Context: an optimization exercise on an open-source flow, tuned for small area and a short achievable clock period. The choices shown serve that exercise and are no tape-out recipe.
In this exercise RTL edits were held to simulation tests only and were not proved equivalent to the original.
The series may have gaps, and a smaller design here may also do less where the tests do not look.

[flow/design.v]
module fifo_sync #(
    parameter WIDTH = 32,
    parameter DEPTH = 64
) (
    input  logic clk,
    input  logic rst_n,
    input  logic wr_en,
    input  logic rd_en,
    input  logic [WIDTH-1:0] wr_data,
    output logic [WIDTH-1:0] rd_data,
    output logic full,
    output logic empty,
    output logic almost_full,
    output logic [$clog2(DEPTH):0] count
);
    localparam PTR_WIDTH = $clog2(DEPTH);
    logic [WIDTH-1:0] mem [0:DEPTH-1];
    logic [PTR_WIDTH-1:0] wr_ptr, rd_ptr;
    logic [PTR_WIDTH:0] fifo_count;
    assign count = fifo_count;
    assign empty = (fifo_count == 0);
    assign full = (fifo_count == DEPTH);
    assign almost_full = (fifo_count >= DEPTH-1);
    always_ff @(posedge clk or negedge rst_n) begin
        if (!rst_n) begin
            wr_ptr <= 0; rd_ptr <= 0; fifo_count <= 0; rd_data <= '0;
        end else begin
            if (wr_en && !full) begin
                mem[wr_ptr] <= wr_data;
                wr_ptr <= wr_ptr + 1;
            end
            if (rd_en && !empty) begin
                rd_data <= mem[rd_ptr];
                rd_ptr <= rd_ptr + 1;
            end
            if ((wr_en && !full) && !(rd_en && !empty)) fifo_count <= fifo_count + 1;
            else if (!(wr_en && !full) && (rd_en && !empty)) fifo_count <= fifo_count - 1;
        end
    end
endmodule
[flow/run.sh]
#!/bin/bash
# synth_recipe.tcl (not shown) runs the flow's synth.tcl, then flattens the netlist and writes it again
# the make line also repeats each setting of config.mk as NAME=value (left out here)
make -C /OpenROAD-flow-scripts/flow DESIGN_CONFIG=/design/flow/config.mk WORK_HOME=/design/flow/orfs CLKGATE_MAP_FILE= SYNTH_SCRIPT=/design/flow/synth_recipe.tcl finish
[flow/config.mk]
export PLATFORM = sky130hd
export DESIGN_NAME = fifo_sync
export DESIGN_NICKNAME = fifo_sync
export VERILOG_FILES = /design/flow/design.v
export SDC_FILE = /design/flow/constraint.sdc
export NUM_CORES = 4
export LEC_CHECK = 0
export CAP_MARGIN = 20
export CORE_MARGIN = 2
export CORE_UTILIZATION = 40
export SETUP_SLACK_MARGIN = 0.2
export SLEW_MARGIN = 20
[flow/constraint.sdc]
create_clock -name core_clock -period 3.8 [get_ports {clk}]
set_input_delay 0.7600 -clock core_clock [delete_from_list [all_inputs] [get_ports {clk}]]
set_output_delay 0.7600 -clock core_clock [all_outputs]
set_load 0.01 [all_outputs]
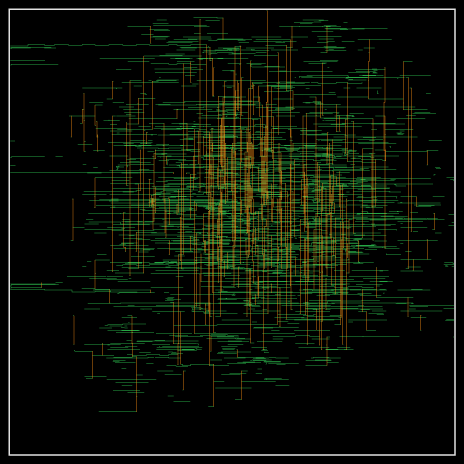
(run_1/metal_stack.png)
Scale: 1 px per um. Two of the layers only.
legend:
  orange:
    layer: met4
    wire_length: 14700 um
  green:
    layer: met3
    wire_length: 31.9 mm

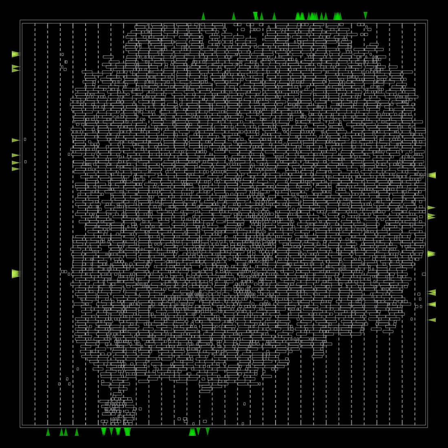
(run_1/final_placement.png)
sequential cell count: 2099
core footprint: 193000 sq um
number of well taps: 2526

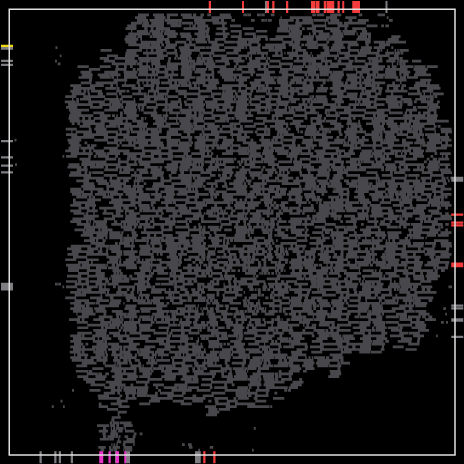
(run_1/pins.png)
Scale: 1 px per um. Pins as bars across the die edge, other pins in gray.
legend:
  yellow:
    port: `clk`
    pins: 1
    direction: input
    edge: west
  red:
    port: `rd_data`
    pins: 32
    direction: output
    edge: 24 north, 6 east, 2 south
  magenta:
    port: `count`
    pins: 7
    direction: output
    edge: south
all pins by edge: 27 north, 23 south, 14 west, 14 east

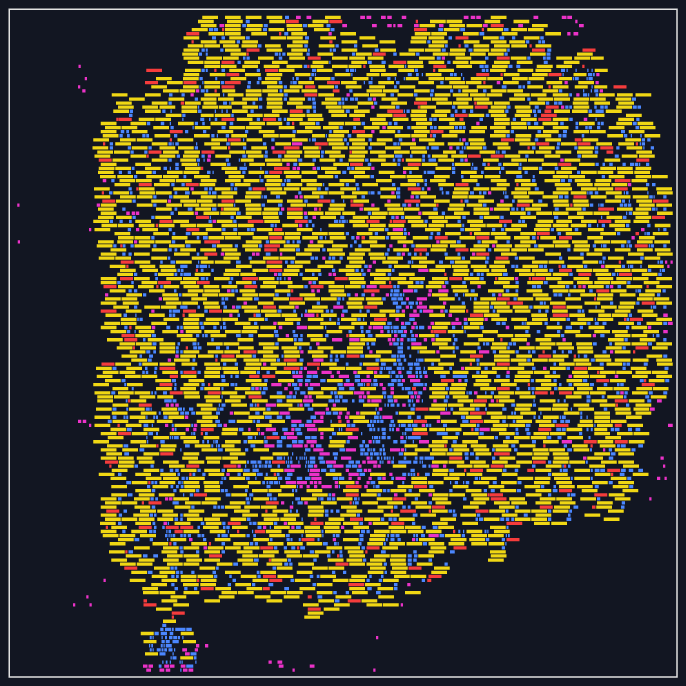
(run_1/cell_classes.png)
Scale: 1.5 px per um.
legend:
  red:
    class: clock drivers and dummy loads
    cells: 381
    share_of_their_area: 7.7%
  blue:
    class: all other logic
    cells: 1975
    share_of_their_area: 16%
  yellow:
    class: flops
    cells: 2099
    share_of_their_area: 71%
  magenta:
    class: other buffers and delay cells
    cells: 434
    share_of_their_area: 4.8%

==> impl_metrics.json, run 1 <==
{
  "clk_latency_ps": 870,
  "n_fill_cell": 16100,
  "final_common_cell": "edfxtp_1",
  "synthArstFlopShare_pct": 2.43,
  "fin_skew_ps": 71.2,
  "relSlewSlack_pct": 16.3,
  "drc_errors": 0,
  "multi_input_area_share_pct": 15.7,
  "synthDistinctLibCells": 81,
  "tightest_slew_ps": 1250,
  "start_util_pct": 40.3,
  "vias": 47300,
  "root_buffer": "clkbuf_16",
  "design.die.area_sq_um": 197000,
  "setup-violations-final": 0,
  "nClkBuffers": 272,
  "ctsLongestPathBuffers": 3,
  "utilization_pct": 47.5,
  "use_met3_pct": 6.34,
  "multi_input_area_sq_um": 14400,
  "synth_commonest_cells": "edfxtp_1, a22oi_1, nor2_1",
  "cts_tree": "built",
  "chipHeight_um": 444,
  "use_met2_pct": 41.1,
  "overflow": 0,
  "final_area_sq_um": 91400,
  "r2r_slack_ps": 230,
  "dp.cells": 7031,
  "rsz0062_at_grt": "false",
  "crit_required_ps": 4530,
  "drt_iter0_markers": 7141,
  "grt_pass1_wl_um": 365000,
  "end_kind": "register",
  "io_pins": 78,
  "regMostFlops": "mem",
  "wl_met3_um": 31900,
  "cp.depth": 8,
  "area_delta_synth_final_pct": 17.9,
  "drt.antenna.violating_nets": 0,
  "synthCells": 4337,
  "syn_area_sq_um": 77500,
  "htree_levels": 4,
  "busiest_layer": "met2",
  "synth_top_family_by_area": "compound AO/OA/AOI/OAI gates",
  "cp_slowest_cell": "nor4_1",
  "crit_chain": "and2_2 > buf_4 > a22oi_1 > o32ai_1 > nor4_1 > nand4_1 > nor4_1 > o221ai_1",
  "seq_share_pct": 68.7,
  "synth-simple-area-share_pct": 5.03,
  "wl_per_cell_um": 36.0,
  "setup_ws_ps": 225,
  "dpl_cell_area_sq_um": 84500,
  "highest_layer": "met5",
  "final_layout_size_suffix_gt1_share_pct": 17.5,
  "hp-class": "input pin to asynchronous set/reset pin",
  "post-cts-setup-buffers": 0,
  "maxCapViolations": 0,
  "via_per_inst": 6.37,
  "routed_wl_um": 267000,
  "critPathBufInv": 1,
  "synth_top_area_cell": "edfxtp_1",
  "final_nets": 4762,
  "dp_hpwl_um": 167000,
  "largest_register_ff_count": 2048,
  "crit_end": "rd_data[10]$_DFFE_PN0P_",
  "synth_sequential_area_ratio_pct": 81.0,
  "period_needed_ps": 3570,
  "synthAdderAreaFrac_pct": 0.252,
  "reg2reg_from": "rd_ptr[2]$_DFFE_PN0P_",
  "die_w_um": 444,
  "cts_sinks": 2099,
  "met2_length_um": 121000,
  "num-nonclk-inverters": 18,
  "critical_path_class": "register to register",
  "timing.fmax_mhz": 280,
  "ys.flop_type": "edfxtp_1",
  "multi_input_cells": 1957,
  "hold_viol_final": 0,
  "path_max_fanout": 26,
  "largestRegisters": "mem: 2048 flops, rd_data: 32 flops, fifo_count: 7 flops",
  "critPathLaunchType": "register",
  "port_buffers": 77,
  "rows": 161,
  "n_all_buffers": 434,
  "synth.ff_latch_count": 2099,
  "tns_ps": 0,
  "synth_fp_nets": 4388,
  "startpoint": "rd_ptr[2]$_DFFE_PN0P_",
  "largest_class": "registers",
  "track_usage_pct": 26.6,
  "use_met1_pct": 35.7,
  "synthXorXnorAreaFrac_pct": 0.203,
  "drtPass1Iterations": 8,
  "rr_endpoint": "rd_data[10]$_DFFE_PN0P_",
  "antenna_found_initial": 15,
  "fin_crit_sh_pct": 94.1,
  "status": "finished clean",
  "clock_area_share_pct": 7.44,
  "pre_cts_ws_ps": 85.6,
  "buf_share_pct": 4.59,
  "grt_pass1_vias": 45300,
  "mostFrequentLayoutCells": "edfxtp_1, a22oi_1, buf_4",
  "gp_congestion": 0.936,
  "yosysWarnings": 2,
  "cts_resized": 5,
  "cp_common_cell": "nor4_1",
  "max_stage_delay_ps": 850,
  "ctsHoldBuffers": 1,
  "critical-path-top-delay-family": "simple AND/OR/NAND/NOR gates",
  "regArea_sq_um": 62800,
  "clk_pin_slew_ps": 60,
  "synth_area_leaders": "edfxtp_1, a22oi_1, dfrtp_1, a22o_1, nor2_1"
}
==> inputs of run 2 (changes only) <==
==> flow/design.v (replaced) <==
module fifo_sync #(
    parameter WIDTH = 32,
    parameter DEPTH = 64
) (
    input  logic clk,
    input  logic rst_n,
    input  logic wr_en,
    input  logic rd_en,
    input  logic [WIDTH-1:0] wr_data,
    output logic [WIDTH-1:0] rd_data,
    output logic full,
    output logic empty,
    output logic almost_full,
    output logic [$clog2(DEPTH):0] count
);
    localparam PTR_WIDTH = $clog2(DEPTH);
    logic [WIDTH-1:0] mem [0:DEPTH-1];
    logic [PTR_WIDTH-1:0] wr_ptr, rd_ptr;
    logic [PTR_WIDTH:0] cnt;
    logic full_q, empty_q, afull_q;
    assign count       = cnt;
    assign full        = full_q;
    assign empty       = empty_q;
    assign almost_full = afull_q;
    wire wr_fire = wr_en & ~full_q;
    wire rd_fire = rd_en & ~empty_q;
    wire inc = wr_fire & ~rd_fire;
    wire dec = rd_fire & ~wr_fire;
    always_ff @(posedge clk) begin
        for (int i = 0; i < DEPTH; i++)
            if (!full_q && wr_ptr == i) mem[i] <= wr_data;
    end
    logic [WIDTH-1:0] head;
    always_comb begin
        head = '0;
        for (int i = 0; i < DEPTH; i++)
            head = head | (mem[i] & {WIDTH{rd_ptr == i}});
    end
    always_ff @(posedge clk or negedge rst_n) begin
        if (!rst_n) begin
            wr_ptr  <= '0;
            rd_ptr  <= '0;
            cnt     <= '0;
            full_q  <= 1'b0;
            empty_q <= 1'b1;
            afull_q <= 1'b0;
            rd_data <= '0;
        end else begin
            if (wr_fire) wr_ptr <= wr_ptr + 1'b1;
            if (rd_fire) begin
                rd_ptr  <= rd_ptr + 1'b1;
                rd_data <= head;
            end
            if (inc) begin
                cnt     <= cnt + 1'b1;
                full_q  <= (cnt == DEPTH-1);
                empty_q <= 1'b0;
                afull_q <= (cnt >= DEPTH-2);
            end else if (dec) begin
                cnt     <= cnt - 1'b1;
                full_q  <= 1'b0;
                empty_q <= (cnt == 1);
                afull_q <= (cnt == DEPTH);
            end
        end
    end
endmodule
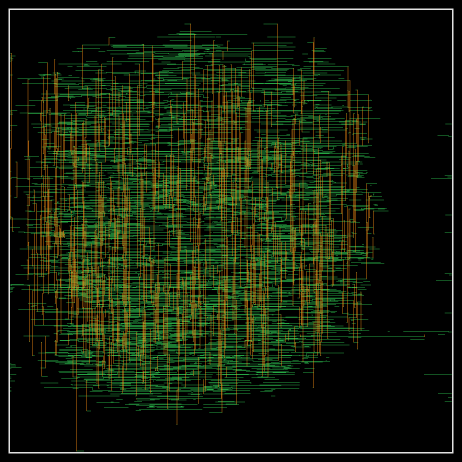
(run_2/metal_stack.png)
Scale: 1 px per um. Two of the layers only.
DR vias: 52100
Total Wirelength: 344000 um
GR Util All Layers: 34.4%
WL per Instance: 46.8 um

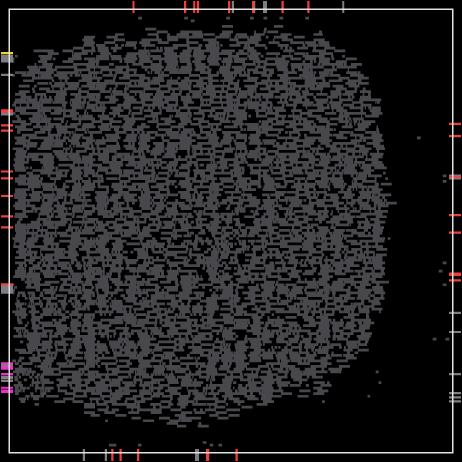
(run_2/pins.png)
Scale: 1 px per um. Pins as bars across the die edge, other pins in gray.
Die Y: 442 um
die span in x: 442 um
IO buf count: 77

==> run 2 against run 1 <==
Net effect: non-clock buffer count fell by 2; sequential cell count rose by 3; critical path type unchanged; critical endpoint is now rd_data[12]$_DFFE_PN0P_; largest cell class unchanged.
==> impl_metrics.json, run 2 <==
{
  "io_pins": 78,
  "ys.flop_type": "edfxtp_1",
  "via_per_inst": 7.10,
  "dp.cells": 6942,
  "final_layout_size_suffix_gt1_share_pct": 17.8,
  "nClkBuffers": 273,
  "crit_end": "rd_data[12]$_DFFE_PN0P_",
  "yosysWarnings": 2,
  "synth_top_family_by_area": "compound AO/OA/AOI/OAI gates",
  "largest_register_ff_count": 2048,
  "fin_skew_ps": 45.7,
  "root_buffer": "clkbuf_16",
  "cp.depth": 10,
  "setup-violations-final": 0,
  "cp_slowest_cell": "and2_2",
  "synth_fp_nets": 4289,
  "cts_resized": 0,
  "timing.fmax_mhz": 272,
  "n_fill_cell": 15800,
  "synth_sequential_area_ratio_pct": 81.9,
  "clock_area_share_pct": 7.23,
  "use_met2_pct": 49.0,
  "regMostFlops": "mem",
  "max_stage_delay_ps": 660,
  "post-cts-setup-buffers": 0,
  "n_sequential_cell": 2102,
  "highest_layer": "met5",
  "buf_share_pct": 5.10,
  "multi_input_area_sq_um": 13800,
  "reg2reg_from": "rd_ptr[0]$_DFFE_PN0P_",
  "largest_class": "registers",
  "taps": 2511,
  "grt_pass1_vias": 47600,
  "wl_met3_um": 58700,
  "path_max_fanout": 10,
  "cts_tree": "built",
  "dp_hpwl_um": 196000,
  "synth_commonest_cells": "edfxtp_1, a22oi_1, nor2_1",
  "final_nets": 4692,
  "gp_congestion": 0.954,
  "tns_ps": 0,
  "clk_pin_slew_ps": 70,
  "maxCapViolations": 0,
  "tightest_slew_ps": 1190,
  "num-nonclk-inverters": 9,
  "drt.antenna.violating_nets": 0,
  "startpoint": "rd_ptr[0]$_DFFE_PN0P_",
  "crit_required_ps": 4570,
  "use_met3_pct": 12.2,
  "rr_endpoint": "rd_data[12]$_DFFE_PN0P_",
  "synthDistinctLibCells": 69,
  "regArea_sq_um": 62900,
  "htree_levels": 4,
  "rows": 160,
  "rsz0062_at_grt": "false",
  "mostFrequentLayoutCells": "edfxtp_1, a22oi_1, buf_4",
  "multi_input_area_share_pct": 15.1,
  "final_common_cell": "edfxtp_1",
  "clk_latency_ps": 880,
  "end_kind": "register",
  "antenna_found_initial": 25,
  "period_needed_ps": 3680,
  "largestRegisters": "mem: 2048 flops, rd_data: 32 flops, cnt: 7 flops",
  "start_util_pct": 40.3,
  "status": "finished clean",
  "drtPass1Iterations": 6,
  "synthAdderAreaFrac_pct": 0.228,
  "use_met1_pct": 44.3,
  "setup_ws_ps": 122,
  "fin_crit_sh_pct": 96.8,
  "critPathBufInv": 3,
  "hold_viol_final": 0,
  "synthXorXnorAreaFrac_pct": 0.194,
  "ctsLongestPathBuffers": 3,
  "synth.ff_latch_count": 2102,
  "synth_area_leaders": "edfxtp_1, a22oi_1, dfrtp_1, nand4_1, nor2_1",
  "grt_pass1_wl_um": 446000,
  "n_all_buffers": 432,
  "synth_top_area_cell": "edfxtp_1",
  "synth-simple-area-share_pct": 5.14,
  "syn_area_sq_um": 76700
}
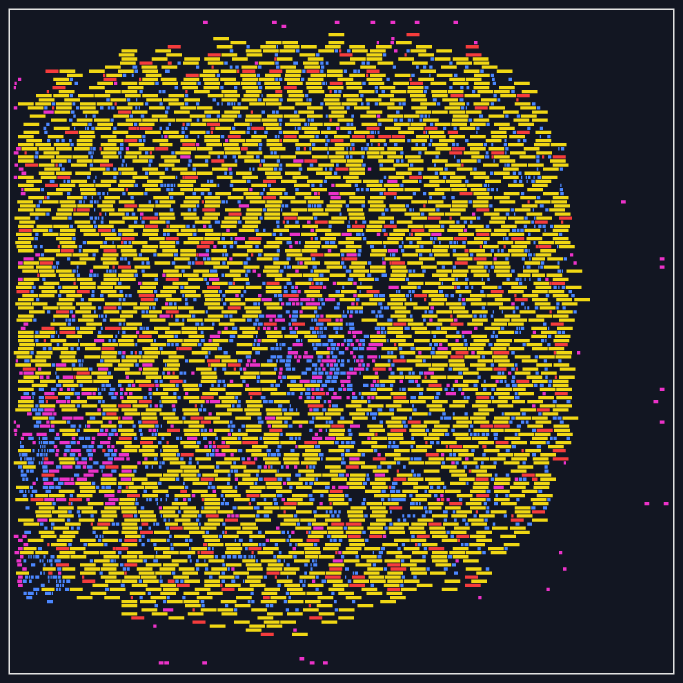
(run_2/cell_classes.png)
Scale: 1.5 px per um.
sequential cell area share: 69.0%
Core Util, Final: 47.9%

==> run_2/final_placement.png <==
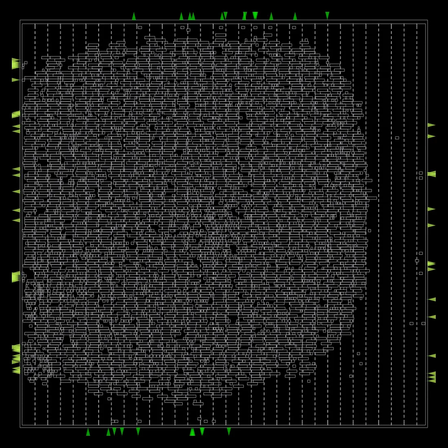

==> inputs of run 3 (changes only) <==
--- a/flow/design.v
+++ b/flow/design.v
@@ -17,3 +17,4 @@
     logic [WIDTH-1:0] mem [0:DEPTH-1];
-    logic [PTR_WIDTH-1:0] wr_ptr, rd_ptr;
+    logic [PTR_WIDTH-1:0] wr_ptr;
+    logic [DEPTH-1:0] rd_sel;    
     logic [PTR_WIDTH:0] cnt;
@@ -36,3 +37,3 @@
         for (int i = 0; i < DEPTH; i++)
-            head = head | (mem[i] & {WIDTH{rd_ptr == i}});
+            head = head | (mem[i] & {WIDTH{rd_sel[i]}});
     end
@@ -41,3 +42,3 @@
             wr_ptr  <= '0;
-            rd_ptr  <= '0;
+            rd_sel  <= DEPTH'(1);
             cnt     <= '0;
@@ -50,3 +51,3 @@
             if (rd_fire) begin
-                rd_ptr  <= rd_ptr + 1'b1;
+                rd_sel  <= {rd_sel[DEPTH-2:0], rd_sel[DEPTH-1]};
                 rd_data <= head;
--- a/flow/config.mk
+++ b/flow/config.mk
@@ -9,4 +9,7 @@
 export CORE_MARGIN = 2
-export CORE_UTILIZATION = 40
-export SETUP_SLACK_MARGIN = 0.2
+export CORE_UTILIZATION = 50
+export CTS_BUF_LIST = sky130_fd_sc_hd__clkbuf_16
+export CTS_CLUSTER_DIAMETER = 80
+export CTS_CLUSTER_SIZE = 26
+export SETUP_SLACK_MARGIN = 1.4
 export SLEW_MARGIN = 20
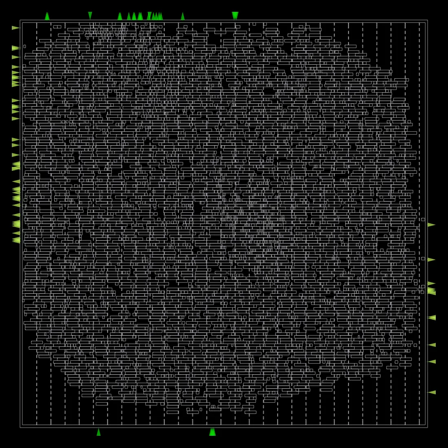
(run_3/final_placement.png)
number of well taps: 2044
Rows: 144

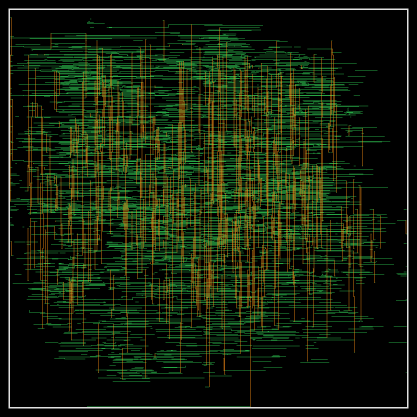
(run_3/metal_stack.png)
Scale: 1 px per um. Two of the layers only.
legend:
  green:
    layer: met3
    wire_length: 52.7 mm
  orange:
    layer: met4
    wire_length: 22.2 mm

==> run 3 against run 2 <==
Net effect: worst hold slack worse by 280 ps; wire length is 6.9% lower; critical path type unchanged; die area decreased by 19%; sequential share of layout area rose by 4.5 points; critical endpoint is now mem[11][6]$_DFFE_PP_.
==> impl_metrics.json, run 3 <==
{
  "period_needed_ps": 2450,
  "fin_crit_sh_pct": 64.6,
  "port_buffers": 77,
  "tns_ps": 0,
  "startpoint": "wr_ptr[3]$_DFFE_PN0P_",
  "grt_pass1_wl_um": 415000,
  "critPathLaunchType": "register",
  "cts_resized": 150,
  "dpl_cell_area_sq_um": 82200,
  "dp_hpwl_um": 174000,
  "yosysWarnings": 2,
  "seq_share_pct": 73.5,
  "ctsLongestPathBuffers": 3,
  "routed_wl_um": 320000,
  "regArea_sq_um": 64600,
  "start_util_pct": 50.2,
  "crit_chain": "nor2b_1 > nand2_1 > nor2_4 > buf_4",
  "syn_area_sq_um": 77200,
  "largestRegisters": "mem: 2048 flops, rd_sel: 64 flops, rd_data: 32 flops",
  "buf_share_pct": 5.79,
  "highest_layer": "met5",
  "area_delta_synth_final_pct": 13.8,
  "fin_skew_ps": 36.8,
  "ctsHoldBuffers": 0,
  "tightest_slew_ps": 1130,
  "reg2reg_from": "wr_ptr[3]$_DFFE_PN0P_",
  "hold_viol_final": 0,
  "synth_commonest_cells": "edfxtp_1, a22oi_1, clkbuf_1",
  "ys.flop_type": "edfxtp_1",
  "nClkBuffers": 106,
  "root_buffer": "clkbuf_16",
  "final_area_sq_um": 87900,
  "synth-simple-area-share_pct": 4.03,
  "core_area_sq_um": 154000,
  "design.die.area_sq_um": 158000,
  "vias": 49700,
  "rr_endpoint": "mem[11][6]$_DFFE_PP_",
  "pre_cts_ws_ps": 739,
  "overflow": 0,
  "cp_slowest_cell": "dfrtp_1",
  "synthXorXnorAreaFrac_pct": 0.136,
  "n_fill_cell": 11500,
  "relSlewSlack_pct": 25.0,
  "status": "finished clean",
  "drt_iter0_markers": 10500,
  "synthArstFlopShare_pct": 5.19,
  "multi_input_cells": 1720,
  "synth_area_leaders": "edfxtp_1, a22oi_1, dfrtp_1, nand4_1, a22o_1",
  "wl_per_cell_um": 48.3,
  "synth.ff_latch_count": 2160,
  "drtPass1Iterations": 8,
  "critical-path-top-delay-family": "simple AND/OR/NAND/NOR gates",
  "htree_levels": 3,
  "maxCapViolations": 0,
  "clock_area_share_pct": 3.75,
  "clk_latency_ps": 780,
  "gp_congestion": 0.891,
  "chipHeight_um": 397,
  "hp-class": "input pin to asynchronous set/reset pin",
  "io_pins": 78,
  "cts_tree": "built",
  "synthAdderAreaFrac_pct": 0.162,
  "via_per_inst": 7.50,
  "cts_sinks": 2160,
  "largest_class": "registers",
  "critical_path_class": "register to register",
  "max_stage_delay_ps": 630,
  "n_sequential_cell": 2160,
  "rsz0062_at_grt": "true",
  "antenna_found_initial": 29,
  "final_common_cell": "edfxtp_1",
  "timing.fmax_mhz": 408,
  "synthDistinctLibCells": 39,
  "die_w_um": 397,
  "synth_top_area_cell": "edfxtp_1",
  "use_met1_pct": 54.1,
  "wl_met3_um": 52700,
  "n_all_buffers": 489
}
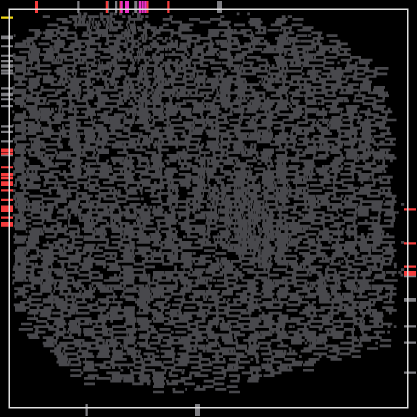
(run_3/pins.png)
Scale: 1 px per um. Pins as bars across the die edge, other pins in gray.
legend:
  magenta:
    port: `count`
    pins: 7
    direction: output
    edge: north
  yellow:
    port: `clk`
    pins: 1
    direction: input
    edge: west
  red:
    port: `rd_data`
    pins: 32
    direction: output
    edge: 20 west, 6 east, 6 north
all pins by edge: 39 west, 22 north, 12 east, 5 south

==> run_3/gate_families.png <==
Scale: 1.5 px per um.
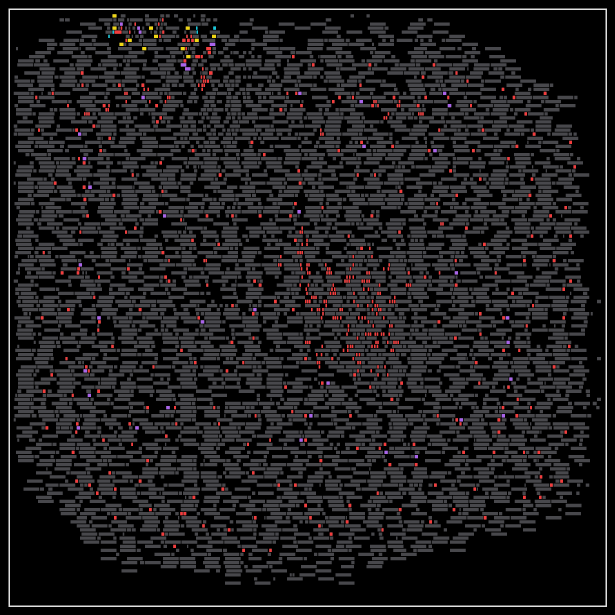

==> inputs of run 4 (changes only) <==
--- a/flow/design.v
+++ b/flow/design.v
@@ -15,7 +15,8 @@
 );
-    localparam PTR_WIDTH = $clog2(DEPTH);
+    localparam LO = 8;
+    localparam HI = DEPTH / LO;
     logic [WIDTH-1:0] mem [0:DEPTH-1];
-    logic [PTR_WIDTH-1:0] wr_ptr;
-    logic [DEPTH-1:0] rd_sel;    
-    logic [PTR_WIDTH:0] cnt;
+    logic [LO-1:0] wr_lo, rd_lo;
+    logic [HI-1:0] wr_hi, rd_hi;
+    logic [$clog2(DEPTH):0] cnt;
     logic full_q, empty_q, afull_q;
@@ -31,3 +32,3 @@
         for (int i = 0; i < DEPTH; i++)
-            if (!full_q && wr_ptr == i) mem[i] <= wr_data;
+            if (!full_q && wr_hi[i/LO] && wr_lo[i%LO]) mem[i] <= wr_data;
     end
@@ -37,3 +38,3 @@
         for (int i = 0; i < DEPTH; i++)
-            head = head | (mem[i] & {WIDTH{rd_sel[i]}});
+            head = head | (mem[i] & {WIDTH{rd_hi[i/LO] & rd_lo[i%LO]}});
     end
@@ -41,4 +42,6 @@
         if (!rst_n) begin
-            wr_ptr  <= '0;
-            rd_sel  <= DEPTH'(1);
+            wr_lo   <= LO'(1);
+            wr_hi   <= HI'(1);
+            rd_lo   <= LO'(1);
+            rd_hi   <= HI'(1);
             cnt     <= '0;
@@ -49,5 +52,9 @@
         end else begin
-            if (wr_fire) wr_ptr <= wr_ptr + 1'b1;
+            if (wr_fire) begin
+                wr_lo <= {wr_lo[LO-2:0], wr_lo[LO-1]};
+                if (wr_lo[LO-1]) wr_hi <= {wr_hi[HI-2:0], wr_hi[HI-1]};
+            end
             if (rd_fire) begin
-                rd_sel  <= {rd_sel[DEPTH-2:0], rd_sel[DEPTH-1]};
+                rd_lo   <= {rd_lo[LO-2:0], rd_lo[LO-1]};
+                if (rd_lo[LO-1]) rd_hi <= {rd_hi[HI-2:0], rd_hi[HI-1]};
                 rd_data <= head;
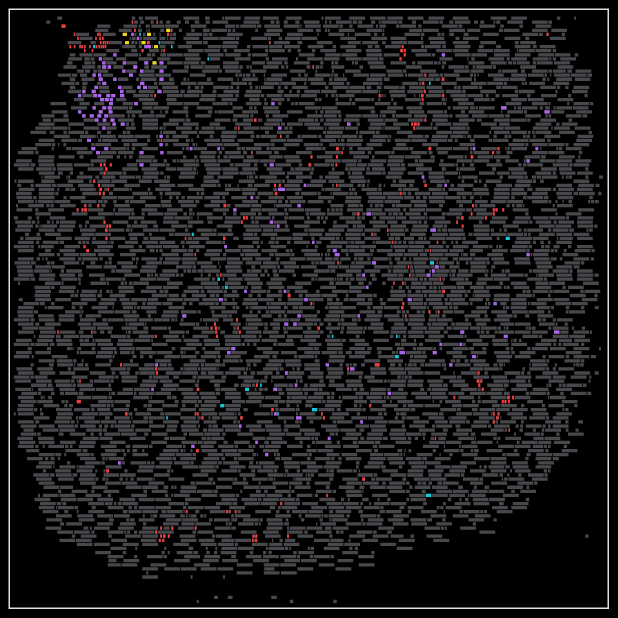
(run_4/gate_families.png)
Scale: 1.5 px per um.
legend:
  purple:
    family: AND and OR gates
    cells: 140
    most_used: and2_4
  red:
    family: NAND gates
    cells: 207
    most_used: nand3_1
    where: widely spread
  yellow:
    family: XOR/XNOR gates
    cells: 7
    most_used: xor2_1
    where: north-west
  cyan:
    family: inverters
    cells: 21
    most_used: inv_2

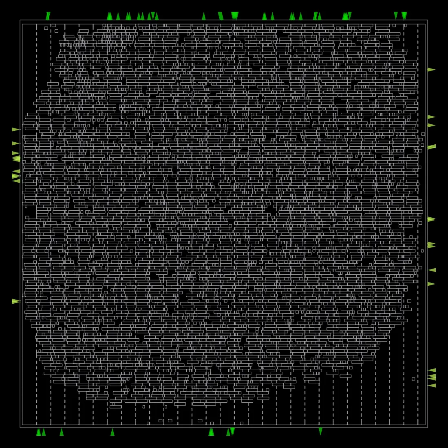
(run_4/final_placement.png)
Core Util, Final: 57.7%
sequential cell area share: 71.3%
Layout Cells excl Fill: 6758

==> run 4 against run 3 <==
Net effect: still clean on timing, DRC and antenna; wire length up 1.4%; design area up 1.3%; via count up 4.7%; clock-buffer cell count down 2; sequential cell count down 38; critical path type unchanged.
==> impl_metrics.json, run 4 <==
{
  "antenna_found_initial": 20,
  "dp_hpwl_um": 158000,
  "drt_iter0_markers": 11400,
  "synth_top_family_by_area": "compound AO/OA/AOI/OAI gates",
  "status": "finished clean",
  "largestRegisters": "mem: 2048 flops, rd_data: 32 flops",
  "synth_sequential_area_ratio_pct": 81.5,
  "period_needed_ps": 2540,
  "synthXorXnorAreaFrac_pct": 0.0788,
  "design.die.area_sq_um": 159000,
  "critical_path_class": "register to register",
  "dpl_cell_area_sq_um": 82400,
  "clock_area_share_pct": 3.65,
  "cts_sinks": 2122,
  "multi_input_area_sq_um": 13700,
  "n_sequential_cell": 2122,
  "critPathLaunchType": "register",
  "n_all_buffers": 461,
  "grt_pass1_vias": 46200,
  "root_buffer": "clkbuf_16",
  "synth-simple-area-share_pct": 3.56,
  "synth_top_area_cell": "edfxtp_1",
  "path_max_fanout": 5,
  "fin_crit_sh_pct": 66.9,
  "relSlewSlack_pct": 22.0,
  "cts_tree": "built",
  "n_fill_cell": 11600,
  "startpoint": "rd_hi[2]$_DFFE_PN0P_",
  "wl_per_cell_um": 48.0,
  "ctsHoldBuffers": 0,
  "cp_common_cell": "buf_12",
  "pre_cts_ws_ps": 712,
  "post-cts-setup-buffers": 118,
  "io_pins": 78,
  "core_area_sq_um": 154000,
  "critical-path-top-delay-family": "compound AO/OA/AOI/OAI gates",
  "largest_class": "registers",
  "synthDistinctLibCells": 60,
  "clk_latency_ps": 790,
  "wl_met3_um": 54100,
  "via_per_inst": 7.70,
  "crit_end": "rd_data[8]$_DFFE_PN0P_",
  "cts_resized": 239,
  "synth_area_leaders": "edfxtp_1, a22oi_1, dfrtp_1, a222oi_1, o22ai_1",
  "buf_share_pct": 6.56,
  "track_usage_pct": 39.6,
  "synthCells": 4361,
  "ys.flop_type": "edfxtp_1",
  "synth_fp_nets": 4403,
  "timing.fmax_mhz": 393,
  "final_layout_size_suffix_gt1_share_pct": 17.1,
  "largest_register_ff_count": 2048,
  "tns_ps": 0,
  "multi_input_cells": 1900,
  "synth.ff_latch_count": 2122,
  "r2r_slack_ps": 1260,
  "syn_area_sq_um": 77800,
  "regArea_sq_um": 63400,
  "routed_wl_um": 324000
}
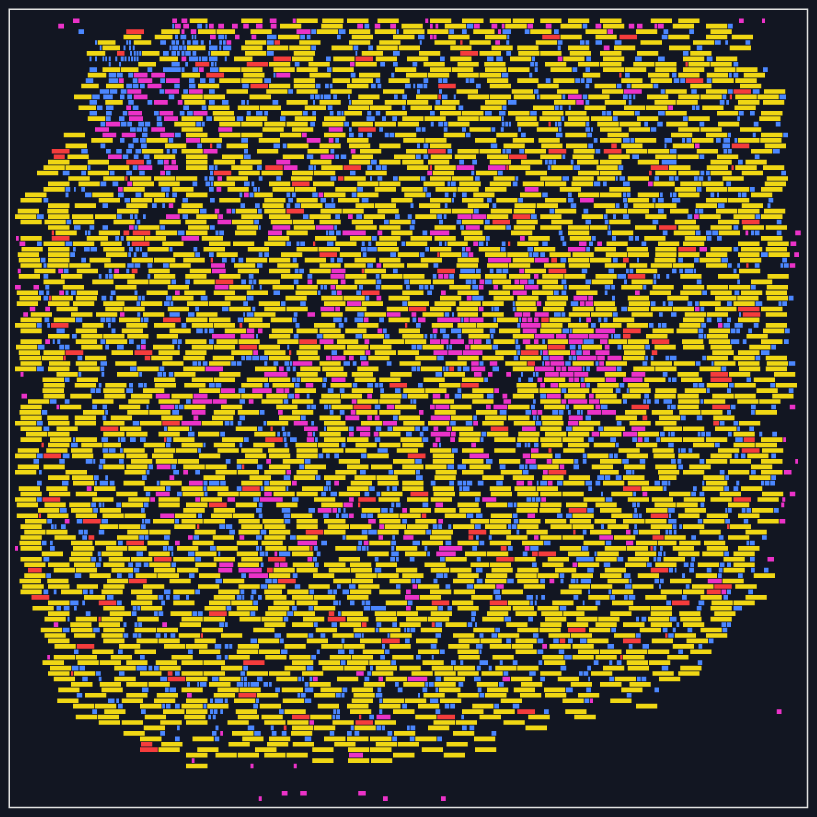
(run_4/cell_classes.png)
Scale: 2 px per um.
legend:
  red:
    class: clock drivers and dummy loads
    cells: 185
    share_of_their_area: 3.8%
  blue:
    class: all other logic
    cells: 1921
    share_of_their_area: 16%
  magenta:
    class: other buffers and delay cells
    cells: 461
    share_of_their_area: 6.8%
  yellow:
    class: flops
    cells: 2122
    share_of_their_area: 73%

==> run_4/metal_stack.png <==
Scale: 1 px per um. Two of the layers only.
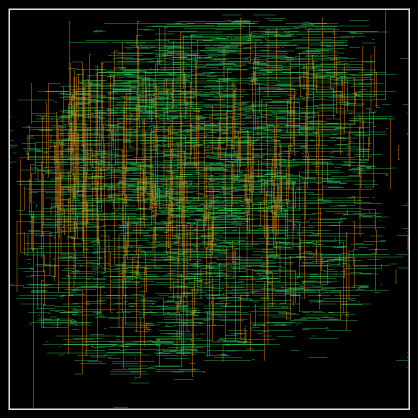

==> inputs of run 5 (changes only) <==
--- a/flow/design.v
+++ b/flow/design.v
@@ -18,4 +18,5 @@
     logic [WIDTH-1:0] mem [0:DEPTH-1];
-    logic [LO-1:0] wr_lo, rd_lo;
-    logic [HI-1:0] wr_hi, rd_hi;
+    logic [LO-1:0] wr_lo;
+    logic [HI-1:0] wr_hi, wr_hig;
+    logic [DEPTH-1:0] rd_sel;    
     logic [$clog2(DEPTH):0] cnt;
@@ -30,5 +31,7 @@
     wire dec = rd_fire & ~wr_fire;
+    wire full_nx = inc ? (cnt == DEPTH-1) : (dec ? 1'b0 : full_q);
+    wire [HI-1:0] wr_hi_nx = (wr_fire && wr_lo[LO-1]) ? {wr_hi[HI-2:0], wr_hi[HI-1]} : wr_hi;
     always_ff @(posedge clk) begin
         for (int i = 0; i < DEPTH; i++)
-            if (!full_q && wr_hi[i/LO] && wr_lo[i%LO]) mem[i] <= wr_data;
+            if (wr_hig[i/LO] && wr_lo[i%LO]) mem[i] <= wr_data;
     end
@@ -38,3 +41,3 @@
         for (int i = 0; i < DEPTH; i++)
-            head = head | (mem[i] & {WIDTH{rd_hi[i/LO] & rd_lo[i%LO]}});
+            head = head | (mem[i] & {WIDTH{rd_sel[i]}});
     end
@@ -44,4 +47,4 @@
             wr_hi   <= HI'(1);
-            rd_lo   <= LO'(1);
-            rd_hi   <= HI'(1);
+            wr_hig  <= HI'(1);
+            rd_sel  <= DEPTH'(1);
             cnt     <= '0;
@@ -52,14 +55,12 @@
         end else begin
-            if (wr_fire) begin
-                wr_lo <= {wr_lo[LO-2:0], wr_lo[LO-1]};
-                if (wr_lo[LO-1]) wr_hi <= {wr_hi[HI-2:0], wr_hi[HI-1]};
-            end
+            if (wr_fire) wr_lo <= {wr_lo[LO-2:0], wr_lo[LO-1]};
+            wr_hi  <= wr_hi_nx;
+            wr_hig <= wr_hi_nx & {HI{~full_nx}};
             if (rd_fire) begin
-                rd_lo   <= {rd_lo[LO-2:0], rd_lo[LO-1]};
-                if (rd_lo[LO-1]) rd_hi <= {rd_hi[HI-2:0], rd_hi[HI-1]};
+                rd_sel  <= {rd_sel[DEPTH-2:0], rd_sel[DEPTH-1]};
                 rd_data <= head;
             end
+            full_q <= full_nx;
             if (inc) begin
                 cnt     <= cnt + 1'b1;
-                full_q  <= (cnt == DEPTH-1);
                 empty_q <= 1'b0;
@@ -68,3 +69,2 @@
                 cnt     <= cnt - 1'b1;
-                full_q  <= 1'b0;
                 empty_q <= (cnt == 1);
--- a/flow/config.mk
+++ b/flow/config.mk
@@ -9,3 +9,3 @@
 export CORE_MARGIN = 2
-export CORE_UTILIZATION = 50
+export CORE_UTILIZATION = 65
 export CTS_BUF_LIST = sky130_fd_sc_hd__clkbuf_16
@@ -13,3 +13,3 @@
 export CTS_CLUSTER_SIZE = 26
-export SETUP_SLACK_MARGIN = 1.4
+export SETUP_SLACK_MARGIN = 1.55
 export SLEW_MARGIN = 20
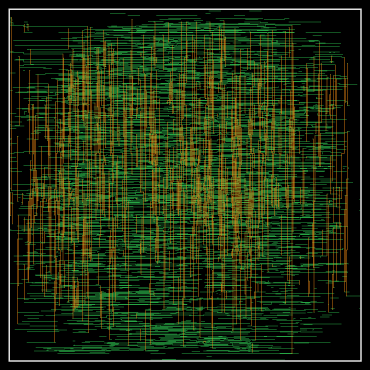
(run_5/metal_stack.png)
Scale: 1 px per um. Two of the layers only.
legend:
  green:
    layer: met3
    wire_length: 58.7 mm
  orange:
    layer: met4
    wire_length: 27.3 mm

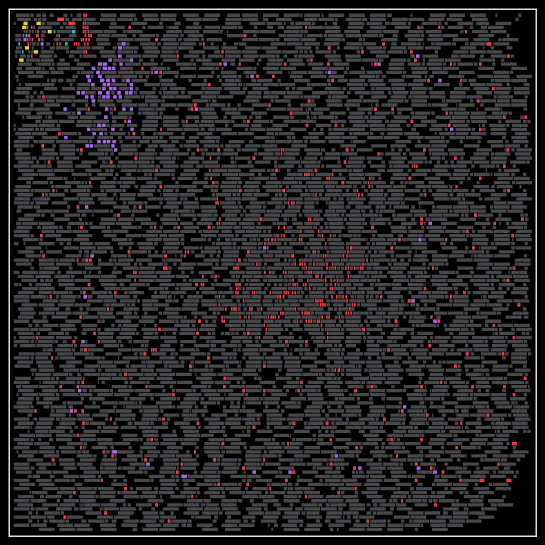
(run_5/gate_families.png)
Scale: 1.5 px per um.
Layout Cells excl Fill: 6224
commonest non-fill, non-tap cell in the layout: edfxtp_1

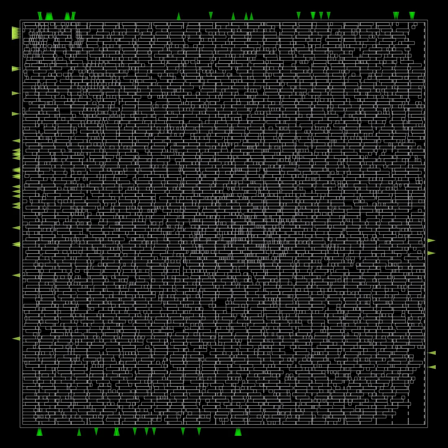
(run_5/final_placement.png)
filler instances: 7099
number of well taps: 1612

==> run 5 against run 4 <==
Net effect: still clean on timing, DRC and antenna; worst hold slack got worse by 3.5 ps; die area fell by 23%; wire length fell by 4.3%; synthesized cell count fell by 3.9%; via count fell by 3.4%; setup slack improved by 160 ps; clock-buffer cell count fell by 4; cell count fell by 7.9%; area after synthesis rose by 0.22%; sequential cell count rose by 56; first-iteration DRC count fell by 2.0%; largest cell class unchanged.
==> impl_metrics.json, run 5 <==
{
  "status": "finished clean",
  "multi_input_cells": 1724,
  "final_layout_size_suffix_gt1_share_pct": 18.0,
  "maxSlewViolCount": 0,
  "grt_max_degree": 97,
  "critPathBufInv": 1,
  "synth_fp_nets": 4232,
  "synth.top_cell.area_share_pct": 78.9,
  "yosysMostFrequentCell": "edfxtp_1",
  "track_usage_pct": 50.8,
  "cts_tree": "built",
  "fin_crit_sh_pct": 62.8,
  "avgSynthCellArea_sq_um": 18.6,
  "clock_area_share_pct": 3.27,
  "largest_class": "registers",
  "crit_chain": "and2_2 > buf_4",
  "use_met1_pct": 67.0,
  "synth_top_area_cell": "edfxtp_1",
  "crit_required_ps": 4180,
  "cts_resized": 217,
  "ctsLongestPathBuffers": 3,
  "synthXorXnorAreaFrac_pct": 0.0787,
  "synthArstFlopShare_pct": 5.97,
  "dp.cells": 5801,
  "use_met3_pct": 20.8,
  "synth_commonest_cells": "edfxtp_1, a22oi_1, nand2_1",
  "final_area_sq_um": 87600,
  "pre_cts_ws_ps": 599,
  "reg2reg_from": "wr_lo[6]$_DFFE_PN0P_",
  "dpl_cell_area_sq_um": 81600,
  "synth_sequential_area_ratio_pct": 83.1,
  "clk_latency_ps": 780,
  "worst_ep_arrival_time_ps": 2770,
  "drt_iter0_markers": 11200,
  "gp_congestion": 0.891,
  "drtPass1Iterations": 10,
  "critical_path_class": "register to register",
  "met2_length_um": 128000,
  "end_kind": "register",
  "htree_levels": 3,
  "regMostFlops": "mem",
  "cp.depth": 2,
  "n_sequential_cell": 2178,
  "highest_layer": "met5",
  "critPathLaunchType": "register",
  "multi_input_area_share_pct": 14.0,
  "design.die.area_sq_um": 123000,
  "critical-path-top-delay-family": "flip-flops",
  "synth-compound-area-share_pct": 10.8,
  "via_per_inst": 8.08,
  "largestRegisters": "mem: 2048 flops, rd_sel: 64 flops, rd_data: 32 flops",
  "yosysWarnings": 2,
  "port_buffers": 77,
  "syn_area_sq_um": 77900,
  "tns_ps": 0,
  "vias": 50300,
  "setup_ws_ps": 1410,
  "grt_pass1_wl_um": 403000,
  "ctsHoldBuffers": 0,
  "nClkBuffers": 100,
  "hp-class": "input pin to asynchronous set/reset pin",
  "cp_slowest_cell": "dfrtp_1",
  "ys.flop_type": "edfxtp_1",
  "busiest_layer": "met2",
  "n_all_buffers": 503,
  "core_area_sq_um": 119000,
  "cts_sinks": 2178,
  "timing.fmax_mhz": 419,
  "reg2regPathDepth": 2,
  "synthAdderAreaFrac_pct": 0.112,
  "wl_met1_um": 96100,
  "wl_met3_um": 58700,
  "setup-violations-final": 0,
  "period_needed_ps": 2390,
  "synth.ff_latch_count": 2178,
  "clk_pin_slew_ps": 100,
  "r2r_slack_ps": 1410,
  "hold_viol_final": 0,
  "chipHeight_um": 350,
  "largest_register_ff_count": 2048,
  "rsz0062_at_grt": "true",
  "die_w_um": 350,
  "routed_wl_um": 311000,
  "synthCells": 4189,
  "root_buffer": "clkbuf_16",
  "overflow": 0,
  "num-nonclk-inverters": 6,
  "post-cts-setup-buffers": 188,
  "maxCapViolations": 0,
  "use_met2_pct": 69.9,
  "fin_skew_ps": 48.8,
  "relSlewSlack_pct": 17.3,
  "wl_per_cell_um": 49.9,
  "mostFrequentLayoutCells": "edfxtp_1, a22oi_1, buf_4",
  "synth_mux_area_share_pct": 0.116,
  "startpoint": "wr_lo[6]$_DFFE_PN0P_",
  "synth-edff-count": 2048,
  "drc_errors": 0,
  "io_pins": 78,
  "max_stage_delay_ps": 680,
  "tightest_slew_ps": 1240,
  "buf_share_pct": 6.08,
  "crit_end": "mem[30][8]$_DFFE_PP_",
  "path_max_fanout": 22,
  "rows": 127,
  "numCtsBuffers": 95,
  "antenna_found_initial": 29,
  "regArea_sq_um": 65000,
  "multi_input_area_sq_um": 12300,
  "grt_pass1_vias": 45100,
  "rr_endpoint": "mem[30][8]$_DFFE_PP_",
  "dp_hpwl_um": 168000,
  "final_nets": 4551,
  "seq_share_pct": 74.2,
  "synth_top_family_by_area": "compound AO/OA/AOI/OAI gates",
  "utilization_pct": 73.3,
  "area_delta_synth_final_pct": 12.4,
  "drt.antenna.violating_nets": 0,
  "start_util_pct": 65.2,
  "whs_ps": 39.1,
  "synth-simple-area-share_pct": 4.19,
  "n_antenna_cell": 27,
  "synthDistinctLibCells": 40,
  "synth_area_leaders": "edfxtp_1, a22oi_1, dfrtp_1, nand4_1, nand2_1"
}
==> run_5/cell_classes.png <==
Scale: 2 px per um.
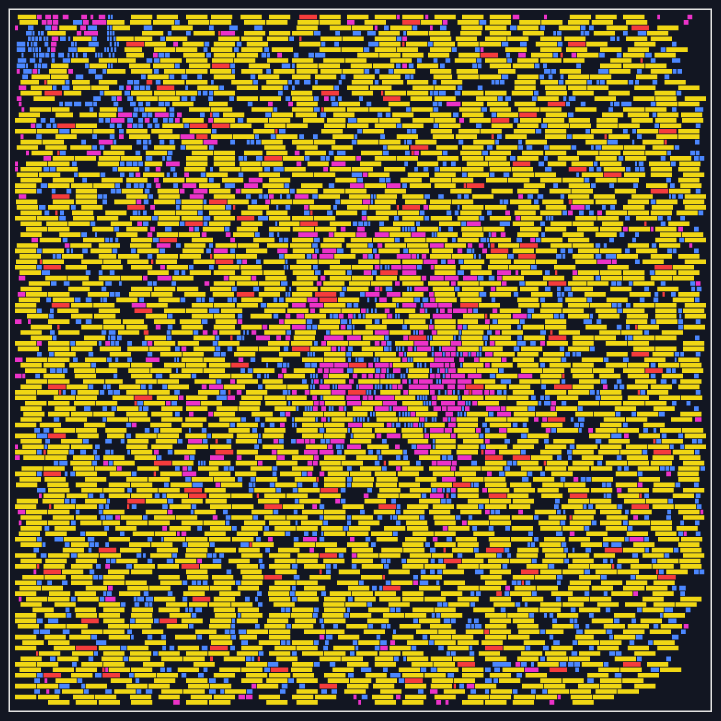

==> inputs of run 6 (changes only) <==
--- a/flow/config.mk
+++ b/flow/config.mk
@@ -9,3 +9,3 @@
 export CORE_MARGIN = 2
-export CORE_UTILIZATION = 65
+export CORE_UTILIZATION = 50
 export CTS_BUF_LIST = sky130_fd_sc_hd__clkbuf_16
@@ -13,3 +13,3 @@
 export CTS_CLUSTER_SIZE = 26
-export SETUP_SLACK_MARGIN = 1.55
+export SETUP_SLACK_MARGIN = 1.4
 export SLEW_MARGIN = 20
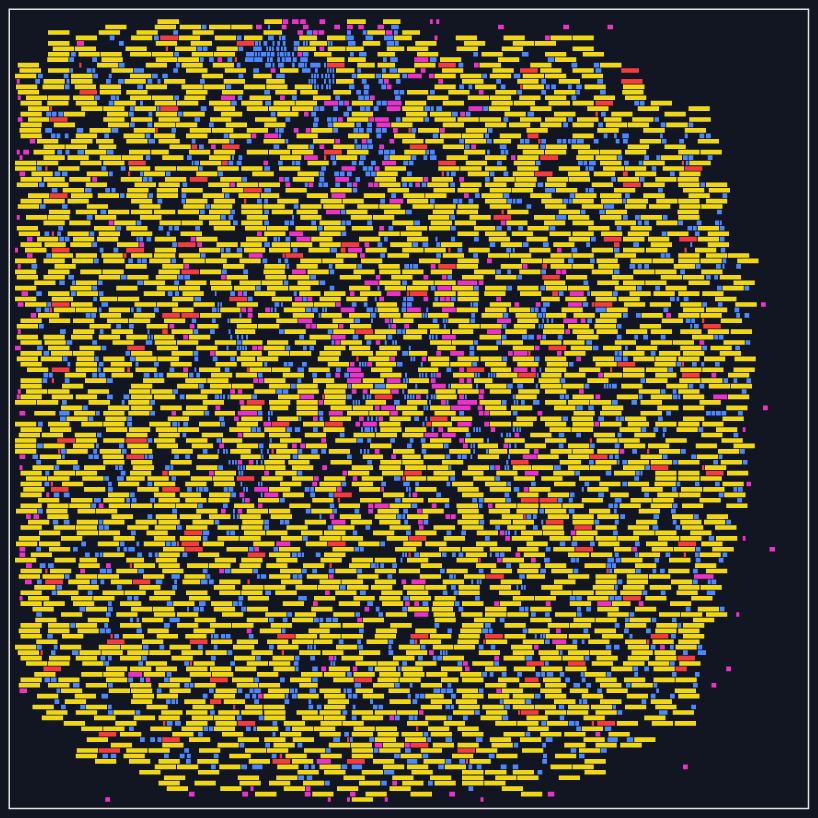
(run_6/cell_classes.png)
Scale: 2 px per um.
legend:
  blue:
    class: all other logic
    cells: 1730
    share_of_their_area: 14%
  red:
    class: clock drivers and dummy loads
    cells: 184
    share_of_their_area: 3.6%
  magenta:
    class: other buffers and delay cells
    cells: 387
    share_of_their_area: 4.6%
  yellow:
    class: flops
    cells: 2178
    share_of_their_area: 77%

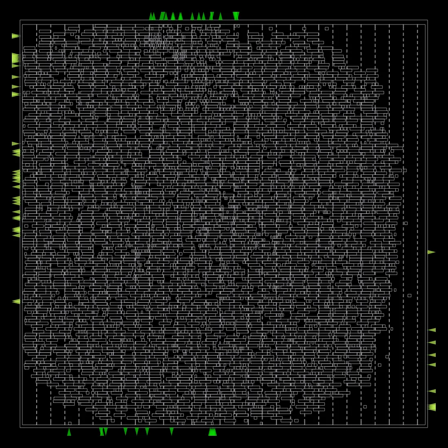
(run_6/final_placement.png)
Layout Cells excl Fill: 6536
Core Util, Final: 56.0%

==> run 6 against run 5 <==
Net effect: still clean; synthesized cell count is the same; worst hold slack gained 54 ps; setup slack lost 72 ps; design area shrank 1.3%; register-to-register slack lost 70 ps; largest cell class unchanged.
==> impl_metrics.json, run 6 <==
{
  "status": "finished clean",
  "clk_latency_ps": 800,
  "rsz0062_at_grt": "false",
  "use_met1_pct": 52.4,
  "worst_ep_arrival_time_ps": 3140,
  "multi_input_area_share_pct": 13.9,
  "crit_required_ps": 4480,
  "root_buffer": "clkbuf_16",
  "design.die.area_sq_um": 159000,
  "cts_tree": "built",
  "synth_sequential_area_ratio_pct": 83.1,
  "startpoint": "rd_sel[42]$_DFFE_PN0P_",
  "reg2reg_from": "rd_sel[42]$_DFFE_PN0P_",
  "synth_area_leaders": "edfxtp_1, a22oi_1, dfrtp_1, nand4_1, nand2_1",
  "rr_endpoint": "rd_data[6]$_DFFE_PN0P_",
  "numCtsBuffers": 97,
  "track_usage_pct": 39.1,
  "synth_mux_area_share_pct": 0.116,
  "tns_ps": 0,
  "n_antenna_cell": 13,
  "critPathBufInv": 1,
  "regArea_sq_um": 65000,
  "busiest_layer": "met2",
  "maxSlewViolCount": 0,
  "ctsLongestPathBuffers": 3,
  "end_kind": "register",
  "port_buffers": 77,
  "n_all_buffers": 387,
  "drtPass1Iterations": 8,
  "met2_length_um": 139000,
  "critPathLaunchType": "register",
  "synth_top_area_cell": "edfxtp_1",
  "fin_crit_sh_pct": 64.7,
  "drt.antenna.violating_nets": 0,
  "n_sequential_cell": 2178,
  "clk_pin_slew_ps": 100,
  "path_max_fanout": 12,
  "wl_met3_um": 47200,
  "vias": 49000,
  "synthCells": 4189,
  "crit_chain": "buf_4 > a22oi_1 > nand4_1 > or4_1 > o32a_1",
  "hold_viol_final": 0,
  "synthArstFlopShare_pct": 5.97,
  "r2r_slack_ps": 1340,
  "critical_path_class": "register to register",
  "io_pins": 78,
  "multi_input_area_sq_um": 12000,
  "pre_cts_ws_ps": 558,
  "final_common_cell": "edfxtp_1",
  "buf_share_pct": 4.44,
  "hp-class": "input pin to asynchronous set/reset pin",
  "cts_sinks": 2178,
  "dp_hpwl_um": 175000,
  "cp_slowest_cell": "dfrtp_2",
  "post-cts-setup-buffers": 57,
  "synthAdderAreaFrac_pct": 0.112,
  "synth-simple-area-share_pct": 4.19,
  "multi_input_cells": 1724,
  "overflow": 0,
  "synthXorXnorAreaFrac_pct": 0.0787,
  "synth-compound-area-share_pct": 10.8,
  "fin_skew_ps": 49.8,
  "num-nonclk-inverters": 6,
  "final_layout_size_suffix_gt1_share_pct": 14.6,
  "ctsHoldBuffers": 0,
  "n_fill_cell": 11700,
  "synth_fp_nets": 4232,
  "synth.ff_latch_count": 2178,
  "whs_ps": 93.1,
  "setup-violations-final": 0,
  "wl_met1_um": 107000,
  "final_nets": 4437,
  "syn_area_sq_um": 77900,
  "synth-edff-count": 2048,
  "grt_max_degree": 97
}
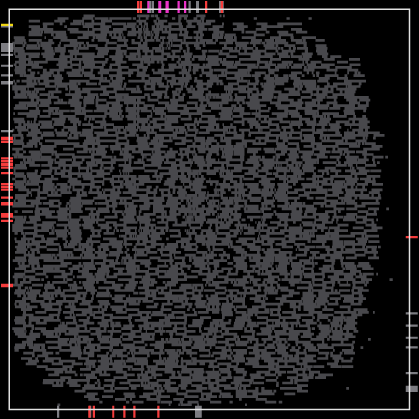
(run_6/pins.png)
Scale: 1 px per um. Pins as bars across the die edge, other pins in gray.
die span in x: 399 um
Die Y: 399 um

==> run_6/gate_families.png <==
Scale: 1.5 px per um.
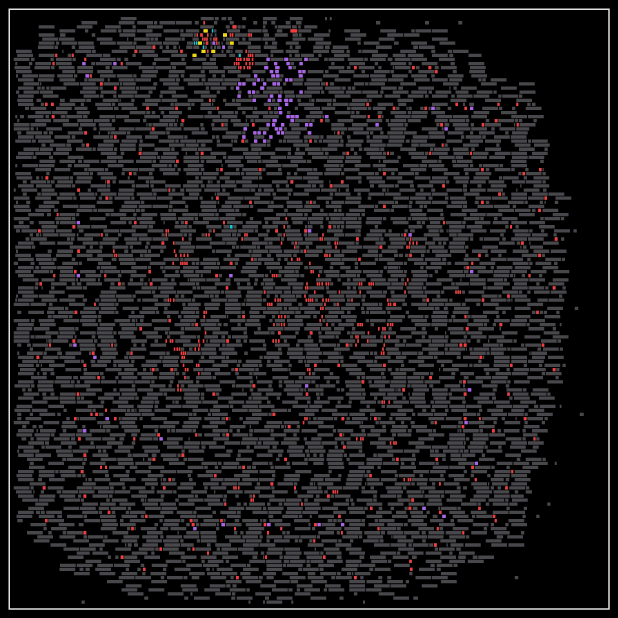

==> inputs of run 7 (changes only) <==
--- a/flow/config.mk
+++ b/flow/config.mk
@@ -13,3 +13,3 @@
 export CTS_CLUSTER_SIZE = 26
-export SETUP_SLACK_MARGIN = 1.4
+export SETUP_SLACK_MARGIN = 1.8
 export SLEW_MARGIN = 20
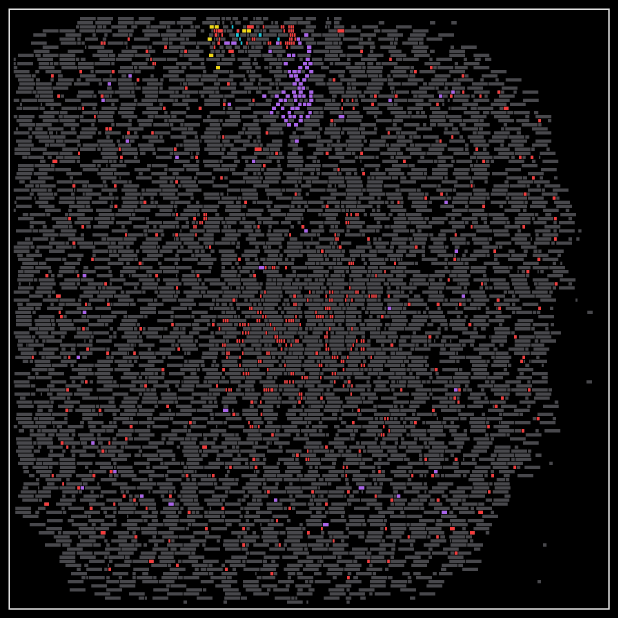
(run_7/gate_families.png)
Scale: 1.5 px per um.
legend:
  yellow:
    family: XOR/XNOR gates
    cells: 7
    most_used: xor2_1
  cyan:
    family: inverters
    cells: 6
    most_used: inv_1
    where: north
  red:
    family: NAND gates
    cells: 489
    most_used: nand2_1
  purple:
    family: AND and OR gates
    cells: 99
    most_used: and2_4

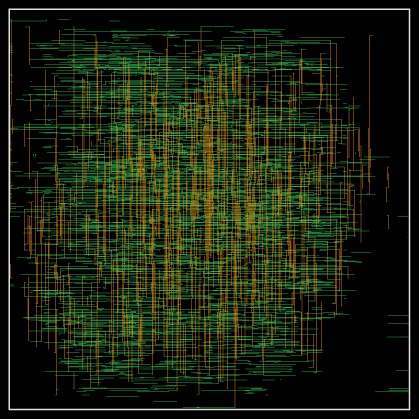
(run_7/metal_stack.png)
Scale: 1 px per um. Two of the layers only.
legend:
  green:
    layer: met3
    wire_length: 53.2 mm
  orange:
    layer: met4
    wire_length: 28.6 mm

==> run 7 against run 6 <==
Net effect: critical path depth increased by 2; setup slack improved by 110 ps; sequential cell count did not move; highest routed layer unchanged; largest cell class unchanged; clock skew grew 9.9 ps; critical endpoint is now rd_data[26]$_DFFE_PN0P_; die area stayed put.
==> impl_metrics.json, run 7 <==
{
  "status": "finished clean",
  "seq_share_pct": 71.2,
  "tns_ps": 0,
  "core_area_sq_um": 154000,
  "cts_tree": "built",
  "clk_pin_slew_ps": 110,
  "post-cts-setup-buffers": 283,
  "final_area_sq_um": 91300,
  "wl_met1_um": 109000,
  "hold_viol_final": 0,
  "ctsHoldBuffers": 1,
  "period_needed_ps": 2350,
  "synth_sequential_area_ratio_pct": 83.1,
  "n_antenna_cell": 21,
  "track_usage_pct": 41.5,
  "met2_length_um": 142000,
  "num-nonclk-inverters": 6,
  "yosysMostFrequentCell": "edfxtp_1",
  "synthXorXnorAreaFrac_pct": 0.0787,
  "busiest_layer": "met2",
  "dpl_cell_area_sq_um": 82100,
  "synthDistinctLibCells": 40,
  "cts_sinks": 2178,
  "synth_area_leaders": "edfxtp_1, a22oi_1, dfrtp_1, nand4_1, nand2_1",
  "reg2regPathDepth": 7,
  "clock_area_share_pct": 3.56,
  "n_sequential_cell": 2178,
  "critical-path-top-delay-family": "simple AND/OR/NAND/NOR gates",
  "mostFrequentLayoutCells": "edfxtp_1, a22oi_1, buf_4",
  "critPathLaunchType": "register",
  "grt_pass1_vias": 46000,
  "avgSynthCellArea_sq_um": 18.6,
  "worst_ep_arrival_time_ps": 3010,
  "rr_endpoint": "rd_data[26]$_DFFE_PN0P_",
  "pre_cts_ws_ps": 685,
  "wl_per_cell_um": 49.1,
  "antenna_found_initial": 38,
  "fin_skew_ps": 59.7,
  "synth-simple-area-share_pct": 4.19,
  "port_buffers": 77,
  "critPathBufInv": 2,
  "synth.ff_latch_count": 2178,
  "start_util_pct": 50.5,
  "clk_latency_ps": 800,
  "largest_class": "registers",
  "ys.flop_type": "edfxtp_1",
  "relSlewSlack_pct": 18.0,
  "design.die.area_sq_um": 159000,
  "synth_mux_area_share_pct": 0.116,
  "synthAdderAreaFrac_pct": 0.112,
  "use_met2_pct": 59.8,
  "use_met1_pct": 54.2,
  "path_max_fanout": 9,
  "synth_top_family_by_area": "compound AO/OA/AOI/OAI gates",
  "largest_register_ff_count": 2048,
  "highest_layer": "met5",
  "drtPass1Iterations": 9,
  "regArea_sq_um": 65000,
  "synth_fp_nets": 4232,
  "chipHeight_um": 399,
  "cts_resized": 574,
  "synth.top_cell.area_share_pct": 78.9,
  "syn_area_sq_um": 77900,
  "numCtsBuffers": 101,
  "maxCapViolations": 0,
  "end_kind": "register",
  "final_nets": 4665,
  "hp-class": "input pin to register",
  "multi_input_cells": 1728,
  "reg2reg_from": "rd_sel[25]$_DFFE_PN0P_",
  "grt_pass1_wl_um": 430000,
  "grt_max_degree": 97,
  "routed_wl_um": 333000,
  "whs_ps": 414,
  "setup-violations-final": 0
}
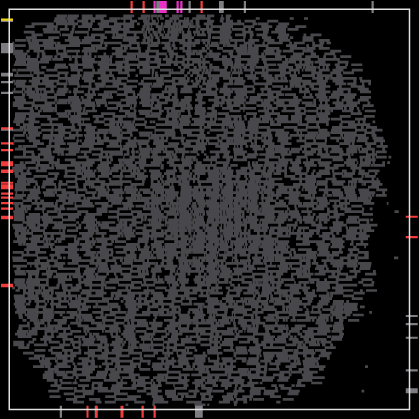
(run_7/pins.png)
Scale: 1 px per um. Pins as bars across the die edge, other pins in gray.
legend:
  red:
    port: `rd_data`
    pins: 32
    direction: output
    edge: 20 west, 6 south, 4 north, 2 east
  magenta:
    port: `count`
    pins: 7
    direction: output
    edge: north
  yellow:
    port: `clk`
    pins: 1
    direction: input
    edge: west

==> run_7/final_placement.png <==
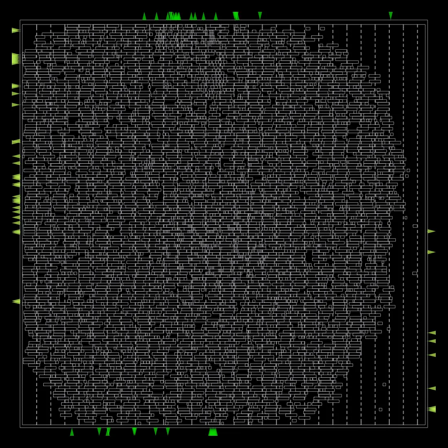

==> inputs of run 8 (changes only) <==
--- a/flow/config.mk
+++ b/flow/config.mk
@@ -9,3 +9,3 @@
 export CORE_MARGIN = 2
-export CORE_UTILIZATION = 50
+export CORE_UTILIZATION = 70
 export CTS_BUF_LIST = sky130_fd_sc_hd__clkbuf_16
@@ -13,3 +13,3 @@
 export CTS_CLUSTER_SIZE = 26
-export SETUP_SLACK_MARGIN = 1.8
+export SETUP_SLACK_MARGIN = 1.7
 export SLEW_MARGIN = 20
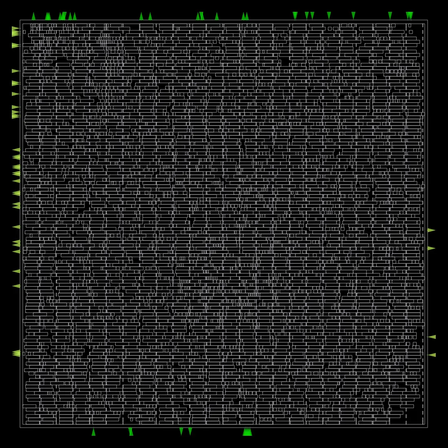
(run_8/final_placement.png)
core footprint: 111000 sq um
Layout Cells excl Fill: 6181

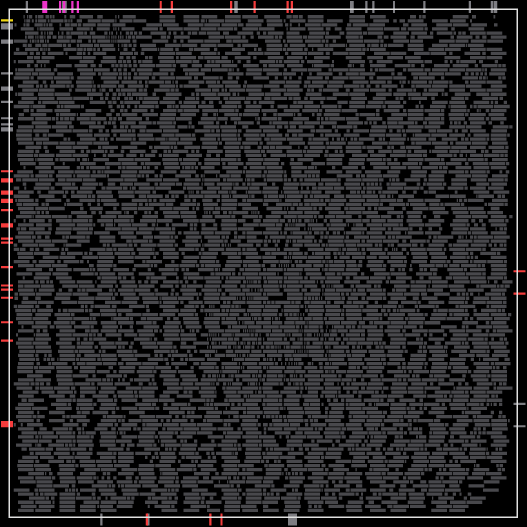
(run_8/pins.png)
Scale: 1.5 px per um. Pins as bars across the die edge, other pins in gray.
die span in x: 338 um
Die Y: 338 um

==> run 8 against run 7 <==
Net effect: core utilization is 21 points higher; clock-buffer cell count is 10 lower; non-clock buffer count is 43 lower; largest cell class unchanged.
==> impl_metrics.json, run 8 <==
{
  "synth_area_leaders": "edfxtp_1, a22oi_1, dfrtp_1, nand4_1, nand2_1",
  "grt_pass1_vias": 48100,
  "yosysWarnings": 2,
  "synth_top_family_by_area": "compound AO/OA/AOI/OAI gates",
  "overflow": 0,
  "wl_met1_um": 87100,
  "vias": 52800,
  "clk_pin_slew_ps": 120,
  "synth.ff_latch_count": 2178,
  "seq_share_pct": 73.4,
  "worst_ep_arrival_time_ps": 3150,
  "multi_input_area_share_pct": 14.3,
  "cts_sinks": 2178,
  "synth_fp_nets": 4232,
  "rr_endpoint": "rd_data[25]$_DFFE_PN0P_",
  "final_common_cell": "edfxtp_1",
  "antenna_found_initial": 46,
  "n_all_buffers": 564,
  "io_pins": 78,
  "synth.top_cell.area_share_pct": 78.9,
  "dp_hpwl_um": 167000,
  "synth_sequential_area_ratio_pct": 83.1,
  "synth-edff-count": 2048,
  "use_met1_pct": 66.7,
  "n_fill_cell": 5652,
  "n_sequential_cell": 2178,
  "critical_path_class": "register to register",
  "tightest_slew_ps": 1170,
  "wl_met3_um": 68600,
  "synth_mux_area_share_pct": 0.116,
  "track_usage_pct": 56.1,
  "crit_required_ps": 4450,
  "design.die.area_sq_um": 114000,
  "final_nets": 4612,
  "final_area_sq_um": 88600,
  "startpoint": "rd_sel[55]$_DFFE_PN0P_",
  "relSlewSlack_pct": 22.0,
  "period_needed_ps": 2500,
  "numCtsBuffers": 93,
  "maxSlewViolCount": 0,
  "rows": 122,
  "routed_wl_um": 318000,
  "r2r_slack_ps": 1300,
  "tns_ps": 0,
  "critical-path-top-delay-family": "simple AND/OR/NAND/NOR gates",
  "setup_ws_ps": 1300,
  "rsz0062_at_grt": "true",
  "cp_common_cell": "nand4_1",
  "root_buffer": "clkbuf_16",
  "drtPass1Iterations": 9,
  "critPathBufInv": 2,
  "clock_area_share_pct": 3.08,
  "fin_crit_sh_pct": 65.7,
  "post-cts-setup-buffers": 244,
  "pre_cts_ws_ps": 819,
  "synth_commonest_cells": "edfxtp_1, a22oi_1, nand2_1",
  "dp.cells": 5672,
  "yosysMostFrequentCell": "edfxtp_1",
  "clk_latency_ps": 770,
  "met2_length_um": 127000,
  "synthCells": 4189,
  "synthXorXnorAreaFrac_pct": 0.0787,
  "maxCapViolations": 0,
  "synthArstFlopShare_pct": 5.97,
  "regMostFlops": "mem",
  "taps": 1488,
  "use_met3_pct": 31.7,
  "grt_pass1_wl_um": 413000,
  "hp-class": "input pin to asynchronous set/reset pin",
  "setup-violations-final": 0,
  "path_max_fanout": 10,
  "critPathLaunchType": "register",
  "reg2reg_from": "rd_sel[55]$_DFFE_PN0P_",
  "status": "finished clean",
  "reg2regPathDepth": 7,
  "synth-compound-area-share_pct": 10.8,
  "synth_top_area_cell": "edfxtp_1",
  "fin_skew_ps": 44.3,
  "cts_tree": "built",
  "max_stage_delay_ps": 560,
  "whs_ps": 105,
  "ctsHoldBuffers": 0,
  "busiest_layer": "met2",
  "grt_max_degree": 97,
  "synth-simple-area-share_pct": 4.19,
  "drt_iter0_markers": 12200,
  "drc_errors": 0,
  "final_layout_size_suffix_gt1_share_pct": 20.5,
  "buf_share_pct": 6.98,
  "end_kind": "register",
  "utilization_pct": 80.2,
  "synthAdderAreaFrac_pct": 0.112,
  "crit_end": "rd_data[25]$_DFFE_PN0P_",
  "timing.fmax_mhz": 400,
  "cts_resized": 419,
  "avgSynthCellArea_sq_um": 18.6,
  "drt.antenna.violating_nets": 0,
  "ys.flop_type": "edfxtp_1",
  "syn_area_sq_um": 77900,
  "mostFrequentLayoutCells": "edfxtp_1, a22oi_1, buf_4",
  "largestRegisters": "mem: 2048 flops, rd_sel: 64 flops, rd_data: 32 flops",
  "synthDistinctLibCells": 40,
  "wl_per_cell_um": 51.5,
  "area_delta_synth_final_pct": 13.7,
  "cp.depth": 7,
  "nClkBuffers": 95,
  "hold_viol_final": 0,
  "use_met2_pct": 74.2,
  "largest_register_ff_count": 2048,
  "n_antenna_cell": 45,
  "crit_chain": "buf_4 > buf_6 > a22oi_1 > nand4_1 > nor2_1 > nand4_1 > o32a_1",
  "start_util_pct": 70.5,
  "port_buffers": 77,
  "num-nonclk-inverters": 6,
  "htree_levels": 3,
  "ctsLongestPathBuffers": 3,
  "multi_input_area_sq_um": 12700,
  "cp_slowest_cell": "dfrtp_4",
  "highest_layer": "met5",
  "gp_congestion": 0.961
}
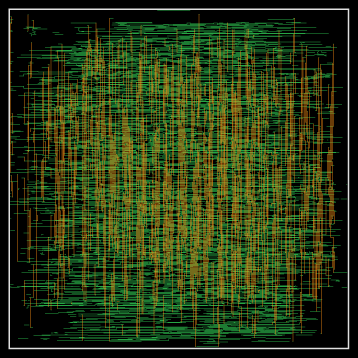
(run_8/metal_stack.png)
Scale: 1 px per um. Two of the layers only.
legend:
  green:
    layer: met3
    wire_length: 68.6 mm
  orange:
    layer: met4
    wire_length: 35.2 mm

==> run_8/cell_classes.png <==
Scale: 2 px per um.
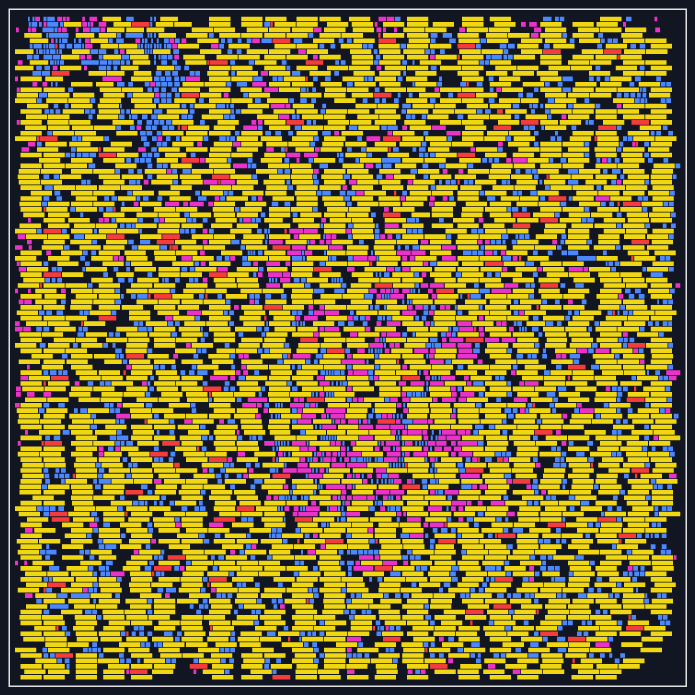

==> inputs of run 9 (changes only) <==
--- a/flow/config.mk
+++ b/flow/config.mk
@@ -9,3 +9,3 @@
 export CORE_MARGIN = 2
-export CORE_UTILIZATION = 70
+export CORE_UTILIZATION = 60
 export CTS_BUF_LIST = sky130_fd_sc_hd__clkbuf_16
@@ -13,3 +13,3 @@
 export CTS_CLUSTER_SIZE = 26
-export SETUP_SLACK_MARGIN = 1.7
+export SETUP_SLACK_MARGIN = 1.45
 export SLEW_MARGIN = 20
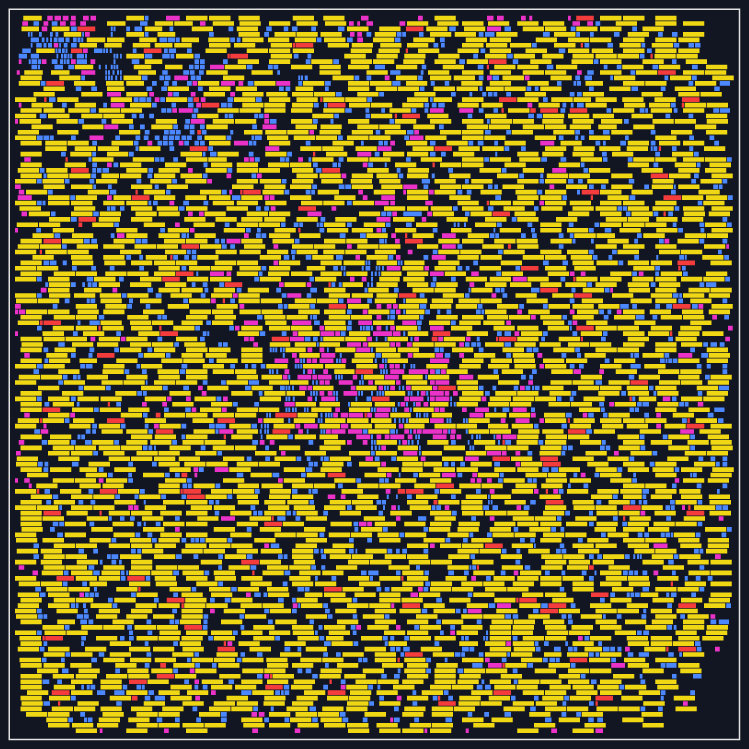
(run_9/cell_classes.png)
Scale: 2 px per um.
legend:
  blue:
    class: all other logic
    cells: 1730
    share_of_their_area: 14%
  red:
    class: clock drivers and dummy loads
    cells: 180
    share_of_their_area: 3.4%
  magenta:
    class: other buffers and delay cells
    cells: 461
    share_of_their_area: 5.6%
  yellow:
    class: flops
    cells: 2178
    share_of_their_area: 77%

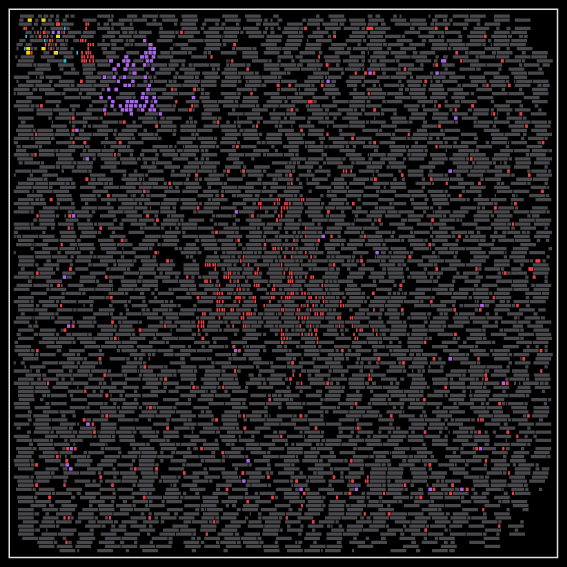
(run_9/gate_families.png)
Scale: 1.5 px per um.
legend:
  red:
    family: NAND gates
    cells: 488
    most_used: nand2_1
    where: widely spread
  yellow:
    family: XOR/XNOR gates
    cells: 7
    most_used: xor2_1
    where: north-west
  cyan:
    family: inverters
    cells: 6
    most_used: inv_1
    where: north-west
  purple:
    family: AND and OR gates
    cells: 97
    most_used: and2_2

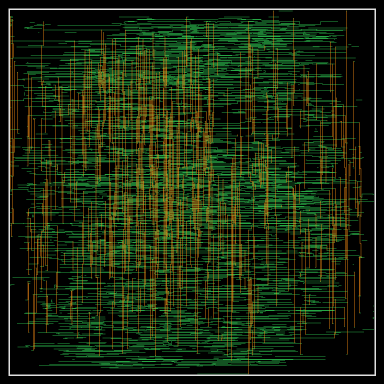
(run_9/metal_stack.png)
Scale: 1 px per um. Two of the layers only.
legend:
  green:
    layer: met3
    wire_length: 55.4 mm
  orange:
    layer: met4
    wire_length: 23.9 mm

==> run 9 against run 8 <==
Net effect: fmax increased by 3.5%; worst hold slack got worse by 85 ps; sequential share of layout area increased by 1.3 points; synthesized cell count unchanged; die area increased by 16%; sequential cell count unchanged; area after synthesis unchanged; first-iteration DRC count decreased by 12%; core utilization decreased by 13 points; global-route usage decreased by 8.1 points.
==> impl_metrics.json, run 9 <==
{
  "setup-violations-final": 0,
  "seq_share_pct": 74.7,
  "synthAdderAreaFrac_pct": 0.112,
  "io_pins": 78,
  "synth_top_family_by_area": "compound AO/OA/AOI/OAI gates",
  "htree_levels": 3,
  "multi_input_area_sq_um": 12100,
  "num-nonclk-inverters": 6,
  "utilization_pct": 67.4,
  "whs_ps": 20.2,
  "r2r_slack_ps": 1390,
  "numCtsBuffers": 96,
  "finalNonFillerCells": 6313,
  "regMostFlops": "mem",
  "synth_area_leaders": "edfxtp_1, a22oi_1, dfrtp_1, nand4_1, nand2_1",
  "cts_tree": "built",
  "syn_area_sq_um": 77900,
  "drt_iter0_markers": 10700,
  "synth-simple-area-share_pct": 4.19,
  "synth_fp_nets": 4232,
  "busiest_layer": "met2",
  "maxCapViolations": 0,
  "synthCells": 4189,
  "ys.flop_type": "edfxtp_1",
  "largest_register_ff_count": 2048,
  "mostFrequentLayoutCells": "edfxtp_1, a22oi_1, buf_4",
  "cts_resized": 140,
  "avgSynthCellArea_sq_um": 18.6,
  "fin_skew_ps": 31.8,
  "maxSlewViolCount": 0,
  "critical-path-top-delay-family": "compound AO/OA/AOI/OAI gates",
  "clock_area_share_pct": 3.30,
  "ctsLongestPathBuffers": 3,
  "vias": 49700,
  "multi_input_cells": 1724,
  "via_per_inst": 7.87,
  "nClkBuffers": 99,
  "final_nets": 4510,
  "grt_pass1_wl_um": 412000,
  "setup_ws_ps": 1390,
  "fin_crit_sh_pct": 63.5,
  "n_fill_cell": 8641,
  "max_stage_delay_ps": 680,
  "crit_chain": "buf_8 > a22o_1 > a221oi_4 > nand4_1 > o32a_1",
  "gp_congestion": 0.891,
  "wl_met3_um": 55400,
  "synthXorXnorAreaFrac_pct": 0.0787,
  "critical_path_class": "register to register",
  "status": "finished clean",
  "dp.cells": 5941,
  "drc_errors": 0,
  "reg2reg_from": "rd_sel[25]$_DFFE_PN0P_",
  "largest_class": "registers",
  "crit_required_ps": 4450,
  "tns_ps": 0,
  "rows": 132,
  "n_sequential_cell": 2178,
  "taps": 1742,
  "use_met3_pct": 16.7,
  "area_delta_synth_final_pct": 11.7,
  "period_needed_ps": 2410,
  "cp_slowest_cell": "dfrtp_4",
  "wl_per_cell_um": 50.3,
  "end_kind": "register",
  "largestRegisters": "mem: 2048 flops, rd_sel: 64 flops, rd_data: 32 flops",
  "hold_viol_final": 0,
  "final_common_cell": "edfxtp_1",
  "synth_top_area_cell": "edfxtp_1",
  "clk_latency_ps": 780,
  "use_met1_pct": 64.2,
  "reg2regPathDepth": 5,
  "grt_max_degree": 97,
  "met2_length_um": 135000,
  "core_area_sq_um": 129000,
  "synth_mux_area_share_pct": 0.116,
  "timing.fmax_mhz": 414,
  "die_w_um": 364,
  "wl_met1_um": 103000,
  "yosysWarnings": 2,
  "dpl_cell_area_sq_um": 81800,
  "drt.antenna.violating_nets": 0,
  "dp_hpwl_um": 176000,
  "ctsHoldBuffers": 0,
  "critPathBufInv": 1,
  "antenna_found_initial": 43,
  "synthArstFlopShare_pct": 5.97,
  "chipHeight_um": 364,
  "cts_sinks": 2178,
  "port_buffers": 77,
  "cp.depth": 5,
  "use_met2_pct": 67.9,
  "yosysMostFrequentCell": "edfxtp_1",
  "synth_commonest_cells": "edfxtp_1, a22oi_1, nand2_1",
  "drtPass1Iterations": 7,
  "startpoint": "rd_sel[25]$_DFFE_PN0P_",
  "synth-compound-area-share_pct": 10.8,
  "final_area_sq_um": 87000,
  "crit_end": "rd_data[22]$_DFFE_PN0P_",
  "worst_ep_arrival_time_ps": 3060,
  "pre_cts_ws_ps": 640,
  "n_all_buffers": 461,
  "hp-class": "input pin to asynchronous set/reset pin",
  "synth.ff_latch_count": 2178,
  "path_max_fanout": 6,
  "root_buffer": "clkbuf_16",
  "synthDistinctLibCells": 40,
  "critPathLaunchType": "register",
  "design.die.area_sq_um": 133000,
  "clk_pin_slew_ps": 110,
  "post-cts-setup-buffers": 109,
  "synth-edff-count": 2048,
  "final_layout_size_suffix_gt1_share_pct": 16.2,
  "multi_input_area_share_pct": 13.9,
  "start_util_pct": 60.4,
  "routed_wl_um": 317000,
  "highest_layer": "met5",
  "relSlewSlack_pct": 17.2
}
==> run_9/final_placement.png <==
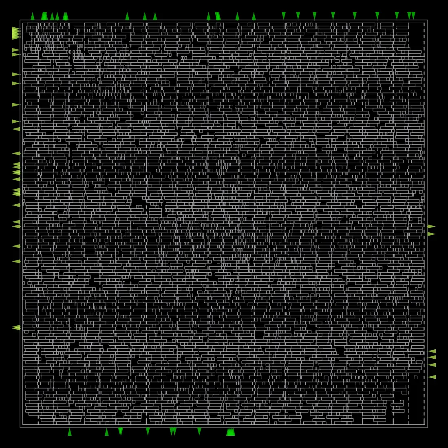

==> inputs of run 10 (changes only) <==
--- a/flow/config.mk
+++ b/flow/config.mk
@@ -9,3 +9,3 @@
 export CORE_MARGIN = 2
-export CORE_UTILIZATION = 60
+export CORE_UTILIZATION = 65
 export CTS_BUF_LIST = sky130_fd_sc_hd__clkbuf_16
@@ -13,3 +13,5 @@
 export CTS_CLUSTER_SIZE = 26
-export SETUP_SLACK_MARGIN = 1.45
+export PLACE_DENSITY = 0.75
+export SETUP_SLACK_MARGIN = 1.55
 export SLEW_MARGIN = 20
+export TNS_END_PERCENT = 10
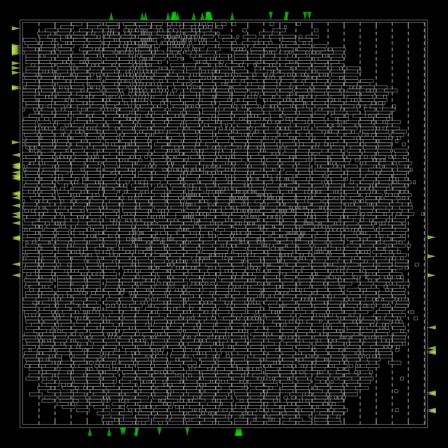
(run_10/final_placement.png)
Core Util, Final: 72.4%
Rows: 127
filler instances: 6941
Layout Cells excl Fill: 6169

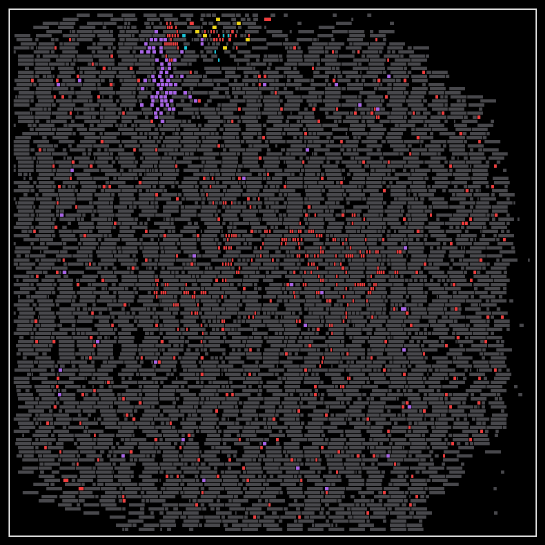
(run_10/gate_families.png)
Scale: 1.5 px per um.
legend:
  red:
    family: NAND gates
    cells: 488
    most_used: nand2_1
  cyan:
    family: inverters
    cells: 6
    most_used: inv_1
    where: north
  yellow:
    family: XOR/XNOR gates
    cells: 7
    most_used: xor2_1
    where: north
  purple:
    family: AND and OR gates
    cells: 97
    most_used: and2_2

==> run 10 against run 9 <==
Net effect: largest cell class unchanged; via count up 2.5%; area after synthesis is the same; design area is 0.60% lower; cell count fell by 2.3%; clock-buffer cell count is 1 lower; core utilization rose by 5.0 points; critical endpoint is now rd_data[16]$_DFFE_PN0P_; register-to-register slack got worse by 99 ps; worst hold slack improved by 390 ps; critical path depth stayed put.
==> impl_metrics.json, run 10 <==
{
  "wl_met3_um": 64000,
  "use_met1_pct": 59.6,
  "clock_area_share_pct": 3.21,
  "dp.cells": 5806,
  "synth-edff-count": 2048,
  "synth_mux_area_share_pct": 0.116,
  "maxCapViolations": 0,
  "yosysWarnings": 2,
  "timing.fmax_mhz": 398,
  "wl_met1_um": 83700,
  "synth_commonest_cells": "edfxtp_1, a22oi_1, nand2_1",
  "whs_path_depth": 1,
  "synth_sequential_area_ratio_pct": 83.1,
  "use_met3_pct": 20.3,
  "period_needed_ps": 2510,
  "num-nonclk-inverters": 6,
  "use_met2_pct": 65.7,
  "critical-path-top-delay-family": "flip-flops",
  "synth-compound-area-share_pct": 10.8,
  "routed_wl_um": 301000,
  "htree_levels": 3,
  "chipHeight_um": 350,
  "tns_ps": 0,
  "core_area_sq_um": 119000,
  "fin_crit_sh_pct": 66.1,
  "status": "finished clean",
  "cts_resized": 89,
  "drt.antenna.violating_nets": 0,
  "port_buffers": 77,
  "via_per_inst": 8.25,
  "drc_errors": 0,
  "start_util_pct": 65.2,
  "critPathBufInv": 1,
  "grt_pass1_vias": 45600,
  "synthXorXnorAreaFrac_pct": 0.0787,
  "cp.depth": 5,
  "met2_length_um": 120000,
  "taps": 1612,
  "final_nets": 4495,
  "nClkBuffers": 98,
  "hp-class": "input pin to register",
  "fin_skew_ps": 46.2,
  "relSlewSlack_pct": 14.0,
  "synth_top_area_cell": "edfxtp_1",
  "synthArstFlopShare_pct": 5.97,
  "regMostFlops": "mem",
  "dpl_cell_area_sq_um": 81400,
  "multi_input_cells": 1724,
  "final_area_sq_um": 86500,
  "hold-path-endpoint": "mem[58][25]$_DFFE_PP_",
  "rsz0062_at_grt": "true",
  "crit_chain": "buf_4 > a22oi_1 > nand4_1 > or4_1 > o32a_1",
  "clk_latency_ps": 770,
  "drt_iter0_markers": 11700,
  "n_antenna_cell": 28,
  "r2r_slack_ps": 1290,
  "startpoint": "rd_sel[44]$_DFFE_PN0P_",
  "n_sequential_cell": 2178,
  "synth.top_cell.area_share_pct": 78.9,
  "setup-violations-final": 0,
  "whs_ps": 406,
  "area_delta_synth_final_pct": 11.0,
  "avgSynthCellArea_sq_um": 18.6,
  "synth.ff_latch_count": 2178,
  "cts_tree": "built",
  "largest_register_ff_count": 2048,
  "vias": 50900,
  "final_layout_size_suffix_gt1_share_pct": 15.7,
  "seq_share_pct": 75.1,
  "hold_viol_final": 0,
  "end_kind": "register",
  "wl_per_cell_um": 48.7,
  "multi_input_area_sq_um": 12100,
  "synth_area_leaders": "edfxtp_1, a22oi_1, dfrtp_1, nand4_1, nand2_1",
  "largest_class": "registers",
  "maxSlewViolCount": 0,
  "hp-start": "wr_data[25]",
  "antenna_found_initial": 32,
  "post-cts-setup-buffers": 18,
  "cts_sinks": 2178,
  "buf_share_pct": 5.21,
  "overflow": 0,
  "cp_slowest_cell": "dfrtp_4",
  "final_common_cell": "edfxtp_1",
  "grt_pass1_wl_um": 382000,
  "synth_fp_nets": 4232,
  "path_max_fanout": 15,
  "yosysMostFrequentCell": "edfxtp_1",
  "ys.flop_type": "edfxtp_1",
  "crit_required_ps": 4440,
  "clk_pin_slew_ps": 100,
  "synthDistinctLibCells": 40,
  "critical_path_class": "register to register",
  "pre_cts_ws_ps": 634,
  "root_buffer": "clkbuf_16",
  "largestRegisters": "mem: 2048 flops, rd_sel: 64 flops, rd_data: 32 flops",
  "synthAdderAreaFrac_pct": 0.112,
  "ctsHoldBuffers": 1,
  "regArea_sq_um": 65000,
  "critPathLaunchType": "register",
  "syn_area_sq_um": 77900,
  "io_pins": 78,
  "max_stage_delay_ps": 780,
  "synth-simple-area-share_pct": 4.19,
  "reg2reg_from": "rd_sel[44]$_DFFE_PN0P_",
  "gp_congestion": 0.930,
  "track_usage_pct": 47.4,
  "reg2regPathDepth": 5,
  "design.die.area_sq_um": 123000,
  "highest_layer": "met5",
  "n_all_buffers": 448,
  "grt_max_degree": 97,
  "drtPass1Iterations": 9,
  "setup_ws_ps": 1290,
  "die_w_um": 350,
  "ctsLongestPathBuffers": 3,
  "multi_input_area_share_pct": 14.0,
  "synth_top_family_by_area": "compound AO/OA/AOI/OAI gates",
  "busiest_layer": "met2",
  "crit_end": "rd_data[16]$_DFFE_PN0P_",
  "rr_endpoint": "rd_data[16]$_DFFE_PN0P_",
  "tightest_slew_ps": 1290,
  "worst_ep_arrival_time_ps": 3150,
  "synthCells": 4189,
  "dp_hpwl_um": 164000,
  "numCtsBuffers": 94,
  "mostFrequentLayoutCells": "edfxtp_1, a22oi_1, buf_4"
}
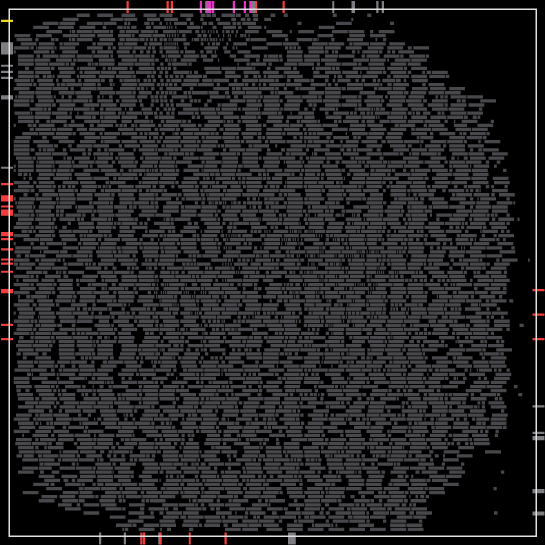
(run_10/pins.png)
Scale: 1.5 px per um. Pins as bars across the die edge, other pins in gray.
legend:
  magenta:
    port: `count`
    pins: 7
    direction: output
    edge: north
  red:
    port: `rd_data`
    pins: 32
    direction: output
    edge: 19 west, 5 south, 5 north, 3 east
  yellow:
    port: `clk`
    pins: 1
    direction: input
    edge: west

==> run_10/cell_classes.png <==
Scale: 2 px per um.
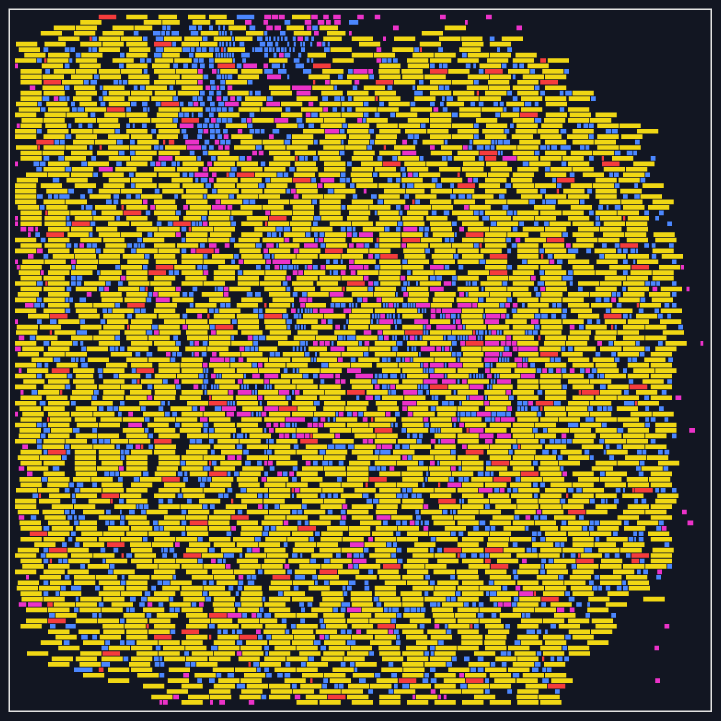

==> inputs of run 11 (changes only) <==
--- a/flow/config.mk
+++ b/flow/config.mk
@@ -11,7 +11,5 @@
 export CTS_BUF_LIST = sky130_fd_sc_hd__clkbuf_16
-export CTS_CLUSTER_DIAMETER = 80
-export CTS_CLUSTER_SIZE = 26
-export PLACE_DENSITY = 0.75
+export CTS_CLUSTER_DIAMETER = 70
+export CTS_CLUSTER_SIZE = 30
 export SETUP_SLACK_MARGIN = 1.55
 export SLEW_MARGIN = 20
-export TNS_END_PERCENT = 10
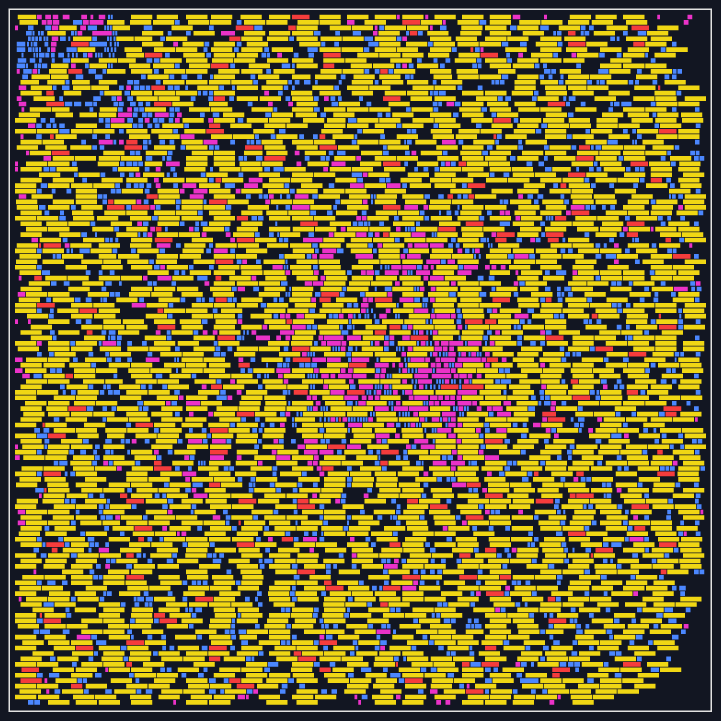
(run_11/cell_classes.png)
Scale: 2 px per um.
core footprint: 119000 sq um
Core Util, Final: 74.4%
sequential cell area share: 73.1%
Final Cell Area: 89000 sq um

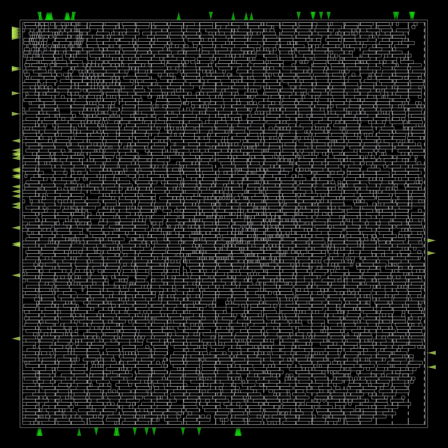
(run_11/final_placement.png)
Layout Cells excl Fill: 6274
sequential cell count: 2178

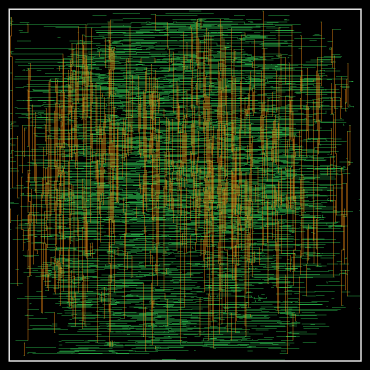
(run_11/metal_stack.png)
Scale: 1 px per um. Two of the layers only.
WL per Instance: 49.8 um
GR Util All Layers: 50.9%
Total Wirelength: 313000 um
DR vias: 50800

==> run 11 against run 10 <==
Net effect: still clean on timing, DRC and antenna; global-route usage up 3.5 points; design area is 2.8% higher; clock-buffer cell count up 15; fmax up 7.5%; largest cell class unchanged.
==> impl_metrics.json, run 11 <==
{
  "end_kind": "output port",
  "synth_top_area_cell": "edfxtp_1",
  "drt_iter0_markers": 10700,
  "grt_max_degree": 97,
  "busiest_layer": "met2",
  "port_buffers": 77,
  "reg2reg_from": "wr_lo[4]$_DFFE_PN0P_",
  "cts_resized": 241,
  "synth_fp_nets": 4232,
  "wl_met1_um": 97300,
  "die_w_um": 350,
  "use_met3_pct": 21.3,
  "avgSynthCellArea_sq_um": 18.6,
  "regMostFlops": "mem",
  "synth-compound-area-share_pct": 10.8,
  "multi_input_area_sq_um": 12300,
  "cp.depth": 1,
  "clk_pin_slew_ps": 110,
  "critical-path-top-delay-family": "flip-flops",
  "use_met2_pct": 69.8,
  "gp_congestion": 0.891,
  "synth.ff_latch_count": 2178,
  "setup_ws_ps": 1460,
  "critPathBufInv": 1,
  "synth-simple-area-share_pct": 4.19,
  "htree_levels": 3,
  "grt_pass1_wl_um": 405000,
  "synthArstFlopShare_pct": 5.97,
  "buf_share_pct": 6.08,
  "final_nets": 4575,
  "largestRegisters": "mem: 2048 flops, rd_sel: 64 flops, rd_data: 32 flops",
  "num-nonclk-inverters": 6,
  "taps": 1612,
  "ctsHoldBuffers": 0,
  "final_common_cell": "edfxtp_1",
  "clock_area_share_pct": 4.65,
  "cp_slowest_cell": "dfrtp_2",
  "fin_skew_ps": 38.6,
  "timing.fmax_mhz": 428,
  "clk_latency_ps": 800,
  "startpoint": "rd_data[0]$_DFFE_PN0P_",
  "yosysWarnings": 2,
  "synth_mux_area_share_pct": 0.116,
  "crit_end": "rd_data[0]",
  "path_max_fanout": 2,
  "critPathLaunchType": "register",
  "regArea_sq_um": 65000,
  "multi_input_area_share_pct": 13.8,
  "status": "finished clean",
  "whs_ps": 25.0,
  "io_pins": 78,
  "root_buffer": "clkbuf_16",
  "synth-edff-count": 2048,
  "synthDistinctLibCells": 40,
  "synth.top_cell.area_share_pct": 78.9,
  "crit_required_ps": 3040,
  "dpl_cell_area_sq_um": 81600
}
==> run_11/gate_families.png <==
Scale: 1.5 px per um.
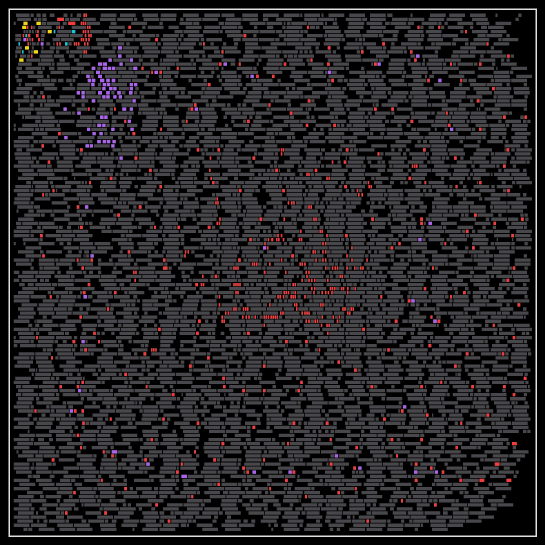

==> inputs of run 12 (changes only) <==
==> flow/flow/run.sh (new file) <==
#!/bin/bash
# The standard layout, with the data pins placed in pairs: wr_data[b] next to
# rd_data[b]. Everything else is the standard flow (standard.sh), whose
# make output goes to standard.log; ORFS's own per-step logs stay in orfs/logs.
set -euo pipefail
here=$(pwd)
bash standard.sh "PRE_IO_PLACEMENT_TCL=$here/flow/io.tcl" finish > "$here/standard.log" 2>&1
==> flow/flow/io.tcl (new file) <==
# Keep each data bit's input and output pins next to each other, so the
# storage column of a bit and its output register sit by the same pins.
for {set b 0} {$b < 32} {incr b} {
  set_io_pin_constraint -group -order -pin_names [list "wr_data\[$b\]" "rd_data\[$b\]"]
}
==> flow/standard.sh (new file) <==
#!/bin/bash
# synth_recipe.tcl (not shown) runs the flow's synth.tcl, then flattens the netlist and writes it again
# the make line also repeats each setting of config.mk as NAME=value (left out here)
make -C /OpenROAD-flow-scripts/flow DESIGN_CONFIG=/design/flow/config.mk WORK_HOME=/design/flow/orfs CLKGATE_MAP_FILE= SYNTH_SCRIPT=/design/flow/synth_recipe.tcl "${@:-finish}"
--- a/flow/config.mk
+++ b/flow/config.mk
@@ -11,4 +11,4 @@
 export CTS_BUF_LIST = sky130_fd_sc_hd__clkbuf_16
-export CTS_CLUSTER_DIAMETER = 70
-export CTS_CLUSTER_SIZE = 30
+export CTS_CLUSTER_DIAMETER = 80
+export CTS_CLUSTER_SIZE = 26
 export SETUP_SLACK_MARGIN = 1.55
removed: flow/run.sh
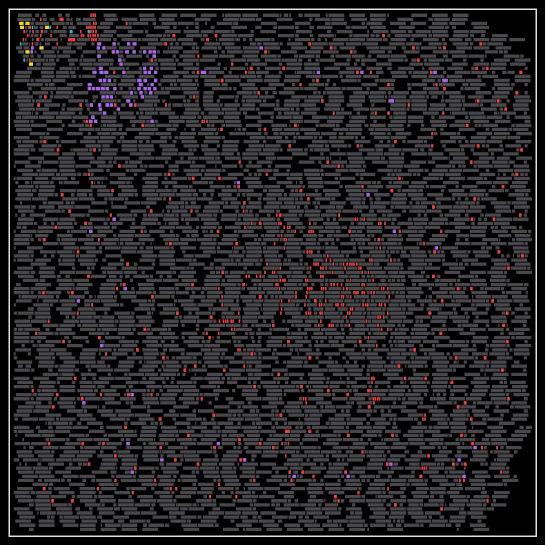
(run_12/gate_families.png)
Scale: 1.5 px per um.
legend:
  cyan:
    family: inverters
    cells: 6
    most_used: inv_1
    where: north-west
  yellow:
    family: XOR/XNOR gates
    cells: 7
    most_used: xor2_1
    where: north-west
  red:
    family: NAND gates
    cells: 488
    most_used: nand2_1
    where: widely spread
  purple:
    family: AND and OR gates
    cells: 97
    most_used: and2_2

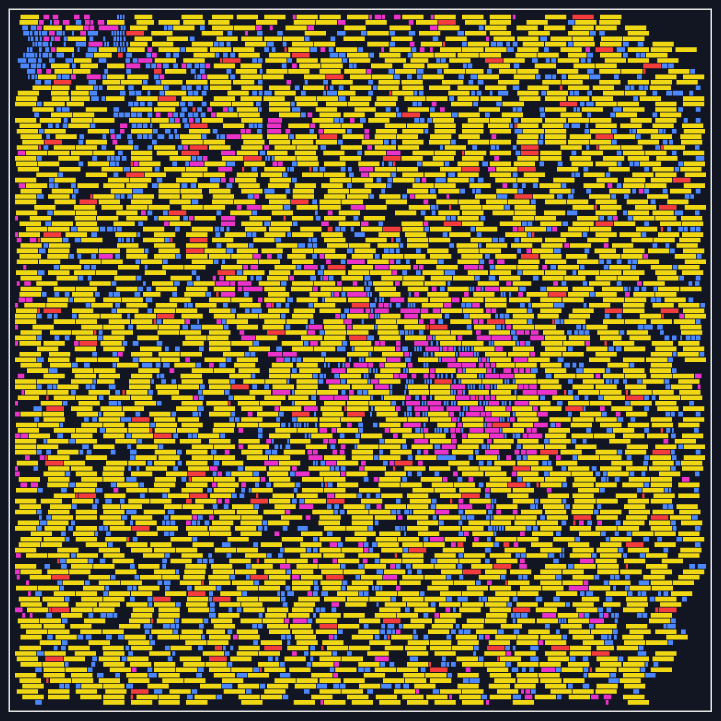
(run_12/cell_classes.png)
Scale: 2 px per um.
sequential cell area share: 74.3%
Core Util, Final: 73.2%
Final Cell Area: 87500 sq um

==> run 12 against run 11 <==
Net effect: area after synthesis unchanged; setup slack worse by 39 ps; critical path depth rose by 1; clock skew down 14 ps; critical path type is now register to register; critical endpoint is now mem[57][8]$_DFFE_PP_.
==> impl_metrics.json, run 12 <==
{
  "synth_commonest_cells": "edfxtp_1, a22oi_1, nand2_1",
  "cts_sinks": 2178,
  "critPathBufInv": 1,
  "path_max_fanout": 17,
  "final_nets": 4546,
  "overflow": 0,
  "clk_pin_slew_ps": 100,
  "maxCapViolations": 0,
  "critical-path-top-delay-family": "simple AND/OR/NAND/NOR gates",
  "synth_top_family_by_area": "compound AO/OA/AOI/OAI gates",
  "ctsLongestPathBuffers": 3,
  "tightest_slew_ps": 1160,
  "crit_chain": "and2_2 > buf_4",
  "via_per_inst": 8.07,
  "tns_ps": 0,
  "synthArstFlopShare_pct": 5.97,
  "post-cts-setup-buffers": 163,
  "maxSlewViolCount": 0,
  "buf_share_pct": 5.91,
  "highest_layer": "met5",
  "met2_length_um": 126000,
  "largestRegisters": "mem: 2048 flops, rd_sel: 64 flops, rd_data: 32 flops",
  "antenna_found_initial": 16,
  "wl_met1_um": 95100,
  "gp_congestion": 0.906,
  "num-nonclk-inverters": 6,
  "final_common_cell": "edfxtp_1",
  "clock_area_share_pct": 3.26,
  "r2r_slack_ps": 1430,
  "final_layout_size_suffix_gt1_share_pct": 18.0,
  "max_stage_delay_ps": 750,
  "ys.flop_type": "edfxtp_1",
  "wl_per_cell_um": 49.2,
  "rows": 127,
  "dp.cells": 5807,
  "numCtsBuffers": 95,
  "synth_mux_area_share_pct": 0.116,
  "rsz0062_at_grt": "true",
  "synthXorXnorAreaFrac_pct": 0.0787,
  "reg2regPathDepth": 2,
  "n_sequential_cell": 2178,
  "period_needed_ps": 2370,
  "reg2reg_from": "wr_lo[1]$_DFFE_PN0P_",
  "mostFrequentLayoutCells": "edfxtp_1, a22oi_1, buf_4",
  "drc_errors": 0,
  "synth.top_cell.area_share_pct": 78.9,
  "largest_class": "registers",
  "n_antenna_cell": 17,
  "use_met2_pct": 68.7,
  "multi_input_area_share_pct": 14.1,
  "fin_skew_ps": 24.1,
  "synth_top_area_cell": "edfxtp_1",
  "htree_levels": 3,
  "grt_pass1_vias": 45200,
  "dp_hpwl_um": 167000,
  "taps": 1612,
  "synth_area_leaders": "edfxtp_1, a22oi_1, dfrtp_1, nand4_1, nand2_1",
  "synth-compound-area-share_pct": 10.8,
  "ctsHoldBuffers": 0,
  "syn_area_sq_um": 77900,
  "crit_end": "mem[57][8]$_DFFE_PP_",
  "use_met3_pct": 20.6,
  "crit_required_ps": 4180,
  "synth-edff-count": 2048,
  "cp.depth": 2,
  "drt_iter0_markers": 10900,
  "end_kind": "register",
  "pre_cts_ws_ps": 648,
  "regMostFlops": "mem",
  "routed_wl_um": 306000,
  "root_buffer": "clkbuf_16",
  "clk_latency_ps": 750,
  "area_delta_synth_final_pct": 12.2,
  "status": "finished clean",
  "setup_ws_ps": 1430,
  "synthCells": 4189,
  "synthDistinctLibCells": 40
}
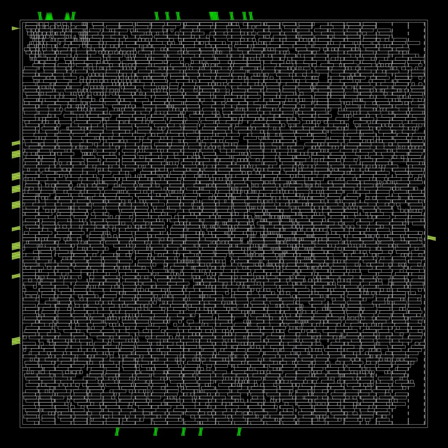
(run_12/final_placement.png)
filler instances: 7198
Layout Cells excl Fill: 6215

==> run_12/metal_stack.png <==
Scale: 1 px per um. Two of the layers only.
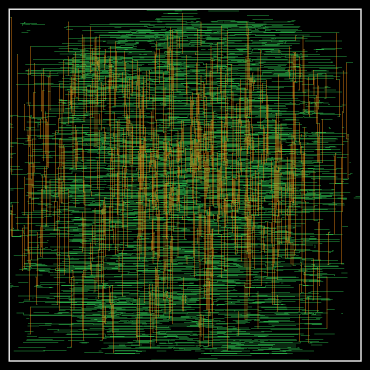

==> inputs of run 13 (changes only) <==
--- a/flow/config.mk
+++ b/flow/config.mk
@@ -9,3 +9,3 @@
 export CORE_MARGIN = 2
-export CORE_UTILIZATION = 65
+export CORE_UTILIZATION = 60
 export CTS_BUF_LIST = sky130_fd_sc_hd__clkbuf_16
@@ -13,3 +13,3 @@
 export CTS_CLUSTER_SIZE = 26
-export SETUP_SLACK_MARGIN = 1.55
+export SETUP_SLACK_MARGIN = 1.45
 export SLEW_MARGIN = 20
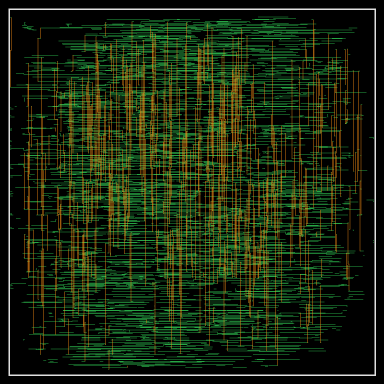
(run_13/metal_stack.png)
Scale: 1 px per um. Two of the layers only.
legend:
  green:
    layer: met3
    wire_length: 51.3 mm
  orange:
    layer: met4
    wire_length: 22.9 mm

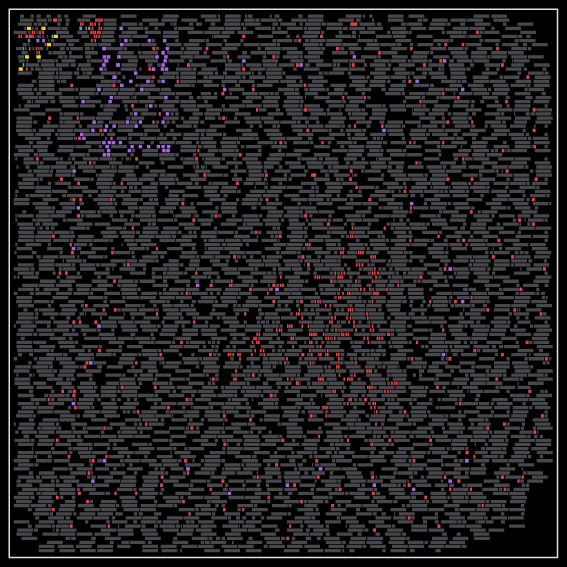
(run_13/gate_families.png)
Scale: 1.5 px per um.
legend:
  red:
    family: NAND gates
    cells: 488
    most_used: nand2_1
    where: widely spread
  yellow:
    family: XOR/XNOR gates
    cells: 7
    most_used: xor2_1
    where: north-west
  cyan:
    family: inverters
    cells: 6
    most_used: inv_1
    where: north-west
  purple:
    family: AND and OR gates
    cells: 97
    most_used: and2_2

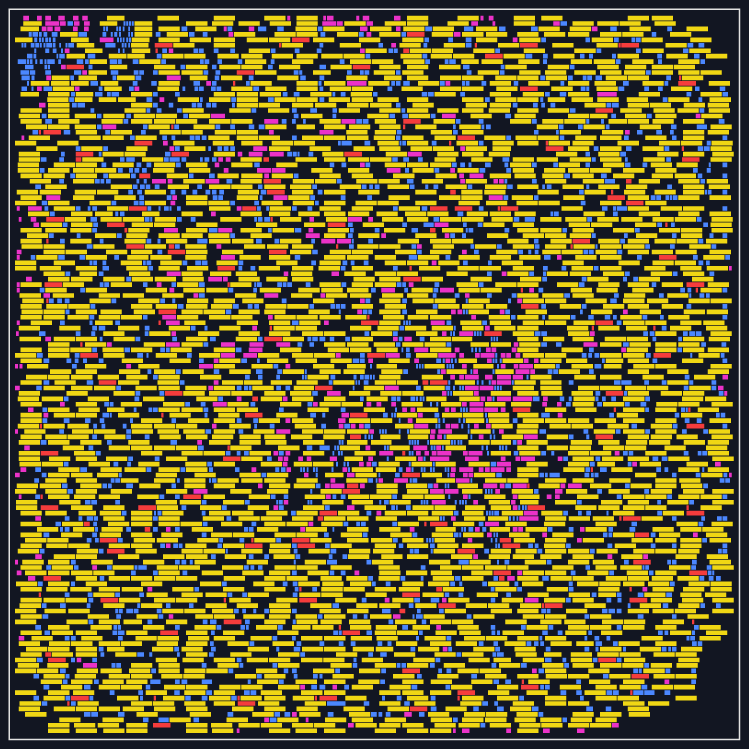
(run_13/cell_classes.png)
Scale: 2 px per um.
legend:
  yellow:
    class: flops
    cells: 2178
    share_of_their_area: 77%
  magenta:
    class: other buffers and delay cells
    cells: 429
    share_of_their_area: 5.4%
  red:
    class: clock drivers and dummy loads
    cells: 183
    share_of_their_area: 3.6%
  blue:
    class: all other logic
    cells: 1731
    share_of_their_area: 14%

==> run 13 against run 12 <==
Net effect: first-iteration DRC count fell by 3.2%; sequential share of layout area is 0.40 points higher; setup slack worse by 39 ps; worst hold slack better by 270 ps; largest cell class unchanged; wire length increased by 1.7%; fmax shrank 1.6%.
==> impl_metrics.json, run 13 <==
{
  "status": "finished clean",
  "relSlewSlack_pct": 22.5,
  "use_met1_pct": 65.0,
  "maxCapViolations": 0,
  "gp_congestion": 0.883,
  "hp-class": "input pin to register",
  "nClkBuffers": 103,
  "period_needed_ps": 2410,
  "n_antenna_cell": 8,
  "setup-violations-final": 0,
  "cts_sinks": 2178,
  "drt_iter0_markers": 10500,
  "via_per_inst": 7.87,
  "crit_chain": "and2_2 > buf_4",
  "hp-start": "wr_data[25]",
  "tns_ps": 0,
  "cp.depth": 2,
  "final_common_cell": "edfxtp_1",
  "dp_hpwl_um": 173000,
  "multi_input_area_sq_um": 12100,
  "maxSlewViolCount": 0,
  "final_area_sq_um": 87000,
  "ctsLongestPathBuffers": 3,
  "busiest_layer": "met2",
  "regMostFlops": "mem",
  "critPathBufInv": 1,
  "vias": 49400,
  "yosysMostFrequentCell": "edfxtp_1",
  "io_pins": 78,
  "fin_skew_ps": 40.5,
  "pre_cts_ws_ps": 723,
  "wl_per_cell_um": 49.6,
  "grt_pass1_wl_um": 404000,
  "rows": 132,
  "synth.ff_latch_count": 2178,
  "finalNonFillerCells": 6271,
  "crit_end": "mem[41][27]$_DFFE_PP_",
  "fin_crit_sh_pct": 63.5,
  "cts_tree": "built",
  "reg2reg_from": "wr_lo[1]$_DFFE_PN0P_",
  "dpl_cell_area_sq_um": 82000,
  "highest_layer": "met5",
  "area_delta_synth_final_pct": 11.6,
  "r2r_slack_ps": 1390,
  "synth_commonest_cells": "edfxtp_1, a22oi_1, nand2_1",
  "cp_slowest_cell": "and2_2",
  "met2_length_um": 132000,
  "path_max_fanout": 14,
  "final_layout_size_suffix_gt1_share_pct": 15.7,
  "rsz0062_at_grt": "true",
  "yosysWarnings": 2,
  "dp.cells": 5936,
  "numCtsBuffers": 99,
  "die_w_um": 364,
  "drc_errors": 0,
  "n_sequential_cell": 2178,
  "clk_pin_slew_ps": 100,
  "regArea_sq_um": 65000,
  "clock_area_share_pct": 3.50,
  "mostFrequentLayoutCells": "edfxtp_1, a22oi_1, buf_4",
  "core_area_sq_um": 129000,
  "start_util_pct": 60.4,
  "max_stage_delay_ps": 950,
  "timing.fmax_mhz": 414,
  "tightest_slew_ps": 1160,
  "multi_input_cells": 1725,
  "drt.antenna.violating_nets": 0,
  "synth_top_family_by_area": "compound AO/OA/AOI/OAI gates",
  "design.die.area_sq_um": 133000,
  "final_nets": 4482,
  "clk_latency_ps": 770,
  "critical_path_class": "register to register",
  "chipHeight_um": 364,
  "utilization_pct": 67.3,
  "synth-simple-area-share_pct": 4.19,
  "grt_pass1_vias": 44300,
  "worst_ep_arrival_time_ps": 2840,
  "routed_wl_um": 311000,
  "seq_share_pct": 74.7,
  "post-cts-setup-buffers": 93,
  "ys.flop_type": "edfxtp_1",
  "critPathLaunchType": "register",
  "use_met3_pct": 13.4,
  "critical-path-top-delay-family": "simple AND/OR/NAND/NOR gates",
  "cts_resized": 132,
  "htree_levels": 3,
  "taps": 1742,
  "hold-path-endpoint": "mem[38][25]$_DFFE_PP_",
  "synthCells": 4189,
  "use_met2_pct": 67.4,
  "synth_sequential_area_ratio_pct": 83.1,
  "buf_share_pct": 5.27,
  "synth_area_leaders": "edfxtp_1, a22oi_1, dfrtp_1, nand4_1, nand2_1"
}

## Gallery

Ports around the boundary.
(a)
Scale: 1 px per um. Pins as bars across the die edge, other pins in gray.
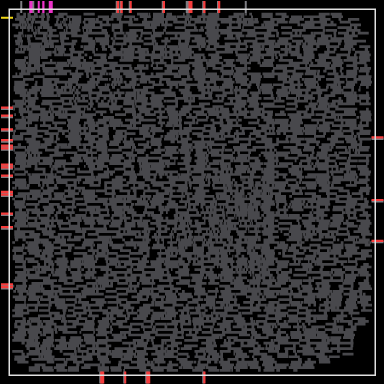
(b)
Scale: 1 px per um. Pins as bars across the die edge, other pins in gray.
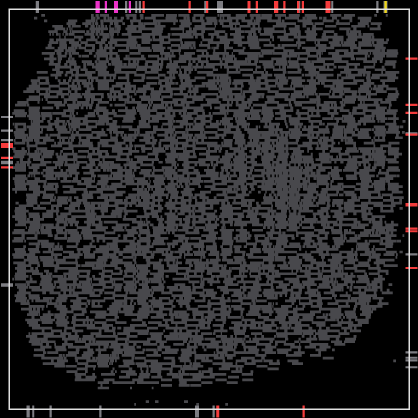
(c)
Scale: 1.5 px per um. Pins as bars across the die edge, other pins in gray.
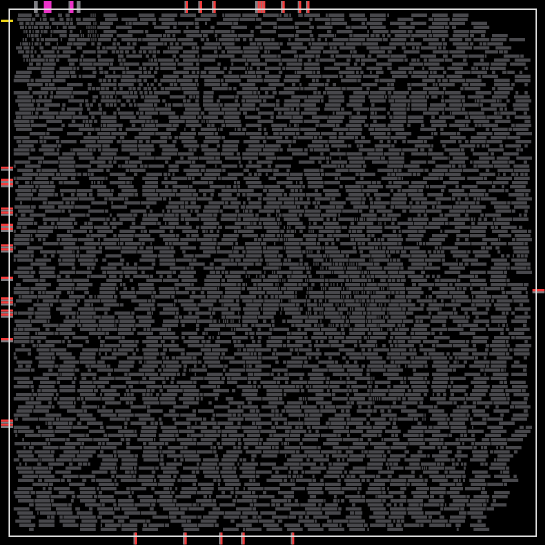
(d)
Scale: 1.5 px per um. Pins as bars across the die edge, other pins in gray.
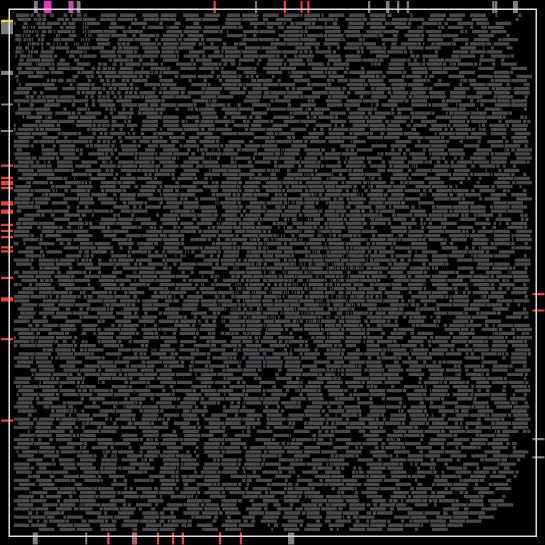
(a): run 13
(b): run 4
(c): run 12
(d): run 5
The one with the largest die is (b).

Key to (d):
legend:
  magenta:
    port: `count`
    pins: 7
    direction: output
    edge: north
  red:
    port: `rd_data`
    pins: 32
    direction: output
    edge: 19 west, 7 south, 4 north, 2 east
  yellow:
    port: `clk`
    pins: 1
    direction: input
    edge: west

afterwards: timing with drivers on the ports:
The results above use ideal ports. As a check the final layouts listed here were re-extracted and re-timed, cells and wires unchanged. Step 1 assumes that a clkbuf_16 drives the clock port and a buf_2 every other input. Step 2, shift: input delay + t, output delay - t, t = (earliest + latest rising clock arrival at the registers) / 2. This alone moves slack from input paths to output paths. Three values: ideal ports, drivers, drivers and shift; two values: the first two.
| run | shift t [ns] | slack for setup (ns) | hold WS [ns] | worst setup path after step 2 | latest minus earliest clock arrival (ns) | slew at the worst register clock pin (ns) |
|---|---|---|---|---|---|---|
| run 1 | 0.935 | 0.225 / 0.225 / 0.225 | 0.326 / 0.257 / 0.535 | register to register | 0.085 / 0.085 | 0.07 / 0.07 |
| run 2 | 0.943 | 0.122 / 0.122 / 0.122 | 0.332 / 0.306 / 0.487 | register to register | 0.052 / 0.052 | 0.07 / 0.07 |
| run 3 | 0.855 | 1.347 / 1.305 / 0.727 | 0.049 / 0.000 / 0.494 | input to register | 0.045 / 0.045 | 0.11 / 0.11 |
| run 4 | 0.863 | 1.258 / 1.257 / 0.653 | 0.043 / -0.019 / 0.500 | input to register | 0.048 / 0.048 | 0.11 / 0.11 |
| run 5 | 0.844 | 1.415 / 1.372 / 0.756 | 0.039 / -0.008 / 0.494 | input to register | 0.051 / 0.052 | 0.11 / 0.11 |
| run 6 | 0.855 | 1.343 / 1.304 / 0.727 | 0.093 / 0.059 / 0.507 | input to register | 0.065 / 0.064 | 0.11 / 0.11 |
| run 7 | 0.863 | 1.454 / 1.417 / 0.819 | 0.414 / 0.341 / 0.524 | input to register | 0.064 / 0.065 | 0.11 / 0.11 |
| run 8 | 0.828 | 1.303 / 1.303 / 0.759 | 0.105 / 0.062 / 0.501 | input to register | 0.048 / 0.049 | 0.12 / 0.12 |
| run 9 | 0.847 | 1.387 / 1.315 / 0.869 | 0.020 / -0.029 / 0.476 | input to register | 0.036 / 0.036 | 0.11 / 0.11 |
| run 10 | 0.830 | 1.288 / 1.263 / 0.757 | 0.406 / 0.343 / 0.502 | input to register | 0.057 / 0.057 | 0.12 / 0.12 |
| run 11 | 0.871 | 1.464 / 1.368 / 0.810 | 0.025 / -0.029 / 0.498 | input to register | 0.048 / 0.048 | 0.12 / 0.12 |
| run 12 | 0.823 | 1.426 / 1.422 / 0.837 | 0.105 / 0.063 / 0.504 | input to register | 0.031 / 0.030 | 0.11 / 0.11 |
| run 13 | 0.835 | 1.387 / 1.374 / 0.824 | 0.378 / 0.311 / 0.490 | input to register | 0.050 / 0.049 | 0.11 / 0.11 |
After both steps every run listed still meets setup and hold. The setup slack of run 5, which loses most, moves by -0.043 ns with the drivers and by -0.659 ns with both steps.
